From an optimization exercise on the open Yosys and OpenROAD flow, aimed at small area and a short achievable clock period; shortcuts taken in it are not production practice.
RTL that was checked went through simulation tests only; none was proved equivalent to the original.
The series may have gaps, and a smaller design here may also do less where the tests do not look.
Only the layout flow was run in runs 1, 2, 8 and 9; the RTL was not checked for function there.
Power and IR drop assume default switching activity. No driver is modelled on the clock port, so clocking that relies on it looks cheaper here than on a real chip.

--- flow/design.v: outline only ---
// module fulladder: 9 lines
// module nbitfulladder: 18 lines
// module twoscomplement: 3 lines
// module mux2_1: 3 lines
// module nbitshifter: 3 lines
// module pipelinediv: 1606 lines
module pipelinediv (clock, dividend, divisor, quotient, remainder);
  // ...
==> flow/flow/run.sh <==
#!/bin/bash
set -euo pipefail
bash standard.sh "BUFFER_PORTS_ARGS=-buffer_cell sky130_fd_sc_hd__buf_2" "CTS_ARGS=-sink_clustering_enable -repair_clock_nets -dont_use_dummy_load -buf_list sky130_fd_sc_hd__clkbuf_16 -sink_clustering_size 30 -sink_clustering_max_diameter 80" finish > make_finish.log 2>&1
==> flow/standard.sh <==
#!/bin/bash
# synth_recipe.tcl (not shown) runs the flow's synth.tcl, then flattens the netlist and writes it again
# the make line also repeats each setting of config.mk as NAME=value (left out here)
make -C /OpenROAD-flow-scripts/flow DESIGN_CONFIG=/design/flow/config.mk WORK_HOME=/design/flow/orfs CLKGATE_MAP_FILE= SYNTH_SCRIPT=/design/flow/synth_recipe.tcl "${@:-finish}"
==> flow/config.mk <==
export PLATFORM = sky130hd
export DESIGN_NAME = pipelinediv
export DESIGN_NICKNAME = pipelinediv
export VERILOG_FILES = /design/flow/design.v
export SDC_FILE = /design/flow/constraint.sdc
export NUM_CORES = 4
export LEC_CHECK = 0
export CAP_MARGIN = 20
export CORE_MARGIN = 2
export CORE_UTILIZATION = 70
export PLACE_DENSITY = 0.8
export SLEW_MARGIN = 20
==> flow/constraint.sdc <==
create_clock -name core_clock -period 18.0 [get_ports {clock}]
set_input_delay 3.6000 -clock core_clock [delete_from_list [all_inputs] [get_ports {clock}]]
set_output_delay 3.6000 -clock core_clock [all_outputs]
set_load 0.01 [all_outputs]
### Floorplan with the power grid, run 1

Pins as bars on the die edge. Tap cells in grey.
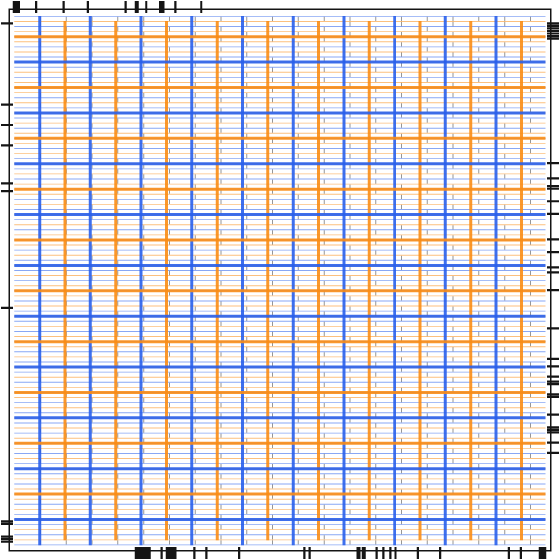
| net | colour |
|---|---|
| VSS | blue |
| VDD | orange |
signal pins: 97
met5 straps: 20
met4 straps: 20
rows: 104
tap cells: 1060

### Cell classes on the final placement, run 1

Fill, decap, tap and diode cells in grey.
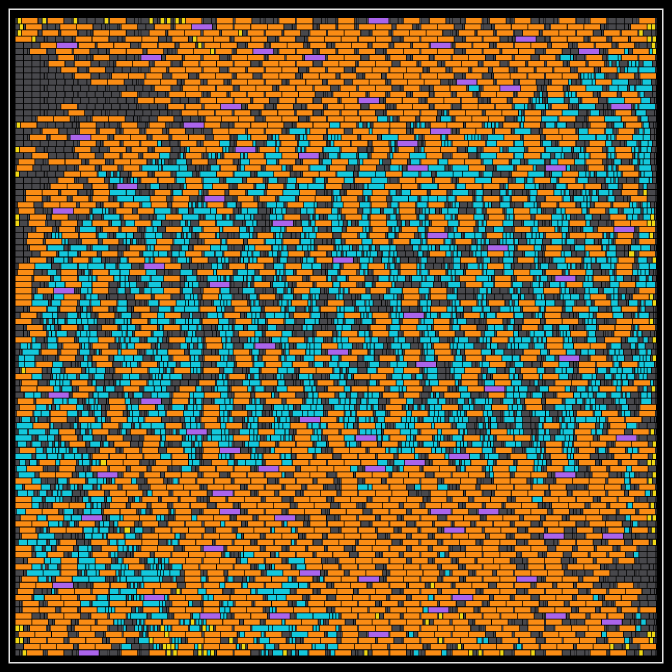
| class | colour | cells |
|---|---|---|
| sequential cells | orange | 1960 |
| remaining buffers and delay cells | yellow | 99 |
| combinational and other logic | cyan | 2197 |
| clock drivers | purple | 76 |

### Routed clock nets over the placement, run 1

Bar = 100 um.
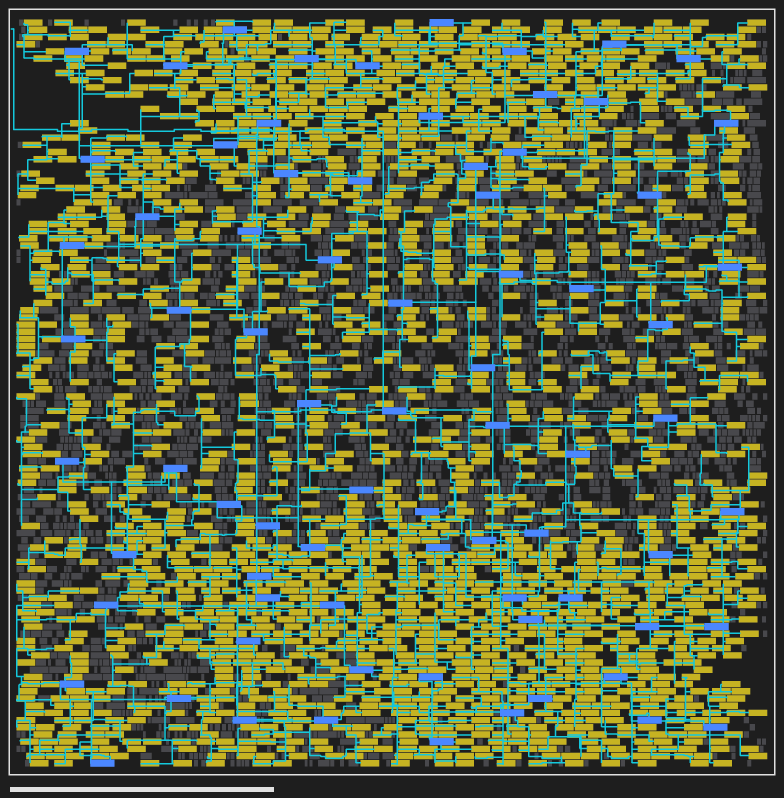
[clock drivers] blue | count: 76
[clock wires] cyan | length: 16000 um
[flip-flops] yellow | count: 1960
routed clock nets: 77
flops lie: all over the die

==> results_dict.tcl, run 1 <==
set metrics [dict create \
    result_of_the_run "complete, no violations" \
    ctsLongestPathBuffers 3 \
    share_seq_of_total_power 0.535 \
    area.growth.synth_to_final_pct 6.11 \
    final_layout_size_suffix_gt1_frac 0.103 \
    cellInternalPower_mw 7.11 \
    fraction_of_the_yosys_area_taken_by_sequential_cells 0.690 \
    asyncSetResetFlopFracSynth 0 \
    detail_route.wirelength.met1_um 30600 \
    cp.arrival_ps 1160 \
    yosys_most_used_dff "sky130_fd_sc_hd__dfxtp_1" \
    final.setup_skew_ps 65.3 \
    grtUsageMet2 0.375 \
    placement.cell_area_mm2 0.0584 \
    cts_num_sinks 1960 \
    post_synth_main_area_contributors "sky130_fd_sc_hd__dfxtp_1 69%, sky130_fd_sc_hd__ha_1 6.6%, sky130_fd_sc_hd__mux2_2 3.9%, sky130_fd_sc_hd__fa_1 3.5%, sky130_fd_sc_hd__a21oi_1 2.4%" \
    power.net_switching_mw 2.83 \
    global_route.usage.met3 0.0250 \
    num_tap_cells 1060 \
    synthCells 4197 \
    finalHoldViolCount 0 \
    die_width_um 289 \
    synthMostInstantiatedCell "sky130_fd_sc_hd__dfxtp_1" \
    antenna_cell_count 0 \
    comb_power_mw 2.69 \
    clockBufferCount 76 \
    critical_path.endpoint_type "primary output" \
    multi_input_gates 2019 \
    synth-compound-area-share 0.0669 \
    power.static_leakage_nw 25.5 \
    stdcell_area_mm2 0.0603 \
    total_clock_buffers_created_by_cts 76 \
    min_path_cells 0 \
    clock_network_fraction_of_design_power 0.194 \
    multi_input_logic_portion_of_the_cell_area 0.277 \
    power_mw 9.94 \
    hold_slack_ps 281 \
    synth_common_cells "1960 x sky130_fd_sc_hd__dfxtp_1, 301 x sky130_fd_sc_hd__ha_1, 275 x sky130_fd_sc_hd__a21oi_1" \
    detailedPlace.worstSlack_ps 13950 \
    path_depth 1 \
    timing.critical_path.from_type "flip-flop" \
    grtUsageTotal 0.188 \
    fill_cells 5077 \
    maxcap_violations 0 \
    antenna_violations_before_repair 1 \
    grt_pass1_vias 29000 \
    post_cts.resized_instances 0 \
    die_height_um 289 \
    ir_worst_vdd_uv 86.4 \
    rsz0062_at_grt "false" \
    synth_fp_nets 4646 \
    largest_net_degree_at_the_start_of_global_routing 31 \
    timing.final.crit_share 0.265 \
    detail_routed_net_length_per_standard_cell_um 14.4 \
    critical-path-slowest-cell "sky130_fd_sc_hd__dfxtp_1" \
    floorplan_core_area_mm2 0.0804 \
    slew-limit-headroom 0.274 \
    synth-warning-count 1 \
    seq-cell-share 0.650 \
    final.min_clock_period_ps 4760 \
    grt_remaining_overflow 0 \
    grt_first_pass_wirelength_um 130000 \
    route.vias.total 28100 \
    synth_simple_gate_area_share 0.0510 \
    avgSynthCellArea_um2 13.5 \
    drt_iter0_markers 958 \
    worst-slew-pin-transition_ps 1090 \
    crit_type "flip-flop to primary output" \
    layout.buffer.nonclock.area_share 0.00834 \
    multi_input_comb_area_mm2 0.0167 \
    fmax_mhz 210 \
    synth.area.mux_share 0.0437 \
    synth.top_cell.area_share 0.690 \
    cts_tree "done" \
    cts_hold_repair.buffers 0 \
    pwr_density_cell_mw_per_mm2 165 \
    top_layer_used "met4" \
    cts_setup_buffers 0 \
]
--- run 2: outline of the changes from run 1 ---
flow/design.v: 1642 -> 1506 lines; modules unchanged: 5
  pipelinediv: edited, 1606 -> 1470 lines
==> run 2 against run 1 <==
Still clean on timing, DRC and antenna. Clock power is essentially flat. Sequential power hardly changed. Combinational power shrank 4%. Hold slack better by 19 ps. Die area shrank 1.4%. Area after synthesis is 1.4% lower. Sequential share of layout area rose by 0.59 points. Worst setup slack worse by 82 ps. Critical path type is now flip-flop to flip-flop. Critical endpoint is now r23[3]. Largest power group unchanged.
==> results_dict.tcl, run 2 <==
set metrics [dict create \
    result_of_the_run "complete, no violations" \
    h-tree-depth 3 \
    comb_power_mw 2.57 \
    synth-compound-area-share 0.0476 \
    cp.arrival_ps 5370 \
    synth-warning-count 1 \
    clockBufferCount 76 \
    grtUsageTotal 0.179 \
    fmax_mhz 206 \
    detail_route.wirelength.met1_um 28200 \
    cts_setup_buffers 0 \
    antenna_violations_before_repair 2 \
    critical_path.endpoint_type "flip-flop" \
    cts_tree "done" \
    post_synth_main_area_contributors "sky130_fd_sc_hd__dfxtp_1 70%, sky130_fd_sc_hd__ha_1 6.1%, sky130_fd_sc_hd__mux2_2 5.0%, sky130_fd_sc_hd__fa_1 4.5%, sky130_fd_sc_hd__xnor2_1 1.7%" \
    multi_input_logic_portion_of_the_cell_area 0.269 \
    layout.buffer.nonclock.area_share 0.0108 \
    viasPerCell 5.09 \
    timing.critical_path.from_type "flip-flop" \
    grtUsageMet2 0.357 \
    cts_num_sinks 1960 \
    power.net_switching_mw 2.66 \
    grt_first_pass_wirelength_um 123000 \
    die_width_um 287 \
    drt_iter0_markers 924 \
    rsz0062_at_grt "false" \
    nets 4601 \
    multi_input_gates 1839 \
    multi_input_comb_area_mm2 0.0161 \
    crit_type "flip-flop to flip-flop" \
    cts_hold_repair.buffers 0 \
    grt-busiest-layer "met2" \
    synthCells 3991 \
    remaining_drc_errors 0 \
    synth_fp_nets 4439 \
    path_depth 14 \
    crit_path_cell_trace "inv_1, ha_1, inv_1, fa_1, fa_1, fa_1, fa_1, a211oi_2, nor3_1, a2111o_1, a2111o_1, and3_4, nor3_4, mux2_2" \
    asyncSetResetFlopFracSynth 0 \
    synth_simple_gate_area_share 0.0493 \
    grt_remaining_overflow 0 \
    post_cts.resized_instances 0 \
    floorplan_core_area_mm2 0.0791 \
    critical-path-slowest-cell "sky130_fd_sc_hd__nor3_4" \
    min_path_cells 0 \
    die_height_um 287 \
    avgSynthCellArea_um2 14.0 \
    share_seq_of_total_power 0.541 \
    synthMostInstantiatedCell "sky130_fd_sc_hd__dfxtp_1" \
    detailroute.wirelength.met2_um 39700 \
    cp_num_buf_inv 2 \
    finalHoldViolCount 0 \
    detailedPlace.worstSlack_ps 13120 \
    num_tap_cells 1050 \
    hold_slack_ps 300 \
    synth_common_cells "1960 x sky130_fd_sc_hd__dfxtp_1, 273 x sky130_fd_sc_hd__ha_1, 251 x sky130_fd_sc_hd__mux2_2" \
    ctsLongestPathBuffers 3 \
    top_layer_used "met4" \
    placement.cell_area_mm2 0.0579 \
    seq-cell-share 0.656 \
    worst-slew-pin-transition_ps 1130 \
    ir_worst_vdd_uv 92.7 \
    power.static_leakage_nw 25.4 \
    final.min_clock_period_ps 4850 \
    area.growth.synth_to_final_pct 6.65 \
    antenna_cell_count 0 \
    cellInternalPower_mw 7.15 \
    timing.final.crit_share 0.269 \
    synth.area.mux_share 0.0568 \
    synth.top_cell.area_share 0.700 \
    grt_pass1_vias 27700 \
    slew-limit-headroom 0.237 \
    fill_cells 4942 \
    final_layout_size_suffix_gt1_frac 0.117 \
    power_mw 9.80 \
    total_clock_buffers_created_by_cts 76 \
    stdcell_area_mm2 0.0598 \
]
### Routed clock nets over the placement, run 2

Bar = 100 um.
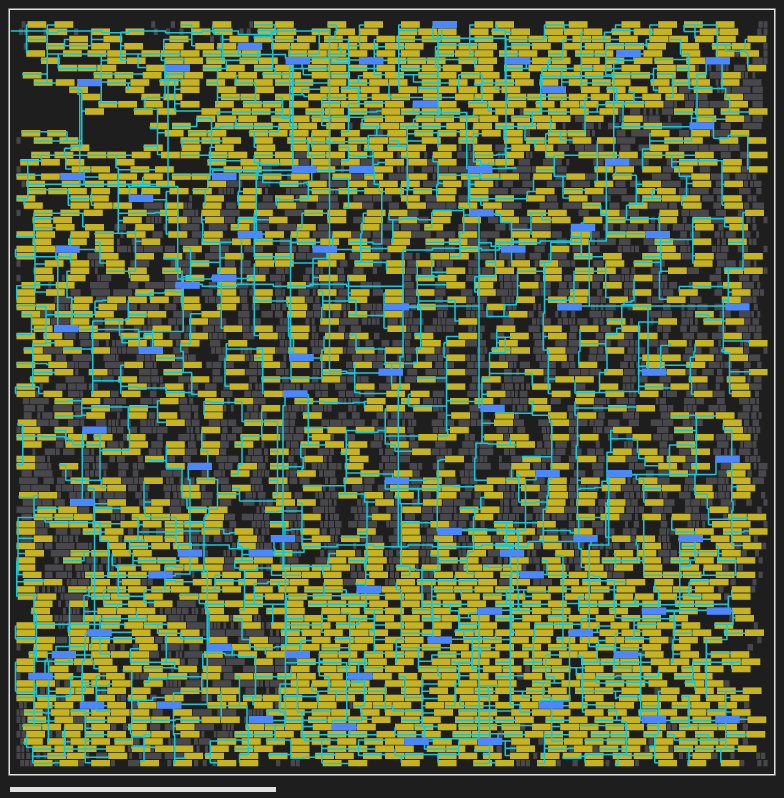
[clock drivers] blue | count: 76
[flip-flops] yellow | count: 1960
[clock wires] cyan | length: 15900 um
routed clock nets: 77
flops lie: all over the die
worst-skew pair later-pin latency: 650 ps
clock network fraction of design power: 0.196
power attributed to the clock group: 1.92 mW
final worst clock skew: 47.0 ps

### Wiring by layer, run 2

Only two layers are drawn.
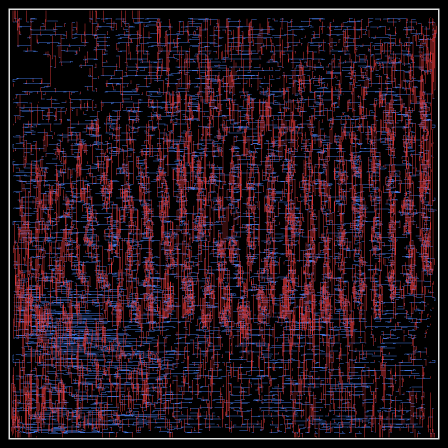
| layer | colour | wire length |
|---|---|---|
| metal 1 | blue | 28.2 mm |
| metal 2 | red | 39.7 mm |
detail-routed net length per standard cell: 13.8 um
vias: 26500
Post-Route WL: 71800 um

### Worst path highlighted, run 2

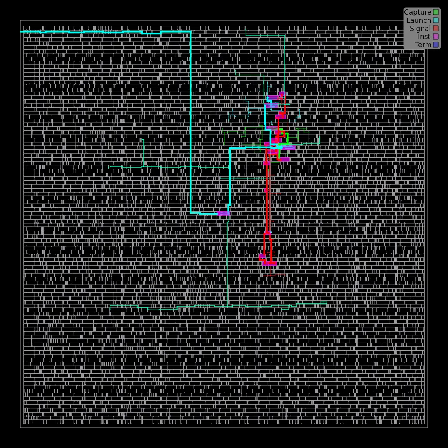
Post-Route Utilization: 0.756
Setup WS post-layout: 13150 ps

==> run 3: too many edits to list; what changed since run 2 <==
flow/design.v: 1506 -> 1408 lines; modules unchanged: 5
  pipelinediv: edited, 1470 -> 1372 lines
==> flow/flow/run.sh (replaced) <==
#!/bin/bash
set -euo pipefail
bash standard.sh "BUFFER_PORTS_ARGS=-buffer_cell sky130_fd_sc_hd__buf_2" "CTS_ARGS=-sink_clustering_enable -repair_clock_nets -dont_use_dummy_load -buf_list sky130_fd_sc_hd__clkbuf_16 -sink_clustering_size 25 -sink_clustering_max_diameter 60" finish > make_finish.log 2>&1
--- a/flow/config.mk
+++ b/flow/config.mk
@@ -8,5 +8,5 @@
 export CAP_MARGIN = 20
 export CORE_MARGIN = 2
-export CORE_UTILIZATION = 70
-export PLACE_DENSITY = 0.8
+export CORE_UTILIZATION = 75
+export PLACE_DENSITY = 0.85
 export SLEW_MARGIN = 20
### Floorplan with the power grid, run 3

Pins as bars on the die edge. Tap cells in grey.
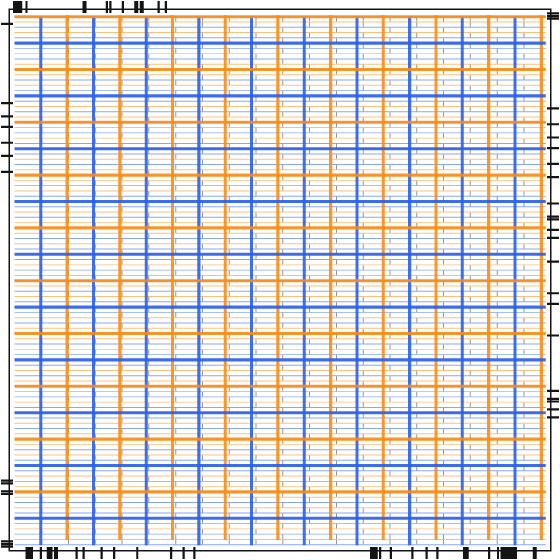
| net | colour |
|---|---|
| VDD | orange |
| VSS | blue |
tap cells: 969
rows: 100
met1 rails: 101
floorplan core area: 0.0744 mm^2
height of the die: 278 um
Max rail drop VDD: 113 uV
overall die width: 278 um

### Routed clock nets over the placement, run 3

Bar = 100 um.
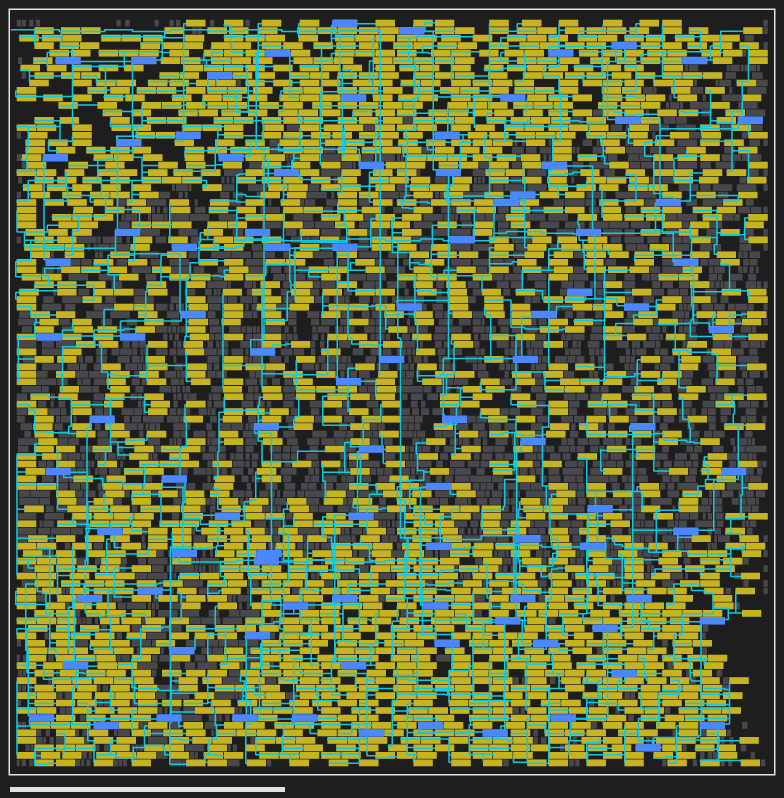
[clock wires] cyan | length: 16300 um
[flip-flops] yellow | count: 1960
[clock drivers] blue | count: 95
routed clock nets: 96
flops lie: all over the die

==> run 3 against run 2 <==
Sequential power rose by 0.9%. Total power rose by 6.4%. Critical path depth fell by 13. Area after synthesis rose by 0.56%. Largest cell class unchanged. Utilization rose by 5.4 points. Die area fell by 6.1%. Final cell count fell by 4.9%. Still clean.
==> results_dict.tcl, run 3 <==
set metrics [dict create \
    result_of_the_run "complete, no violations" \
    yosysUniqueCellTypes 67 \
    grt_remaining_overflow 0 \
    viasPerCell 5.33 \
    clock_power_mw 2.16 \
    postLayoutCoreUtil 0.810 \
    detailed_place_hpwl_um 52700 \
    cp_num_buf_inv 1 \
    power.net_switching_mw 2.94 \
    floorplan.initialDensity 0.757 \
    synth_edf_count 0 \
    worst_setup_hold_path_clk_slew_ps 90 \
    synthMostInstantiatedCell "sky130_fd_sc_hd__dfxtp_1" \
    timing.critical_path.from_type "flip-flop" \
    cellInternalPower_mw 7.49 \
    power.static_leakage_nw 25.8 \
    cp.arrival_ps 1140 \
    multi_input_logic_portion_of_the_cell_area 0.271 \
    comb_power_mw 2.91 \
    cts_hold_repair.buffers 0 \
    total_clock_buffers_created_by_cts 95 \
    route.vias.total 26400 \
    wirelength_um 80700 \
    ff_latch_area_mm2 0.0392 \
    synth_fp_nets 4261 \
    antenna_violations_before_repair 0 \
    yosys_most_used_dff "sky130_fd_sc_hd__dfxtp_1" \
    clockBufferCount 95 \
    avgSynthCellArea_um2 14.8 \
    h-tree-depth 3 \
    synth-adder-area-share 0.109 \
    maxcap_violations 0 \
    synth.cell_area_mm2 0.0564 \
    fmax_mhz 211 \
    layout.area.top_class "flip-flops and latches" \
    top_layer_used "met4" \
    synth_common_cells "1960 x sky130_fd_sc_hd__dfxtp_1, 267 x sky130_fd_sc_hd__mux2_2, 246 x sky130_fd_sc_hd__ha_1" \
    crit_type "flip-flop to primary output" \
    fill_cells 3907 \
    grtUsageMet2 0.435 \
    grt_first_pass_wirelength_um 134000 \
    stdcell_area_mm2 0.0603 \
    critical-path-slowest-cell "sky130_fd_sc_hd__dfxtp_1" \
    multi_input_comb_area_mm2 0.0163 \
    final.setup_skew_ps 60.7 \
    synth_simple_gate_area_share 0.0320 \
    placement.cell_area_mm2 0.0579 \
    power_mw 10.4 \
    grtUsageTotal 0.211 \
    hold_slack_ps 308 \
    layout.buffer.nonclock.area_share 0.00860 \
    global_route.usage.met3 0.0304 \
    area.growth.synth_to_final_pct 6.90 \
    antenna_cell_count 0 \
    critical_path.endpoint_type "primary output" \
    cts_setup_buffers 0 \
    finalHoldViolCount 0 \
    combinational_family_with_the_most_area_after_synthesis "adder cells" \
    drt_iter0_markers 1038 \
    timing.final.crit_share 0.263 \
    synthCells 3813 \
    post_cts.resized_instances 0 \
    crit_path_cell_trace "buf_2" \
    post_synth_main_area_contributors "sky130_fd_sc_hd__dfxtp_1 70%, sky130_fd_sc_hd__ha_1 5.5%, sky130_fd_sc_hd__fa_1 5.4%, sky130_fd_sc_hd__mux2_2 5.3%, sky130_fd_sc_hd__xnor2_1 1.8%" \
    remaining_drc_errors 0 \
    detailedPlace.worstSlack_ps 13560 \
    die_area_mm2 0.0774 \
    nets 4429 \
    final.min_clock_period_ps 4740 \
    min_path_cells 0 \
    worst_skew_pair_later_pin_latency_ps 680 \
    detail_routed_net_length_per_standard_cell_um 16.3 \
    path_depth 1 \
    seq_cell_count 1960 \
    grt-busiest-layer "met2" \
    seq-cell-share 0.651 \
    cts_num_sinks 1960 \
    placement.io_buffers 96 \
    clock_network_fraction_of_design_power 0.207 \
    pwr_density_cell_mw_per_mm2 173 \
    synth-compound-area-share 0.0552 \
    share_seq_of_total_power 0.514 \
    fraction_of_the_yosys_area_taken_by_sequential_cells 0.696 \
    synth-warning-count 1 \
    grt_pass1_vias 28900 \
    ctsLongestPathBuffers 3 \
    largest_net_degree_at_the_start_of_global_routing 33 \
    detailroute.wirelength.met2_um 46600 \
    cp.required_ps 14400 \
    num_tap_cells 969 \
    multi_input_gates 1665 \
    slew-limit-headroom 0.307 \
    synth.area.mux_share 0.0652 \
    asyncSetResetFlopFracSynth 0 \
    synth.top_cell.area_share 0.696 \
    final_critical_path_setup_slack_ps 13260 \
    detail_route.wirelength.met1_um 29800 \
    cts_tree "done" \
    rsz0062_at_grt "false" \
    worst-slew-pin-transition_ps 1030 \
    final_layout_size_suffix_gt1_frac 0.134 \
]
### Wiring by layer, run 3

Only two layers are drawn.
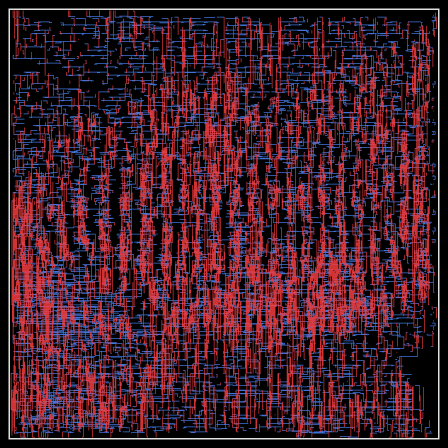
| layer | colour | wire length |
|---|---|---|
| metal 1 | blue | 29.8 mm |
| metal 2 | red | 46.6 mm |

==> run 4: changes to the inputs <==
==> flow/flow/run.sh (replaced) <==
#!/bin/bash
set -euo pipefail
bash standard.sh "BUFFER_PORTS_ARGS=-buffer_cell sky130_fd_sc_hd__buf_2" "CTS_ARGS=-sink_clustering_enable -repair_clock_nets -dont_use_dummy_load -buf_list sky130_fd_sc_hd__clkbuf_16 -sink_clustering_size 30 -sink_clustering_max_diameter 80" "SETUP_SLACK_MARGIN=13.5" finish > make_finish.log 2>&1
--- a/flow/config.mk
+++ b/flow/config.mk
@@ -7,6 +7,6 @@
 export LEC_CHECK = 0
 export CAP_MARGIN = 20
 export CORE_MARGIN = 2
-export CORE_UTILIZATION = 75
-export PLACE_DENSITY = 0.85
+export CORE_UTILIZATION = 70
+export PLACE_DENSITY = 0.8
 export SLEW_MARGIN = 20
==> run 4 against run 3 <==
Still clean. Global-route usage is 3.7 points lower. Total power is 2.9% lower. Routed wire length is 12% lower. Count of clock-buffer cells in the layout is 19 lower. Hold slack worse by 14 ps. Utilization is 5.9 points lower. Non-clock buffer count is 6 higher. First-iteration DRC count is 19% lower. Worst setup slack better by 27 ps. Sequential share of layout area is 0.18 points higher. Clock power is about 10% lower. Via count is 2.2% lower. Largest cell class unchanged.
==> results_dict.tcl, run 4 <==
set metrics [dict create \
    netlist.top_cell.by_area "sky130_fd_sc_hd__dfxtp_1" \
    grtUsageMet2 0.342 \
    synth_xor_area_frac 0.0280 \
    detail_route.wirelength.met1_um 28300 \
    crit_path_cell_trace "buf_6" \
    synthCells 3813 \
    multi_input_logic_portion_of_the_cell_area 0.272 \
    detailroute.wirelength.met3_um 2000 \
    grtUsageTotal 0.174 \
    antenna_cell_count 0 \
    h-tree-depth 3 \
    min_path_cells 0 \
    power_leader "registers" \
    cp.required_ps 14400 \
    worst-slew-pin-transition_ps 1010 \
    final_critical_path_setup_slack_ps 13290 \
    timing.final.crit_share 0.262 \
    mostFrequentLayoutCells "1939 x sky130_fd_sc_hd__dfxtp_1, 267 x sky130_fd_sc_hd__mux2_2, 246 x sky130_fd_sc_hd__ha_1, 158 x sky130_fd_sc_hd__inv_1, 153 x sky130_fd_sc_hd__fa_1" \
    worst_setup_hold_path_clk_slew_ps 110 \
    crit_type "flip-flop to primary output" \
    layout.buffer.nonclock.area_share 0.0118 \
    combinationalPowerShare 0.281 \
    r2r_cells 14 \
    cts_num_sinks 1960 \
    hold_slack_ps 294 \
    detailroute.wirelength.met2_um 39300 \
    layout.area.top_class "flip-flops and latches" \
    drt_iter0_markers 839 \
    grt_first_pass_wirelength_um 120000 \
    synth-compound-area-share 0.0552 \
    avgSynthCellArea_um2 14.8 \
    area.growth.synth_to_final_pct 6.68 \
    final_common_cell "sky130_fd_sc_hd__dfxtp_1" \
    swShare 0.277 \
    grt_remaining_overflow 0 \
    n_all_inverters 158 \
    post_synth_main_area_contributors "sky130_fd_sc_hd__dfxtp_1 70%, sky130_fd_sc_hd__ha_1 5.5%, sky130_fd_sc_hd__fa_1 5.4%, sky130_fd_sc_hd__mux2_2 5.3%, sky130_fd_sc_hd__xnor2_1 1.8%" \
    maxcap_violations 0 \
    n_all_buffers 107 \
    yosys_most_used_dff "sky130_fd_sc_hd__dfxtp_1" \
    die_width_um 288 \
    ys_seq_elements 1960 \
    power_mw 10.1 \
    pwr.group.sequential_mw 5.34 \
    slew_viol_final 0 \
    fmax_mhz 212 \
    detailed_place_hpwl_um 48700 \
    comb_power_mw 2.85 \
    io-pin-count 97 \
    critPathMaxStageDelay_ps 340 \
    synth-adder-area-share 0.109 \
    grt_pass1_vias 26700 \
    synth_edf_count 0 \
    detail_routed_net_length_per_standard_cell_um 14.1 \
    final-clk-cell-share 0.0316 \
    power.static_leakage_nw 25.6 \
    die_area_mm2 0.0828 \
    rsz0062_at_grt "true" \
    synth_fp_nets 4261 \
    synthMostInstantiatedCell "sky130_fd_sc_hd__dfxtp_1" \
    ctsLongestPathBuffers 3 \
    detail_route.first_pass.iterations 4 \
    synth-warning-count 1 \
    largest_net_degree_at_the_start_of_global_routing 33 \
    top_layer_used "met4" \
    antenna_violations_before_repair 0 \
    synth.cell_area_mm2 0.0564 \
    final_layout_size_suffix_gt1_frac 0.137 \
    seq_cell_count 1960 \
    place.gp.congestion 0.782 \
    setup_viol 0 \
    clockBufferCount 76 \
    fraction_of_the_yosys_area_taken_by_sequential_cells 0.696 \
    use_met1 0.190 \
    placement.cell_area_mm2 0.0580 \
    power.net_switching_mw 2.80 \
    combinational_family_with_the_most_area_after_synthesis "adder cells" \
    cts_setup_buffers 0 \
    grt-busiest-layer "met2" \
    synth_common_cells "1960 x sky130_fd_sc_hd__dfxtp_1, 267 x sky130_fd_sc_hd__mux2_2, 246 x sky130_fd_sc_hd__ha_1" \
    synth.area.mux_share 0.0652 \
    cts_root_buf "sky130_fd_sc_hd__clkbuf_16" \
    wirelength_um 71000 \
    post_cts.resized_instances 10 \
    timing.critical_path.from_type "flip-flop" \
    finalHoldViolCount 0 \
    remaining_drc_errors 0 \
    nets 4416 \
    drtAntennaViolNets 0 \
    path_depth 1 \
    fill_cells 4932 \
    num_tap_cells 1060 \
    min-delay-path-class "flip-flop to flip-flop" \
    placement.io_buffers 96 \
    route.vias.total 25800 \
    cellInternalPower_mw 7.32 \
    result_of_the_run "complete, no violations" \
    ff2ff_setup_slack_ps 13730 \
    largest_fanout_of_any_net_on_the_critical_path 1 \
    slew-limit-headroom 0.322 \
    yosysUniqueCellTypes 67 \
    detailedPlace.worstSlack_ps 13550 \
    critical-path-slowest-cell "sky130_fd_sc_hd__dfxtp_2" \
    cp.arrival_ps 1110 \
    global_route.usage.met3 0.0263 \
    floorplan.initialDensity 0.703 \
    ff_latch_area_mm2 0.0393 \
    multi_input_comb_area_mm2 0.0163 \
    ir_worst_vdd_uv 117 \
    cp_num_buf_inv 1 \
    multi_input_gates 1665 \
    die_height_um 288 \
    asyncSetResetFlopFracSynth 0 \
    critical_path.top_delay_family "flip-flops" \
    cts_tree "done" \
    synth_simple_gate_area_share 0.0320 \
    cts_hold_repair.buffers 0 \
    viasPerCell 5.13 \
    synth.top_cell.area_share 0.696 \
    critical_path.endpoint_type "primary output" \
    dpl.cell_count 4943 \
    total_clock_buffers_created_by_cts 76 \
    pwr_density_cell_mw_per_mm2 168 \
    share_seq_of_total_power 0.528 \
]
### Worst path highlighted, run 4

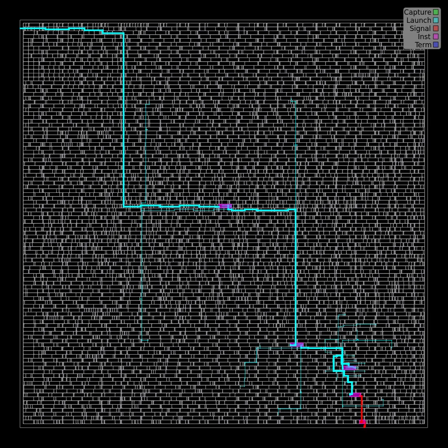
Final Critical Period: 4710 ps
Setup TNS Final: 0 ps
count of non-filler cells in the finished layout: 5026

### Routed clock nets over the placement, run 4

Bar = 100 um.
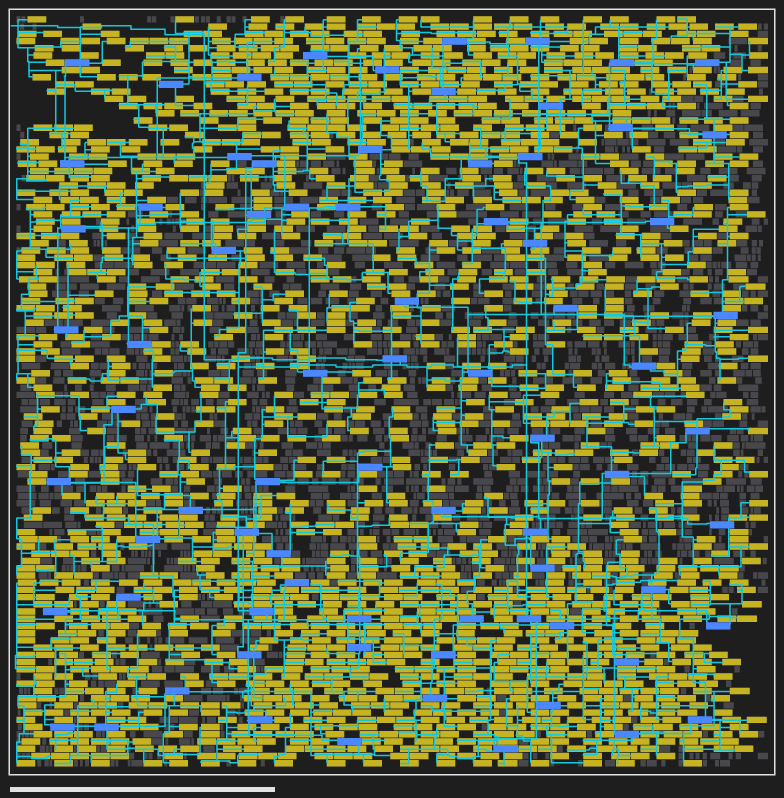
[flip-flops] yellow | count: 1960
[clock drivers] blue | count: 76
[clock wires] cyan | length: 16300 um
flops lie: all over the die
routed clock nets: 77
final worst clock skew: 81.7 ps
worst-skew pair later-pin latency: 660 ps
clock network fraction of design power: 0.191
power attributed to the clock group: 1.94 mW

### Cell classes on the final placement, run 4

Fill, decap, tap and diode cells in grey.
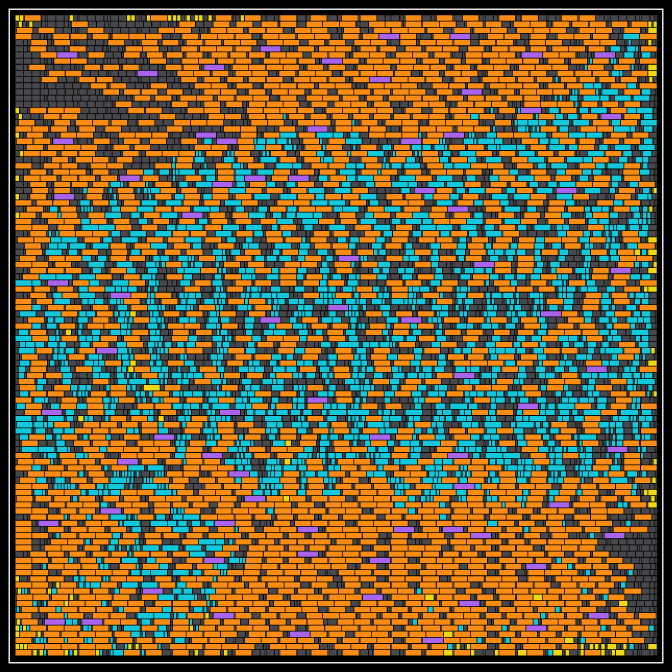
| class | colour | cells |
|---|---|---|
| remaining buffers and delay cells | yellow | 107 |
| combinational and other logic | cyan | 1823 |
| sequential cells | orange | 1960 |
| clock drivers | purple | 76 |
std cell rows: 104
fin area: 0.0601 mm^2
sequential fraction of total cell area: 0.653
Post-Route Utilization: 0.750
floorplan core area: 0.0802 mm^2

### Wiring by layer, run 4

Only two layers are drawn.
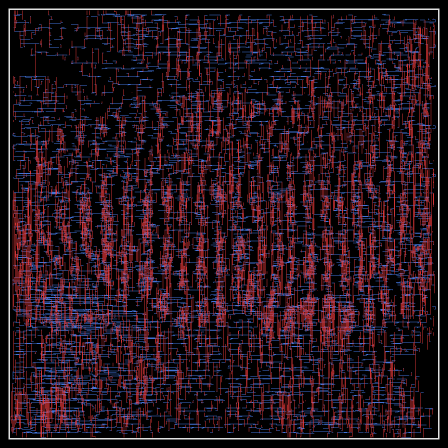

==> run 5: changes to the inputs <==
==> flow/flow/run.sh (replaced) <==
#!/bin/bash
set -euo pipefail
bash standard.sh "BUFFER_PORTS_ARGS=-buffer_cell sky130_fd_sc_hd__buf_2" "CTS_ARGS=-sink_clustering_enable -repair_clock_nets -dont_use_dummy_load -buf_list sky130_fd_sc_hd__clkbuf_16 -sink_clustering_size 30 -sink_clustering_max_diameter 80 -balance_levels" finish > make_finish.log 2>&1
### Wiring by layer, run 5

Only two layers are drawn.
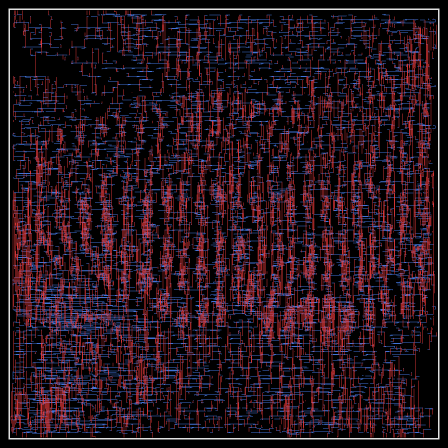
| layer | colour | wire length |
|---|---|---|
| metal 2 | red | 39.0 mm |
| metal 1 | blue | 28.3 mm |
Post-Route WL: 70600 um
global-route usage over all layers: 0.173
detail-routed net length per standard cell: 14.1 um

### Worst path highlighted, run 5

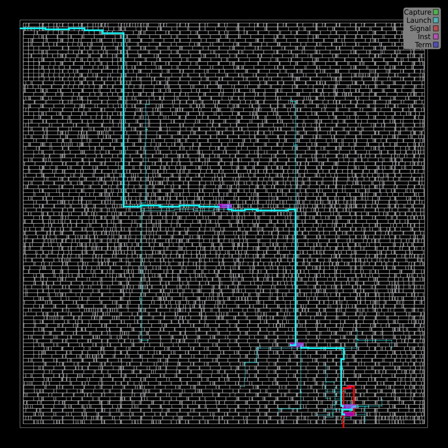
Post-Route Utilization: 0.747
Setup WS post-layout: 13270 ps
count of non-filler cells in the finished layout: 5019
Final Critical Period: 4730 ps

==> run 5 against run 4 <==
Largest power group unchanged. Worst setup slack worse by 18 ps. Hold slack worse by 1.2 ps. Via count down 0.15%. Critical path type unchanged.
==> results_dict.tcl, run 5 <==
set metrics [dict create \
    stdcell_area_mm2 0.0599 \
    route.vias.total 25700 \
    synth.top_cell.area_share 0.696 \
    min_path_cells 0 \
    cp.required_ps 14400 \
    crit_path_cell_trace "buf_2" \
    clock_network_fraction_of_design_power 0.192 \
    cp_num_buf_inv 1 \
    cellInternalPower_mw 7.29 \
    mostFrequentLayoutCells "1960 x sky130_fd_sc_hd__dfxtp_1, 267 x sky130_fd_sc_hd__mux2_2, 246 x sky130_fd_sc_hd__ha_1, 158 x sky130_fd_sc_hd__inv_1, 153 x sky130_fd_sc_hd__fa_1" \
    slew_viol_final 0 \
    h-tree-depth 3 \
    dpl.cell_count 4943 \
    die_area_mm2 0.0828 \
    synth_xor_area_frac 0.0280 \
    final-clk-cell-share 0.0318 \
    drt_iter0_markers 785 \
    n_all_inverters 158 \
    remaining_drc_errors 0 \
    ff_latch_area_mm2 0.0392 \
    critical_path.endpoint_type "primary output" \
    worst_setup_hold_path_clk_slew_ps 100 \
    clock_power_mw 1.93 \
    final_layout_size_suffix_gt1_frac 0.130 \
    cts_setup_buffers 0 \
    seq-cell-share 0.655 \
    power.net_switching_mw 2.79 \
    largest_fanout_of_any_net_on_the_critical_path 1 \
    detailroute.wirelength.met3_um 1990 \
    result_of_the_run "complete, no violations" \
    timing.critical_path.from_type "flip-flop" \
    nets 4409 \
    setup_viol 0 \
    multi_input_logic_portion_of_the_cell_area 0.273 \
    detailedPlace.worstSlack_ps 13550 \
    seq_cell_count 1960 \
    layout.area.top_class "flip-flops and latches" \
    n_all_buffers 100 \
    rsz0062_at_grt "false" \
    grt-busiest-layer "met2" \
    placement.io_buffers 96 \
    antenna_violations_before_repair 0 \
    cts_root_buf "sky130_fd_sc_hd__clkbuf_16" \
    detailed_place_hpwl_um 48700 \
    clockBufferCount 76 \
    final.setup_skew_ps 77.4 \
    netlist.top_cell.by_area "sky130_fd_sc_hd__dfxtp_1" \
    synth-warning-count 1 \
    yosys_most_used_dff "sky130_fd_sc_hd__dfxtp_1" \
    synth.cell_area_mm2 0.0564 \
    worst_skew_pair_later_pin_latency_ps 660 \
    detail_route.wirelength.met1_um 28300 \
    grt_pass1_vias 26600 \
    combinational_family_with_the_most_area_after_synthesis "adder cells" \
    ff2ff_setup_slack_ps 13590 \
    multi_input_gates 1665 \
    grtUsageMet2 0.341 \
    critPathMaxStageDelay_ps 340 \
    worst-slew-pin-transition_ps 1010 \
    power.static_leakage_nw 25.6 \
    top_layer_used "met4" \
    setup-tns-final_ps 0 \
    pwr.group.sequential_mw 5.33 \
    grt_first_pass_wirelength_um 120000 \
    post_cts.resized_instances 0 \
    yosysUniqueCellTypes 67 \
    ctsLongestPathBuffers 3 \
    ys_seq_elements 1960 \
    hold_slack_ps 292 \
    drtAntennaViolNets 0 \
]
### Floorplan with the power grid, run 5

Pins as bars on the die edge. Tap cells in grey.
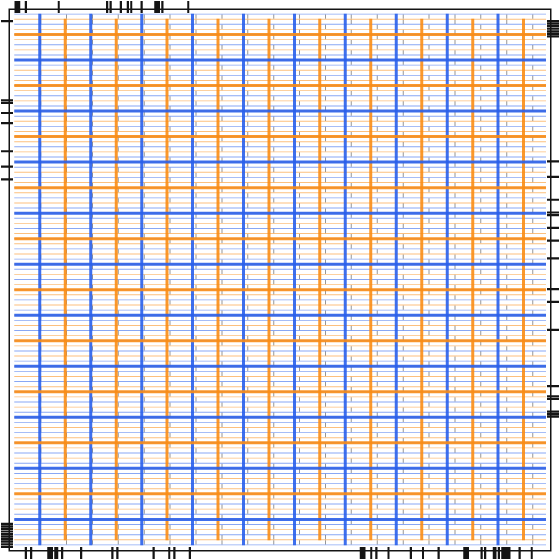
| net | colour |
|---|---|
| VDD | orange |
| VSS | blue |
signal pins: 97
met4 straps: 20
Max rail drop VDD: 117 uV
overall die width: 288 um
height of the die: 288 um

==> run 6: changes to the inputs <==
==> flow/flow/run.sh (replaced) <==
#!/bin/bash
set -euo pipefail
bash standard.sh "BUFFER_PORTS_ARGS=-buffer_cell sky130_fd_sc_hd__buf_2" "CTS_ARGS=-sink_clustering_enable -repair_clock_nets -dont_use_dummy_load -buf_list sky130_fd_sc_hd__clkbuf_16 -sink_clustering_size 36 -sink_clustering_max_diameter 100" finish > make_finish.log 2>&1
### Worst path highlighted, run 6

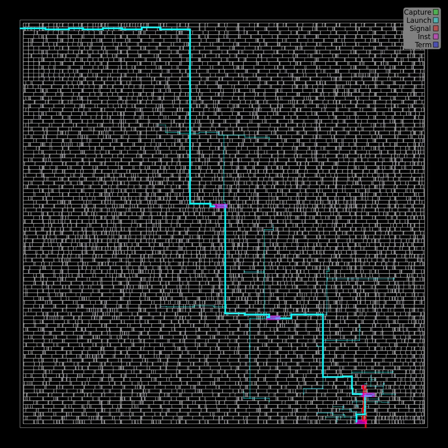
Post-Route Utilization: 0.742
count of non-filler cells in the finished layout: 5003
Final Critical Period: 4740 ps
Setup WS post-layout: 13260 ps

### Wiring by layer, run 6

Only two layers are drawn.
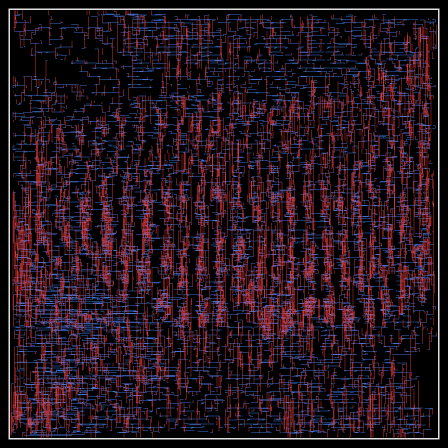
| layer | colour | wire length |
|---|---|---|
| metal 2 | red | 38.4 mm |
| metal 1 | blue | 27.9 mm |

### Cell classes on the final placement, run 6

Fill, decap, tap and diode cells in grey.
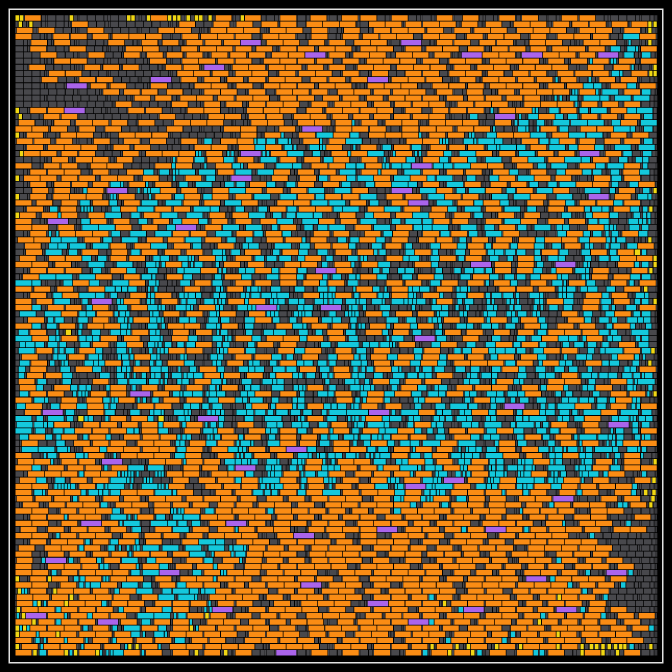
| class | colour | cells |
|---|---|---|
| combinational and other logic | cyan | 1823 |
| sequential cells | orange | 1960 |
| clock drivers | purple | 60 |
| remaining buffers and delay cells | yellow | 100 |
fin area: 0.0595 mm^2
sequential fraction of total cell area: 0.660

==> run 6 against run 5 <==
First-iteration DRC count fell by 4.3%. Sequential share of layout area increased by 0.44 points. Utilization down 0.50 points. Routed wire length decreased by 1.7%. Worst setup slack worse by 19 ps. Area after synthesis stayed put. Die area unchanged. Clock skew down 24 ps. Hold slack gained 5.1 ps.
==> results_dict.tcl, run 6 <==
set metrics [dict create \
    min_path_cells 0 \
    n_all_buffers 100 \
    combinational_family_with_the_most_area_after_synthesis "adder cells" \
    final-clk-cell-share 0.0252 \
    synth_simple_gate_area_share 0.0320 \
    wirelength_um 69400 \
    io-pin-count 97 \
    clockBufferCount 60 \
    largest_fanout_of_any_net_on_the_critical_path 1 \
    seq_cell_count 1960 \
    worst_skew_pair_later_pin_latency_ps 680 \
    power.net_switching_mw 2.74 \
    critPathMaxStageDelay_ps 350 \
    yosysUniqueCellTypes 67 \
    ys_seq_elements 1960 \
    top_layer_used "met4" \
    critical_path.top_delay_family "flip-flops" \
    synth.top_cell.area_share 0.696 \
    dpl.cell_count 4943 \
    min-delay-path-class "flip-flop to flip-flop" \
    grt_remaining_overflow 0 \
    floorplan_core_area_mm2 0.0802 \
    r2r_cells 13 \
    synth.cell_area_mm2 0.0564 \
    cp.arrival_ps 1140 \
    synth_fp_nets 4261 \
    result_of_the_run "complete, no violations" \
    final.setup_skew_ps 53.6 \
    fraction_of_the_yosys_area_taken_by_sequential_cells 0.696 \
    viasPerCell 5.11 \
    yosys_most_used_dff "sky130_fd_sc_hd__dfxtp_1" \
    clock_network_fraction_of_design_power 0.175 \
    maxcap_violations 0 \
    detail_route.wirelength.met1_um 27900 \
    timing.critical_path.from_type "flip-flop" \
    worst-slew-pin-transition_ps 1010 \
    die_height_um 288 \
    drtAntennaViolNets 0 \
    total_clock_buffers_created_by_cts 60 \
    antenna_violations_before_repair 0 \
    post_synth_main_area_contributors "sky130_fd_sc_hd__dfxtp_1 70%, sky130_fd_sc_hd__ha_1 5.5%, sky130_fd_sc_hd__fa_1 5.4%, sky130_fd_sc_hd__mux2_2 5.3%, sky130_fd_sc_hd__xnor2_1 1.8%" \
    multi_input_logic_portion_of_the_cell_area 0.274 \
    timing.final.crit_share 0.264 \
    crit_type "flip-flop to primary output" \
    placement.io_buffers 96 \
    synth-warning-count 1 \
    route.vias.total 25600 \
    detail_route.first_pass.iterations 4 \
    swShare 0.278 \
    floorplan.initialDensity 0.703 \
    fill_cells 5061 \
    cp.required_ps 14400 \
    layout.area.top_class "flip-flops and latches" \
    use_met1 0.186 \
    ff_latch_area_mm2 0.0392 \
    ff2ff_setup_slack_ps 13610 \
    setup_viol 0 \
    remaining_drc_errors 0 \
    comb_power_mw 2.82 \
    setup-tns-final_ps 0 \
    grt_pass1_vias 26400 \
    worst_setup_hold_path_clk_slew_ps 120 \
    drt_iter0_markers 751 \
    hold_slack_ps 297 \
    mostFrequentLayoutCells "1960 x sky130_fd_sc_hd__dfxtp_1, 267 x sky130_fd_sc_hd__mux2_2, 246 x sky130_fd_sc_hd__ha_1, 158 x sky130_fd_sc_hd__inv_1, 153 x sky130_fd_sc_hd__fa_1" \
    finalHoldViolCount 0 \
    global_route.usage.met3 0.0232 \
    placement.cell_area_mm2 0.0580 \
    synth.area.mux_share 0.0652 \
    synth-adder-area-share 0.109 \
    cellInternalPower_mw 7.14 \
    h-tree-depth 2 \
    area.growth.synth_to_final_pct 5.54 \
    ctsLongestPathBuffers 3 \
    die_area_mm2 0.0828 \
    synth_xor_area_frac 0.0280 \
    final_layout_size_suffix_gt1_frac 0.127 \
    detailedPlace.worstSlack_ps 13550 \
    nets 4393 \
    rsz0062_at_grt "false" \
    power_leader "registers" \
    combinationalPowerShare 0.285 \
    largest_net_degree_at_the_start_of_global_routing 37 \
    layout.buffer.nonclock.area_share 0.00858 \
    detailed_place_hpwl_um 48700 \
    detailroute.wirelength.met3_um 1770 \
    power.static_leakage_nw 25.4 \
    detail_routed_net_length_per_standard_cell_um 13.9 \
    antenna_cell_count 0 \
    cts_hold_repair.buffers 0 \
    grtUsageMet2 0.336 \
    cts_tree "done" \
    synth-compound-area-share 0.0552 \
    synthCells 3813 \
    synth_common_cells "1960 x sky130_fd_sc_hd__dfxtp_1, 267 x sky130_fd_sc_hd__mux2_2, 246 x sky130_fd_sc_hd__ha_1" \
    cts_num_sinks 1960 \
    asyncSetResetFlopFracSynth 0 \
    grt-busiest-layer "met2" \
    share_seq_of_total_power 0.540 \
    path_depth 1 \
    post_cts.resized_instances 0 \
    power_mw 9.88 \
    die_width_um 288 \
    n_all_inverters 158 \
    synthMostInstantiatedCell "sky130_fd_sc_hd__dfxtp_1" \
    ir_worst_vdd_uv 105 \
    cp_num_buf_inv 1 \
    num_tap_cells 1060 \
    grt_first_pass_wirelength_um 117000 \
    synth_edf_count 0 \
    pwr_density_cell_mw_per_mm2 166 \
    place.gp.congestion 0.782 \
    slew-limit-headroom 0.322 \
    grtUsageTotal 0.169 \
    pwr.group.sequential_mw 5.33 \
]
==> run 7: changes to the inputs <==
==> flow/flow/run.sh (replaced) <==
#!/bin/bash
set -euo pipefail
bash standard.sh "BUFFER_PORTS_ARGS=-buffer_cell sky130_fd_sc_hd__buf_2" "CTS_ARGS=-sink_clustering_enable -repair_clock_nets -dont_use_dummy_load -buf_list sky130_fd_sc_hd__clkbuf_16 -sink_clustering_size 30 -sink_clustering_max_diameter 80" finish > make_finish.log 2>&1
==> run 7 against run 6 <==
Final cell count grew 0.32%. Global-route usage is 0.46 points higher. Critical path type unchanged. Sequential share of layout area fell by 0.44 points. Routed wire length rose by 1.8%. Sequential power hardly changed. Clock skew up 24 ps. Die area is the same. Largest power group unchanged. Via count increased by 0.64%. Cell area grew 0.67%. Critical endpoint is now quotient[11].
==> results_dict.tcl, run 7 <==
set metrics [dict create \
    synth-compound-area-share 0.0552 \
    combinationalPowerShare 0.279 \
    final_critical_path_setup_slack_ps 13270 \
    die_area_mm2 0.0828 \
    cts_hold_repair.buffers 0 \
    synth_xor_area_frac 0.0280 \
    power.static_leakage_nw 25.6 \
    place.gp.congestion 0.782 \
    cts_setup_buffers 0 \
    final.setup_skew_ps 77.4 \
    pwr_density_cell_mw_per_mm2 168 \
    placement.cell_area_mm2 0.0580 \
    timing.final.crit_share 0.263 \
    synth_fp_nets 4261 \
    fmax_mhz 212 \
    detailedPlace.worstSlack_ps 13550 \
    top_layer_used "met4" \
    swShare 0.277 \
    cp_num_buf_inv 1 \
    critPathMaxStageDelay_ps 340 \
    io-pin-count 97 \
    grt_remaining_overflow 0 \
    fraction_of_the_yosys_area_taken_by_sequential_cells 0.696 \
    hold_slack_ps 292 \
    r2r_cells 13 \
    combinational_family_with_the_most_area_after_synthesis "adder cells" \
    clock_power_mw 1.93 \
    critical_path.endpoint_type "primary output" \
    mostFrequentLayoutCells "1960 x sky130_fd_sc_hd__dfxtp_1, 267 x sky130_fd_sc_hd__mux2_2, 246 x sky130_fd_sc_hd__ha_1, 158 x sky130_fd_sc_hd__inv_1, 153 x sky130_fd_sc_hd__fa_1" \
    yosysUniqueCellTypes 67 \
    power_leader "registers" \
    final-clk-cell-share 0.0318 \
    total_clock_buffers_created_by_cts 76 \
    largest_net_degree_at_the_start_of_global_routing 33 \
    cp.arrival_ps 1130 \
    clockBufferCount 76 \
    floorplan.initialDensity 0.703 \
    setup-tns-final_ps 0 \
    worst_skew_pair_later_pin_latency_ps 660 \
    detailroute.wirelength.met2_um 39000 \
    n_all_inverters 158 \
    result_of_the_run "complete, no violations" \
    synth_edf_count 0 \
    detailroute.wirelength.met3_um 1990 \
    final.min_clock_period_ps 4730 \
    worst_setup_hold_path_clk_slew_ps 100 \
    cellInternalPower_mw 7.29 \
    post_synth_main_area_contributors "sky130_fd_sc_hd__dfxtp_1 70%, sky130_fd_sc_hd__ha_1 5.5%, sky130_fd_sc_hd__fa_1 5.4%, sky130_fd_sc_hd__mux2_2 5.3%, sky130_fd_sc_hd__xnor2_1 1.8%" \
    path_depth 1 \
    synth_simple_gate_area_share 0.0320 \
    share_seq_of_total_power 0.529 \
    clock_network_fraction_of_design_power 0.192 \
    critical-path-slowest-cell "sky130_fd_sc_hd__dfxtp_1" \
    power_mw 10.1 \
    largest_fanout_of_any_net_on_the_critical_path 1 \
    grtUsageMet2 0.341 \
    synthMostInstantiatedCell "sky130_fd_sc_hd__dfxtp_1" \
    floorplan_core_area_mm2 0.0802 \
    cts_num_sinks 1960 \
    synth.cell_area_mm2 0.0564 \
    placement.io_buffers 96 \
    remaining_drc_errors 0 \
    ctsLongestPathBuffers 3 \
    synth-adder-area-share 0.109 \
    maxcap_violations 0 \
    avgSynthCellArea_um2 14.8 \
    final_layout_size_suffix_gt1_frac 0.130 \
    ir_worst_vdd_uv 117 \
    use_met1 0.190 \
    min-delay-path-class "flip-flop to flip-flop" \
    comb_power_mw 2.82 \
    asyncSetResetFlopFracSynth 0 \
    layout.area.top_class "flip-flops and latches" \
    fill_cells 4986 \
    slew_viol_final 0 \
    final_common_cell "sky130_fd_sc_hd__dfxtp_1" \
    dpl.cell_count 4943 \
    viasPerCell 5.13 \
    synth_common_cells "1960 x sky130_fd_sc_hd__dfxtp_1, 267 x sky130_fd_sc_hd__mux2_2, 246 x sky130_fd_sc_hd__ha_1" \
    ff_latch_area_mm2 0.0392 \
    drtAntennaViolNets 0 \
    timing.critical_path.from_type "flip-flop" \
    detailed_place_hpwl_um 48700 \
    netlist.top_cell.by_area "sky130_fd_sc_hd__dfxtp_1" \
    multi_input_gates 1665 \
    crit_type "flip-flop to primary output" \
    drt_iter0_markers 785 \
    num_rows 104 \
    yosys_most_used_dff "sky130_fd_sc_hd__dfxtp_1" \
    fin_cells 5019 \
    seq_cell_count 1960 \
    synthCells 3813 \
    detail_routed_net_length_per_standard_cell_um 14.1 \
    rsz0062_at_grt "false" \
    antenna_violations_before_repair 0 \
    synth.area.mux_share 0.0652 \
    multi_input_comb_area_mm2 0.0163 \
    h-tree-depth 3 \
]
### Cell classes on the final placement, run 7

Fill, decap, tap and diode cells in grey.
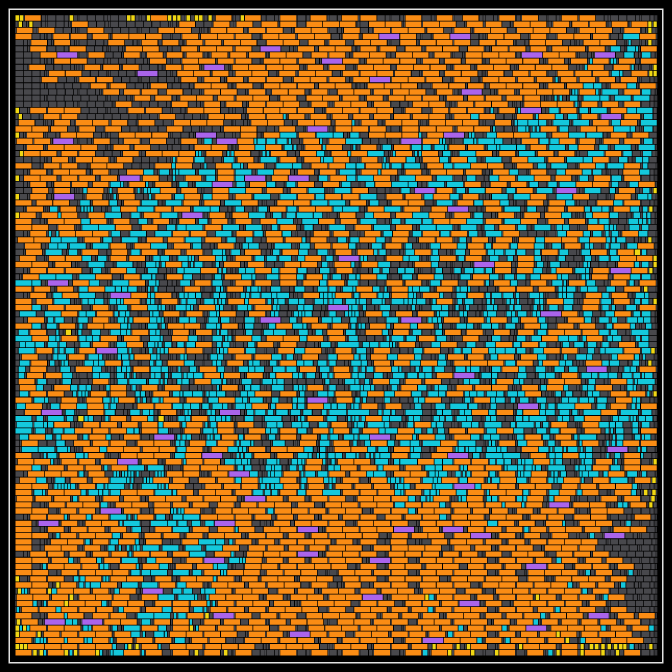
| class | colour | cells |
|---|---|---|
| sequential cells | orange | 1960 |
| clock drivers | purple | 76 |
| remaining buffers and delay cells | yellow | 100 |
| combinational and other logic | cyan | 1823 |
fin area: 0.0599 mm^2
sequential fraction of total cell area: 0.655
Post-Route Utilization: 0.747

### Routed clock nets over the placement, run 7

Bar = 100 um.
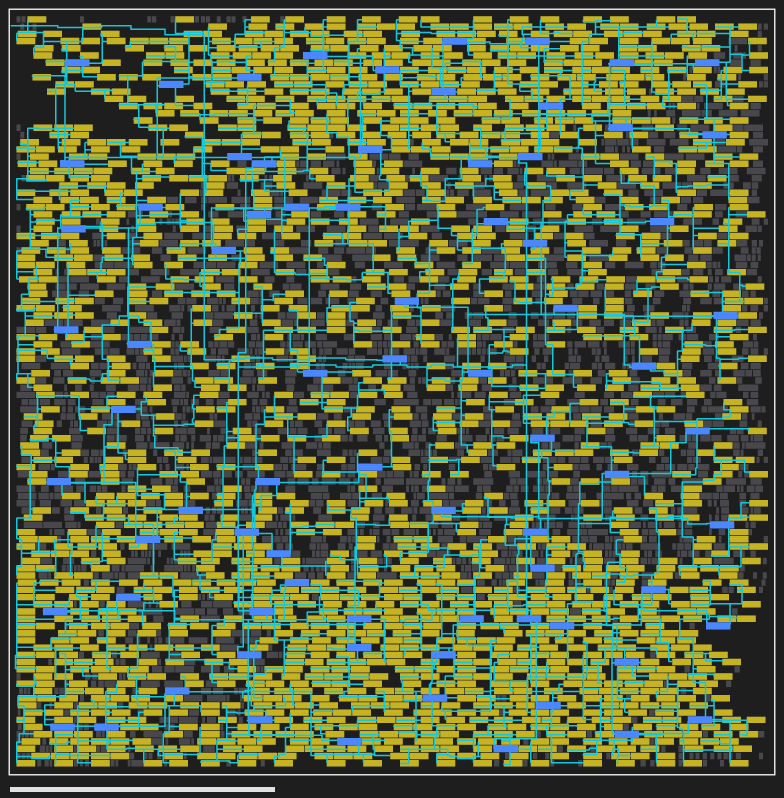
[flip-flops] yellow | count: 1960
[clock wires] cyan | length: 16200 um
[clock drivers] blue | count: 76
flops lie: all over the die

--- run 8: outline of the changes from run 7 ---
flow/design.v: 1408 -> 1408 lines; modules unchanged: 5
  pipelinediv: edited, 1372 -> 1372 lines
### Wiring by layer, run 8

Only two layers are drawn.
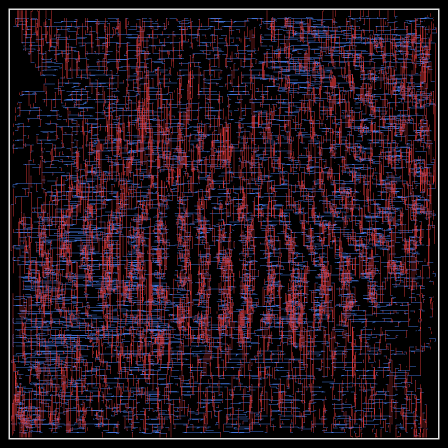
| layer | colour | wire length |
|---|---|---|
| metal 2 | red | 39.2 mm |
| metal 1 | blue | 30.3 mm |
vias: 25500
global-route usage over all layers: 0.181
Post-Route WL: 72700 um
detail-routed net length per standard cell: 14.7 um

### Worst path highlighted, run 8

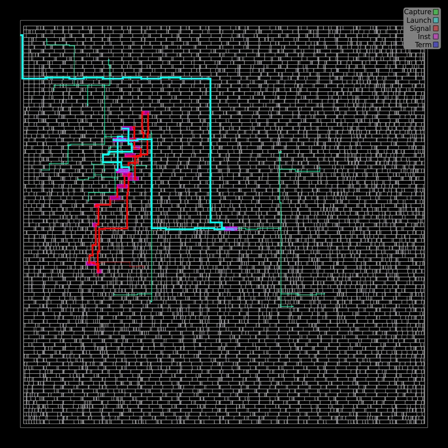
Post-Route Utilization: 0.753
Final Critical Period: 4720 ps

==> run 8 against run 7 <==
Die area is 0.67% lower. Area after synthesis decreased by 0.68%. Register-to-register slack got worse by 310 ps. Critical path type is now flip-flop to flip-flop.
==> results_dict.tcl, run 8 <==
set metrics [dict create \
    result_of_the_run "complete, no violations" \
    synthCells 3738 \
    n_all_inverters 53 \
    largest_net_degree_at_the_start_of_global_routing 33 \
    detail_route.first_pass.iterations 4 \
    slew_viol_final 0 \
    grt_pass1_vias 26900 \
    cts_hold_repair.buffers 0 \
    synth-compound-area-share 0.0506 \
    synth.cell_area_mm2 0.0560 \
    synth_xor_area_frac 0.0299 \
    crit_path_cell_trace "ha_1, fa_1, fa_1, fa_1, fa_1, fa_1, a211oi_1, o21bai_1, a221o_1, and2_1, o21ai_2, mux2_2" \
    fmax_mhz 212 \
    layout.buffer.nonclock.area_share 0.00869 \
    use_met1 0.207 \
    io-pin-count 97 \
    final.setup_skew_ps 36.7 \
    detailroute.wirelength.met2_um 39200 \
    floorplan.initialDensity 0.708 \
    placement.cell_area_mm2 0.0577 \
    cts_root_buf "sky130_fd_sc_hd__clkbuf_16" \
    cellInternalPower_mw 7.30 \
    synth_fp_nets 4187 \
    finalHoldViolCount 0 \
    worst-slew-pin-transition_ps 1050 \
    fill_cells 4883 \
    fraction_of_the_yosys_area_taken_by_sequential_cells 0.701 \
    ff2ff_setup_slack_ps 13280 \
    ctsLongestPathBuffers 3 \
    worst_skew_pair_later_pin_latency_ps 640 \
    drt_iter0_markers 856 \
    clockBufferCount 76 \
    nets 4336 \
    grt-busiest-layer "met2" \
    setup_viol 0 \
    pwr_density_cell_mw_per_mm2 169 \
    maxcap_violations 0 \
    floorplan_core_area_mm2 0.0791 \
    multi_input_comb_area_mm2 0.0164 \
    path_depth 12 \
    grt_remaining_overflow 0 \
    viasPerCell 5.17 \
    final_common_cell "sky130_fd_sc_hd__dfxtp_1" \
    combinationalPowerShare 0.275 \
    synth.area.mux_share 0.0681 \
    detailedPlace.worstSlack_ps 12960 \
    top_layer_used "met4" \
    ir_worst_vdd_uv 103 \
    layout.area.top_class "flip-flops and latches" \
    comb_power_mw 2.76 \
    placement.io_buffers 96 \
    seq_cell_count 1960 \
    r2r_cells 12 \
    power.net_switching_mw 2.75 \
    synth_simple_gate_area_share 0.0344 \
    combinational_family_with_the_most_area_after_synthesis "adder cells" \
    die_height_um 287 \
    power_mw 10.1 \
    global_route.usage.met3 0.0251 \
    remaining_drc_errors 0 \
    final-clk-cell-share 0.0319 \
    total_clock_buffers_created_by_cts 76 \
    synth_edf_count 0 \
    yosysUniqueCellTypes 64 \
    slew-limit-headroom 0.293 \
    avgSynthCellArea_um2 15.0 \
    post_cts.resized_instances 0 \
    largest_fanout_of_any_net_on_the_critical_path 13 \
    cts_num_sinks 1960 \
    antenna_cell_count 0 \
    synth_common_cells "1960 x sky130_fd_sc_hd__dfxtp_1, 314 x sky130_fd_sc_hd__mux2_2, 247 x sky130_fd_sc_hd__ha_1" \
    synthMostInstantiatedCell "sky130_fd_sc_hd__dfxtp_1" \
    die_area_mm2 0.0823 \
    stdcell_area_mm2 0.0596 \
    multi_input_gates 1695 \
    hold_slack_ps 312 \
    asyncSetResetFlopFracSynth 0 \
    die_width_um 287 \
    critical_path.top_delay_family "adder cells" \
    mostFrequentLayoutCells "1960 x sky130_fd_sc_hd__dfxtp_1, 314 x sky130_fd_sc_hd__mux2_2, 247 x sky130_fd_sc_hd__ha_1, 153 x sky130_fd_sc_hd__fa_1, 130 x sky130_fd_sc_hd__xnor2_1" \
    share_seq_of_total_power 0.533 \
]
### Routed clock nets over the placement, run 8

Bar = 100 um.
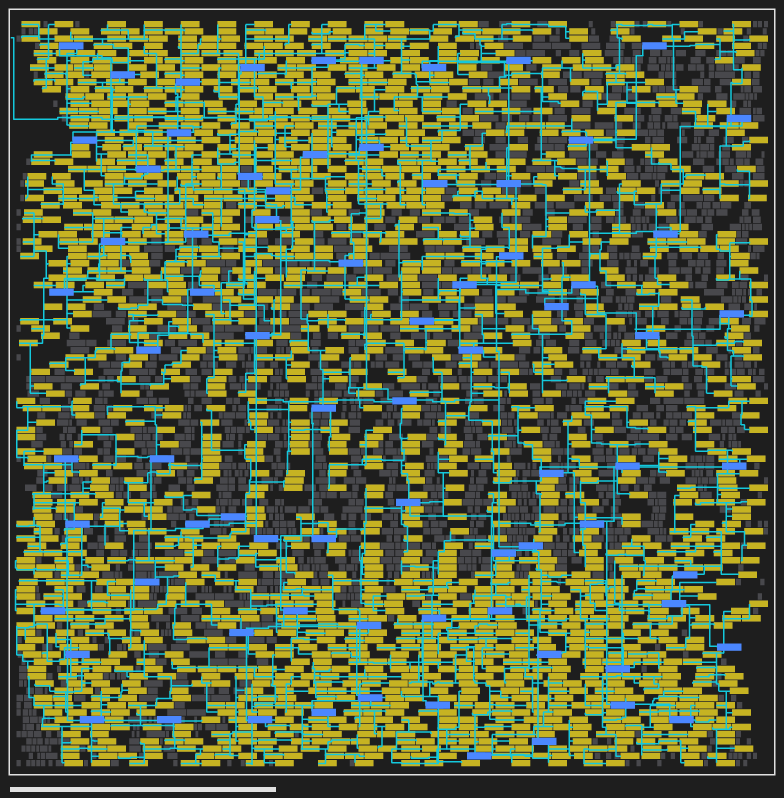
[flip-flops] yellow | count: 1960
[clock wires] cyan | length: 16000 um
[clock drivers] blue | count: 76
flops lie: all over the die
routed clock nets: 77

==> run 9: too many edits to list; what changed since run 8 <==
flow/design.v: 1408 -> 1368 lines; modules unchanged: 5
  pipelinediv: edited, 1372 -> 1332 lines
==> run 9 against run 8 <==
Still clean. Clock power about the same. Hold slack worse by 32 ps. Sequential power about the same. Non-clock buffer count unchanged. Register-to-register slack worse by 140 ps. Clock skew up 24 ps. First-iteration DRC count up 33%. Final cell count up 4.8%. Critical path type unchanged. Largest power group unchanged.
==> results_dict.tcl, run 9 <==
set metrics [dict create \
    result_of_the_run "complete, no violations" \
    detailroute.wirelength.met2_um 41000 \
    crit_path_cell_trace "inv_1, ha_1, inv_1, fa_1, fa_1, fa_1, fa_1, fa_1, a211oi_1, nor2_1, o211ai_1, a21oi_1, a31oi_2, mux2_2" \
    min-delay-path-class "flip-flop to flip-flop" \
    remaining_drc_errors 0 \
    use_met1 0.215 \
    cts_root_buf "sky130_fd_sc_hd__clkbuf_16" \
    detail_route.first_pass.iterations 5 \
    num_tap_cells 1050 \
    ir_worst_vdd_uv 94.3 \
    grtUsageMet2 0.365 \
    viasPerCell 5.15 \
    largest_net_degree_at_the_start_of_global_routing 33 \
    detailroute.wirelength.met3_um 2370 \
    synth.top_cell.area_share 0.699 \
    worst-slew-pin-transition_ps 1050 \
    fin_cells 5174 \
    power.net_switching_mw 2.71 \
    slew_viol_final 0 \
    dpl.cell_count 5098 \
    r2r_cells 14 \
    n_all_inverters 180 \
    cp.arrival_ps 5370 \
    pwr.group.sequential_mw 5.33 \
    h-tree-depth 3 \
    critPathMaxStageDelay_ps 830 \
    comb_power_mw 2.55 \
    swShare 0.276 \
    pwr_density_cell_mw_per_mm2 164 \
    cts_hold_repair.buffers 0 \
    combinationalPowerShare 0.260 \
    clock_power_mw 1.93 \
    placement.io_buffers 96 \
    ys_seq_elements 1960 \
    cellInternalPower_mw 7.10 \
    synth_edf_count 0 \
    synth_xor_area_frac 0.0206 \
    area.growth.synth_to_final_pct 6.40 \
    cp_common_cell "sky130_fd_sc_hd__fa_1" \
    detail_routed_net_length_per_standard_cell_um 14.7 \
    avgSynthCellArea_um2 14.1 \
    power_mw 9.81 \
    die_area_mm2 0.0825 \
    seq-cell-share 0.657 \
    path_depth 14 \
    yosys_most_used_dff "sky130_fd_sc_hd__dfxtp_1" \
    min_path_cells 0 \
    ctsLongestPathBuffers 3 \
    clock_network_fraction_of_design_power 0.197 \
    grt_remaining_overflow 0 \
    share_seq_of_total_power 0.543 \
    placement.cell_area_mm2 0.0578 \
    asyncSetResetFlopFracSynth 0 \
    setup_viol 0 \
    clockBufferCount 76 \
    slew-limit-headroom 0.300 \
    floorplan_core_area_mm2 0.0791 \
    grtUsageTotal 0.190 \
    num_rows 103 \
    synth-warning-count 1 \
    grt-busiest-layer "met2" \
    ff2ff_setup_slack_ps 13140 \
    worst_skew_pair_later_pin_latency_ps 660 \
    final_layout_size_suffix_gt1_frac 0.116 \
    die_width_um 287 \
    synth-compound-area-share 0.0520 \
    wirelength_um 76000 \
    fmax_mhz 206 \
    detail_route.wirelength.met1_um 30700 \
    power.static_leakage_nw 25.1 \
    final-clk-cell-share 0.0318 \
    multi_input_comb_area_mm2 0.0161 \
    detailed_place_hpwl_um 52700 \
    maxcap_violations 0 \
    yosysUniqueCellTypes 69 \
    antenna_violations_before_repair 3 \
    total_clock_buffers_created_by_cts 76 \
    layout.area.top_class "flip-flops and latches" \
    multi_input_gates 1807 \
    cts_setup_buffers 0 \
    antenna_cell_count 0 \
    nets 4574 \
    synth_simple_gate_area_share 0.0474 \
    critical_path.top_delay_family "adder cells" \
    drt_iter0_markers 1136 \
    cts_num_sinks 1960 \
    global_route.usage.met3 0.0298 \
    postLayoutCoreUtil 0.755 \
    final_common_cell "sky130_fd_sc_hd__dfxtp_1" \
    fill_cells 4915 \
    mostFrequentLayoutCells "1960 x sky130_fd_sc_hd__dfxtp_1, 255 x sky130_fd_sc_hd__mux2_2, 246 x sky130_fd_sc_hd__ha_1, 210 x sky130_fd_sc_hd__nor2_1, 179 x sky130_fd_sc_hd__inv_1" \
    synth.area.mux_share 0.0562 \
    post_synth_main_area_contributors "sky130_fd_sc_hd__dfxtp_1 70%, sky130_fd_sc_hd__ha_1 5.5%, sky130_fd_sc_hd__fa_1 5.5%, sky130_fd_sc_hd__mux2_2 5.1%, sky130_fd_sc_hd__nor2_1 1.4%" \
    synthMostInstantiatedCell "sky130_fd_sc_hd__dfxtp_1" \
    layout.buffer.nonclock.area_share 0.00867 \
    worst_setup_hold_path_clk_slew_ps 100 \
    cp.required_ps 18510 \
    timing.final.crit_share 0.270 \
    stdcell_area_mm2 0.0597 \
    power_leader "registers" \
    seq_cell_count 1960 \
    cp_num_buf_inv 2 \
    final.min_clock_period_ps 4860 \
    finalHoldViolCount 0 \
    top_layer_used "met4" \
    timing.critical_path.from_type "flip-flop" \
    floorplan.initialDensity 0.709 \
    post_cts.resized_instances 0 \
    die_height_um 287 \
    final.setup_skew_ps 60.9 \
    cts_tree "done" \
    grt_pass1_vias 27800 \
    final_critical_path_setup_slack_ps 13140 \
    rsz0062_at_grt "false" \
    fraction_of_the_yosys_area_taken_by_sequential_cells 0.699 \
    multi_input_logic_portion_of_the_cell_area 0.269 \
    ff_latch_area_mm2 0.0392 \
    synth_fp_nets 4429 \
    netlist.top_cell.by_area "sky130_fd_sc_hd__dfxtp_1" \
    place.gp.congestion 0.827 \
    route.vias.total 26600 \
    synth_common_cells "1960 x sky130_fd_sc_hd__dfxtp_1, 255 x sky130_fd_sc_hd__mux2_2, 246 x sky130_fd_sc_hd__ha_1" \
    io-pin-count 97 \
    setup-tns-final_ps 0 \
    synth.cell_area_mm2 0.0561 \
    largest_fanout_of_any_net_on_the_critical_path 15 \
    synthCells 3981 \
    crit_type "flip-flop to flip-flop" \
    synth-adder-area-share 0.109 \
    detailedPlace.worstSlack_ps 13160 \
    critical_path.endpoint_type "flip-flop" \
    grt_first_pass_wirelength_um 128000 \
    critical-path-slowest-cell "sky130_fd_sc_hd__a31oi_2" \
    combinational_family_with_the_most_area_after_synthesis "adder cells" \
    hold_slack_ps 280 \
    drtAntennaViolNets 0 \
    n_all_buffers 101 \
]
### Wiring by layer, run 9

Only two layers are drawn.
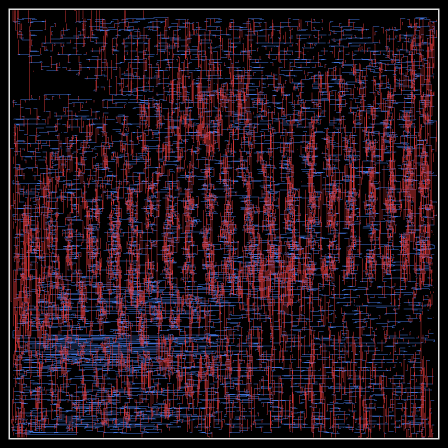
| layer | colour | wire length |
|---|---|---|
| metal 1 | blue | 30.7 mm |
| metal 2 | red | 41.0 mm |

### Cell classes on the final placement, run 9

Fill, decap, tap and diode cells in grey.
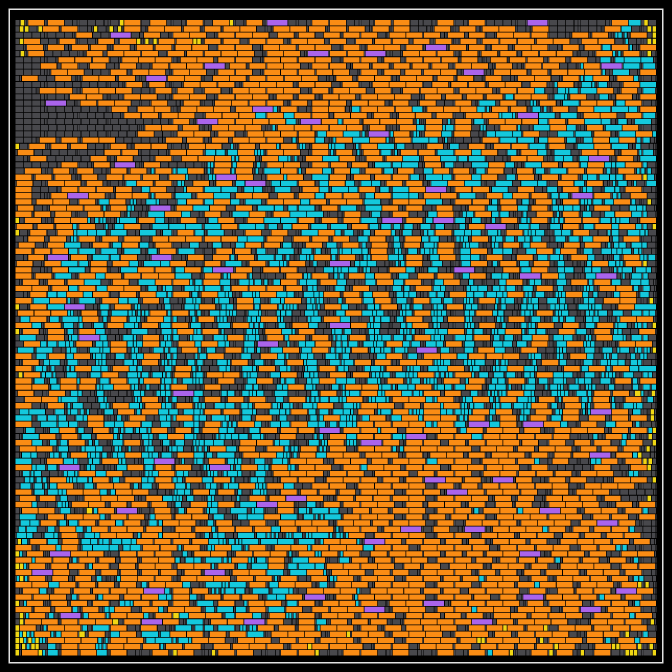
| class | colour | cells |
|---|---|---|
| clock drivers | purple | 76 |
| combinational and other logic | cyan | 1987 |
| sequential cells | orange | 1960 |
| remaining buffers and delay cells | yellow | 101 |

### Routed clock nets over the placement, run 9

Bar = 100 um.
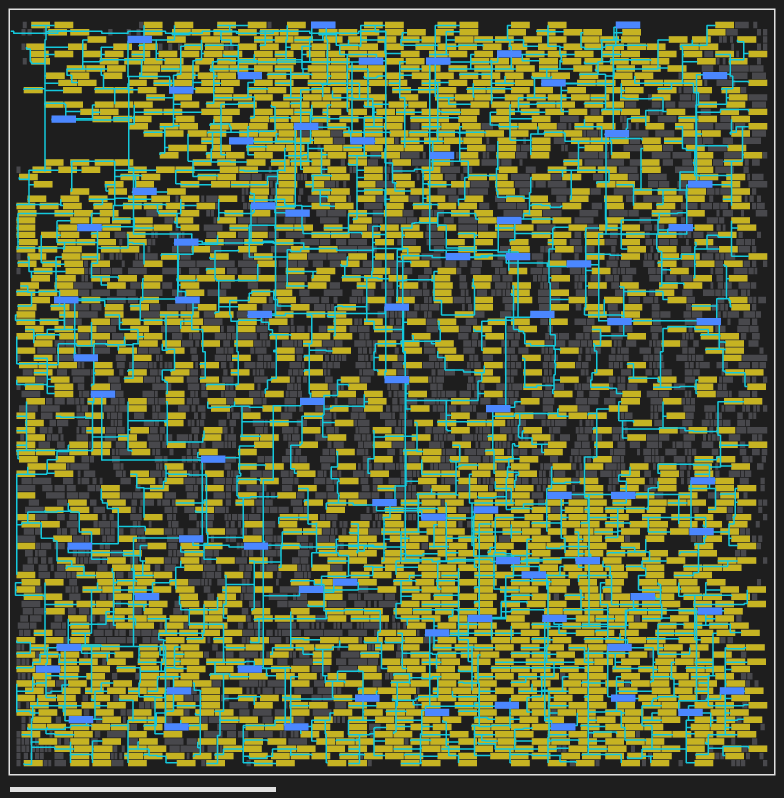
[flip-flops] yellow | count: 1960
[clock drivers] blue | count: 76
[clock wires] cyan | length: 15900 um
routed clock nets: 77


==> screenshots <==
Cell classes on the final placement.
Fill, decap, tap and diode cells in grey.
panel A
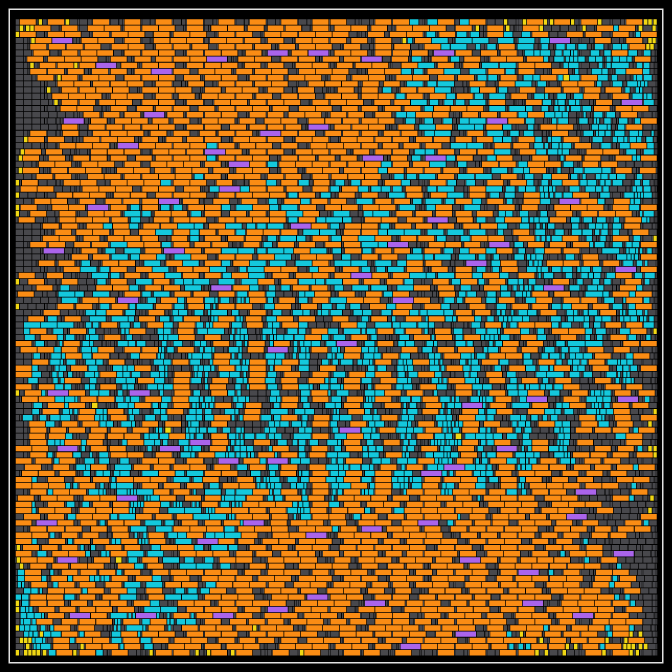
panel B
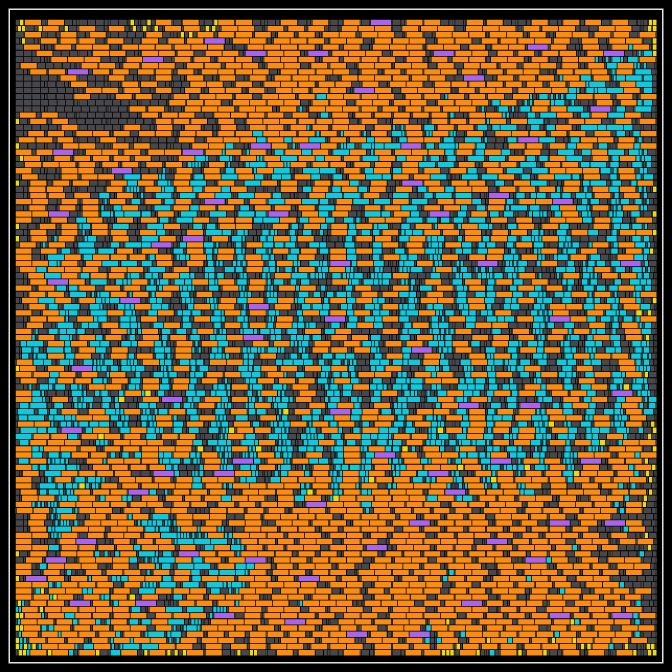
For run 2, see panel B.
For run 8, see panel A.

[port drivers added, routing unchanged]
Ports are ideal in the flow. The routed layouts listed here were re-timed in OpenROAD. Step 1 sets driving cells, clkbuf_16 on the clock port and buf_2 on the other inputs (assumed; they add their load-dependent delay and slew). Step 2, shift: input delay + t, output delay - t, t = (earliest + latest rising clock arrival at the registers) / 2. This alone moves slack from input paths to output paths. a / b / c = no drivers / after step 1 / after step 2; a / b = the first two.
run | t, ns | setup WS [ns] | worst hold slack (ns)
run 1 | 0.694 | 13.237 / 13.172 / 13.866 | 0.281 / 0.281 / 0.281
run 2 | 0.696 | 13.155 / 13.155 / 13.155 | 0.300 / 0.300 / 0.300
run 3 | 0.710 | 13.265 / 13.200 / 13.500 | 0.308 / 0.308 / 0.308
run 4 | 0.682 | 13.291 / 13.228 / 13.726 | 0.294 / 0.294 / 0.294
run 5 | 0.680 | 13.274 / 13.211 / 13.594 | 0.292 / 0.292 / 0.292
run 6 | 0.708 | 13.255 / 13.193 / 13.605 | 0.297 / 0.297 / 0.297
run 7 | 0.680 | 13.274 / 13.211 / 13.594 | 0.292 / 0.292 / 0.292
run 8 | 0.689 | 13.280 / 13.252 / 12.957 | 0.312 / 0.312 / 0.312
run 9 | 0.697 | 13.141 / 13.141 / 13.141 | 0.280 / 0.280 / 0.280
After both steps setup and hold are still met in every run listed. The setup slack of run 8, which loses most, moves by -0.028 ns with the drivers and by -0.323 ns with both steps.
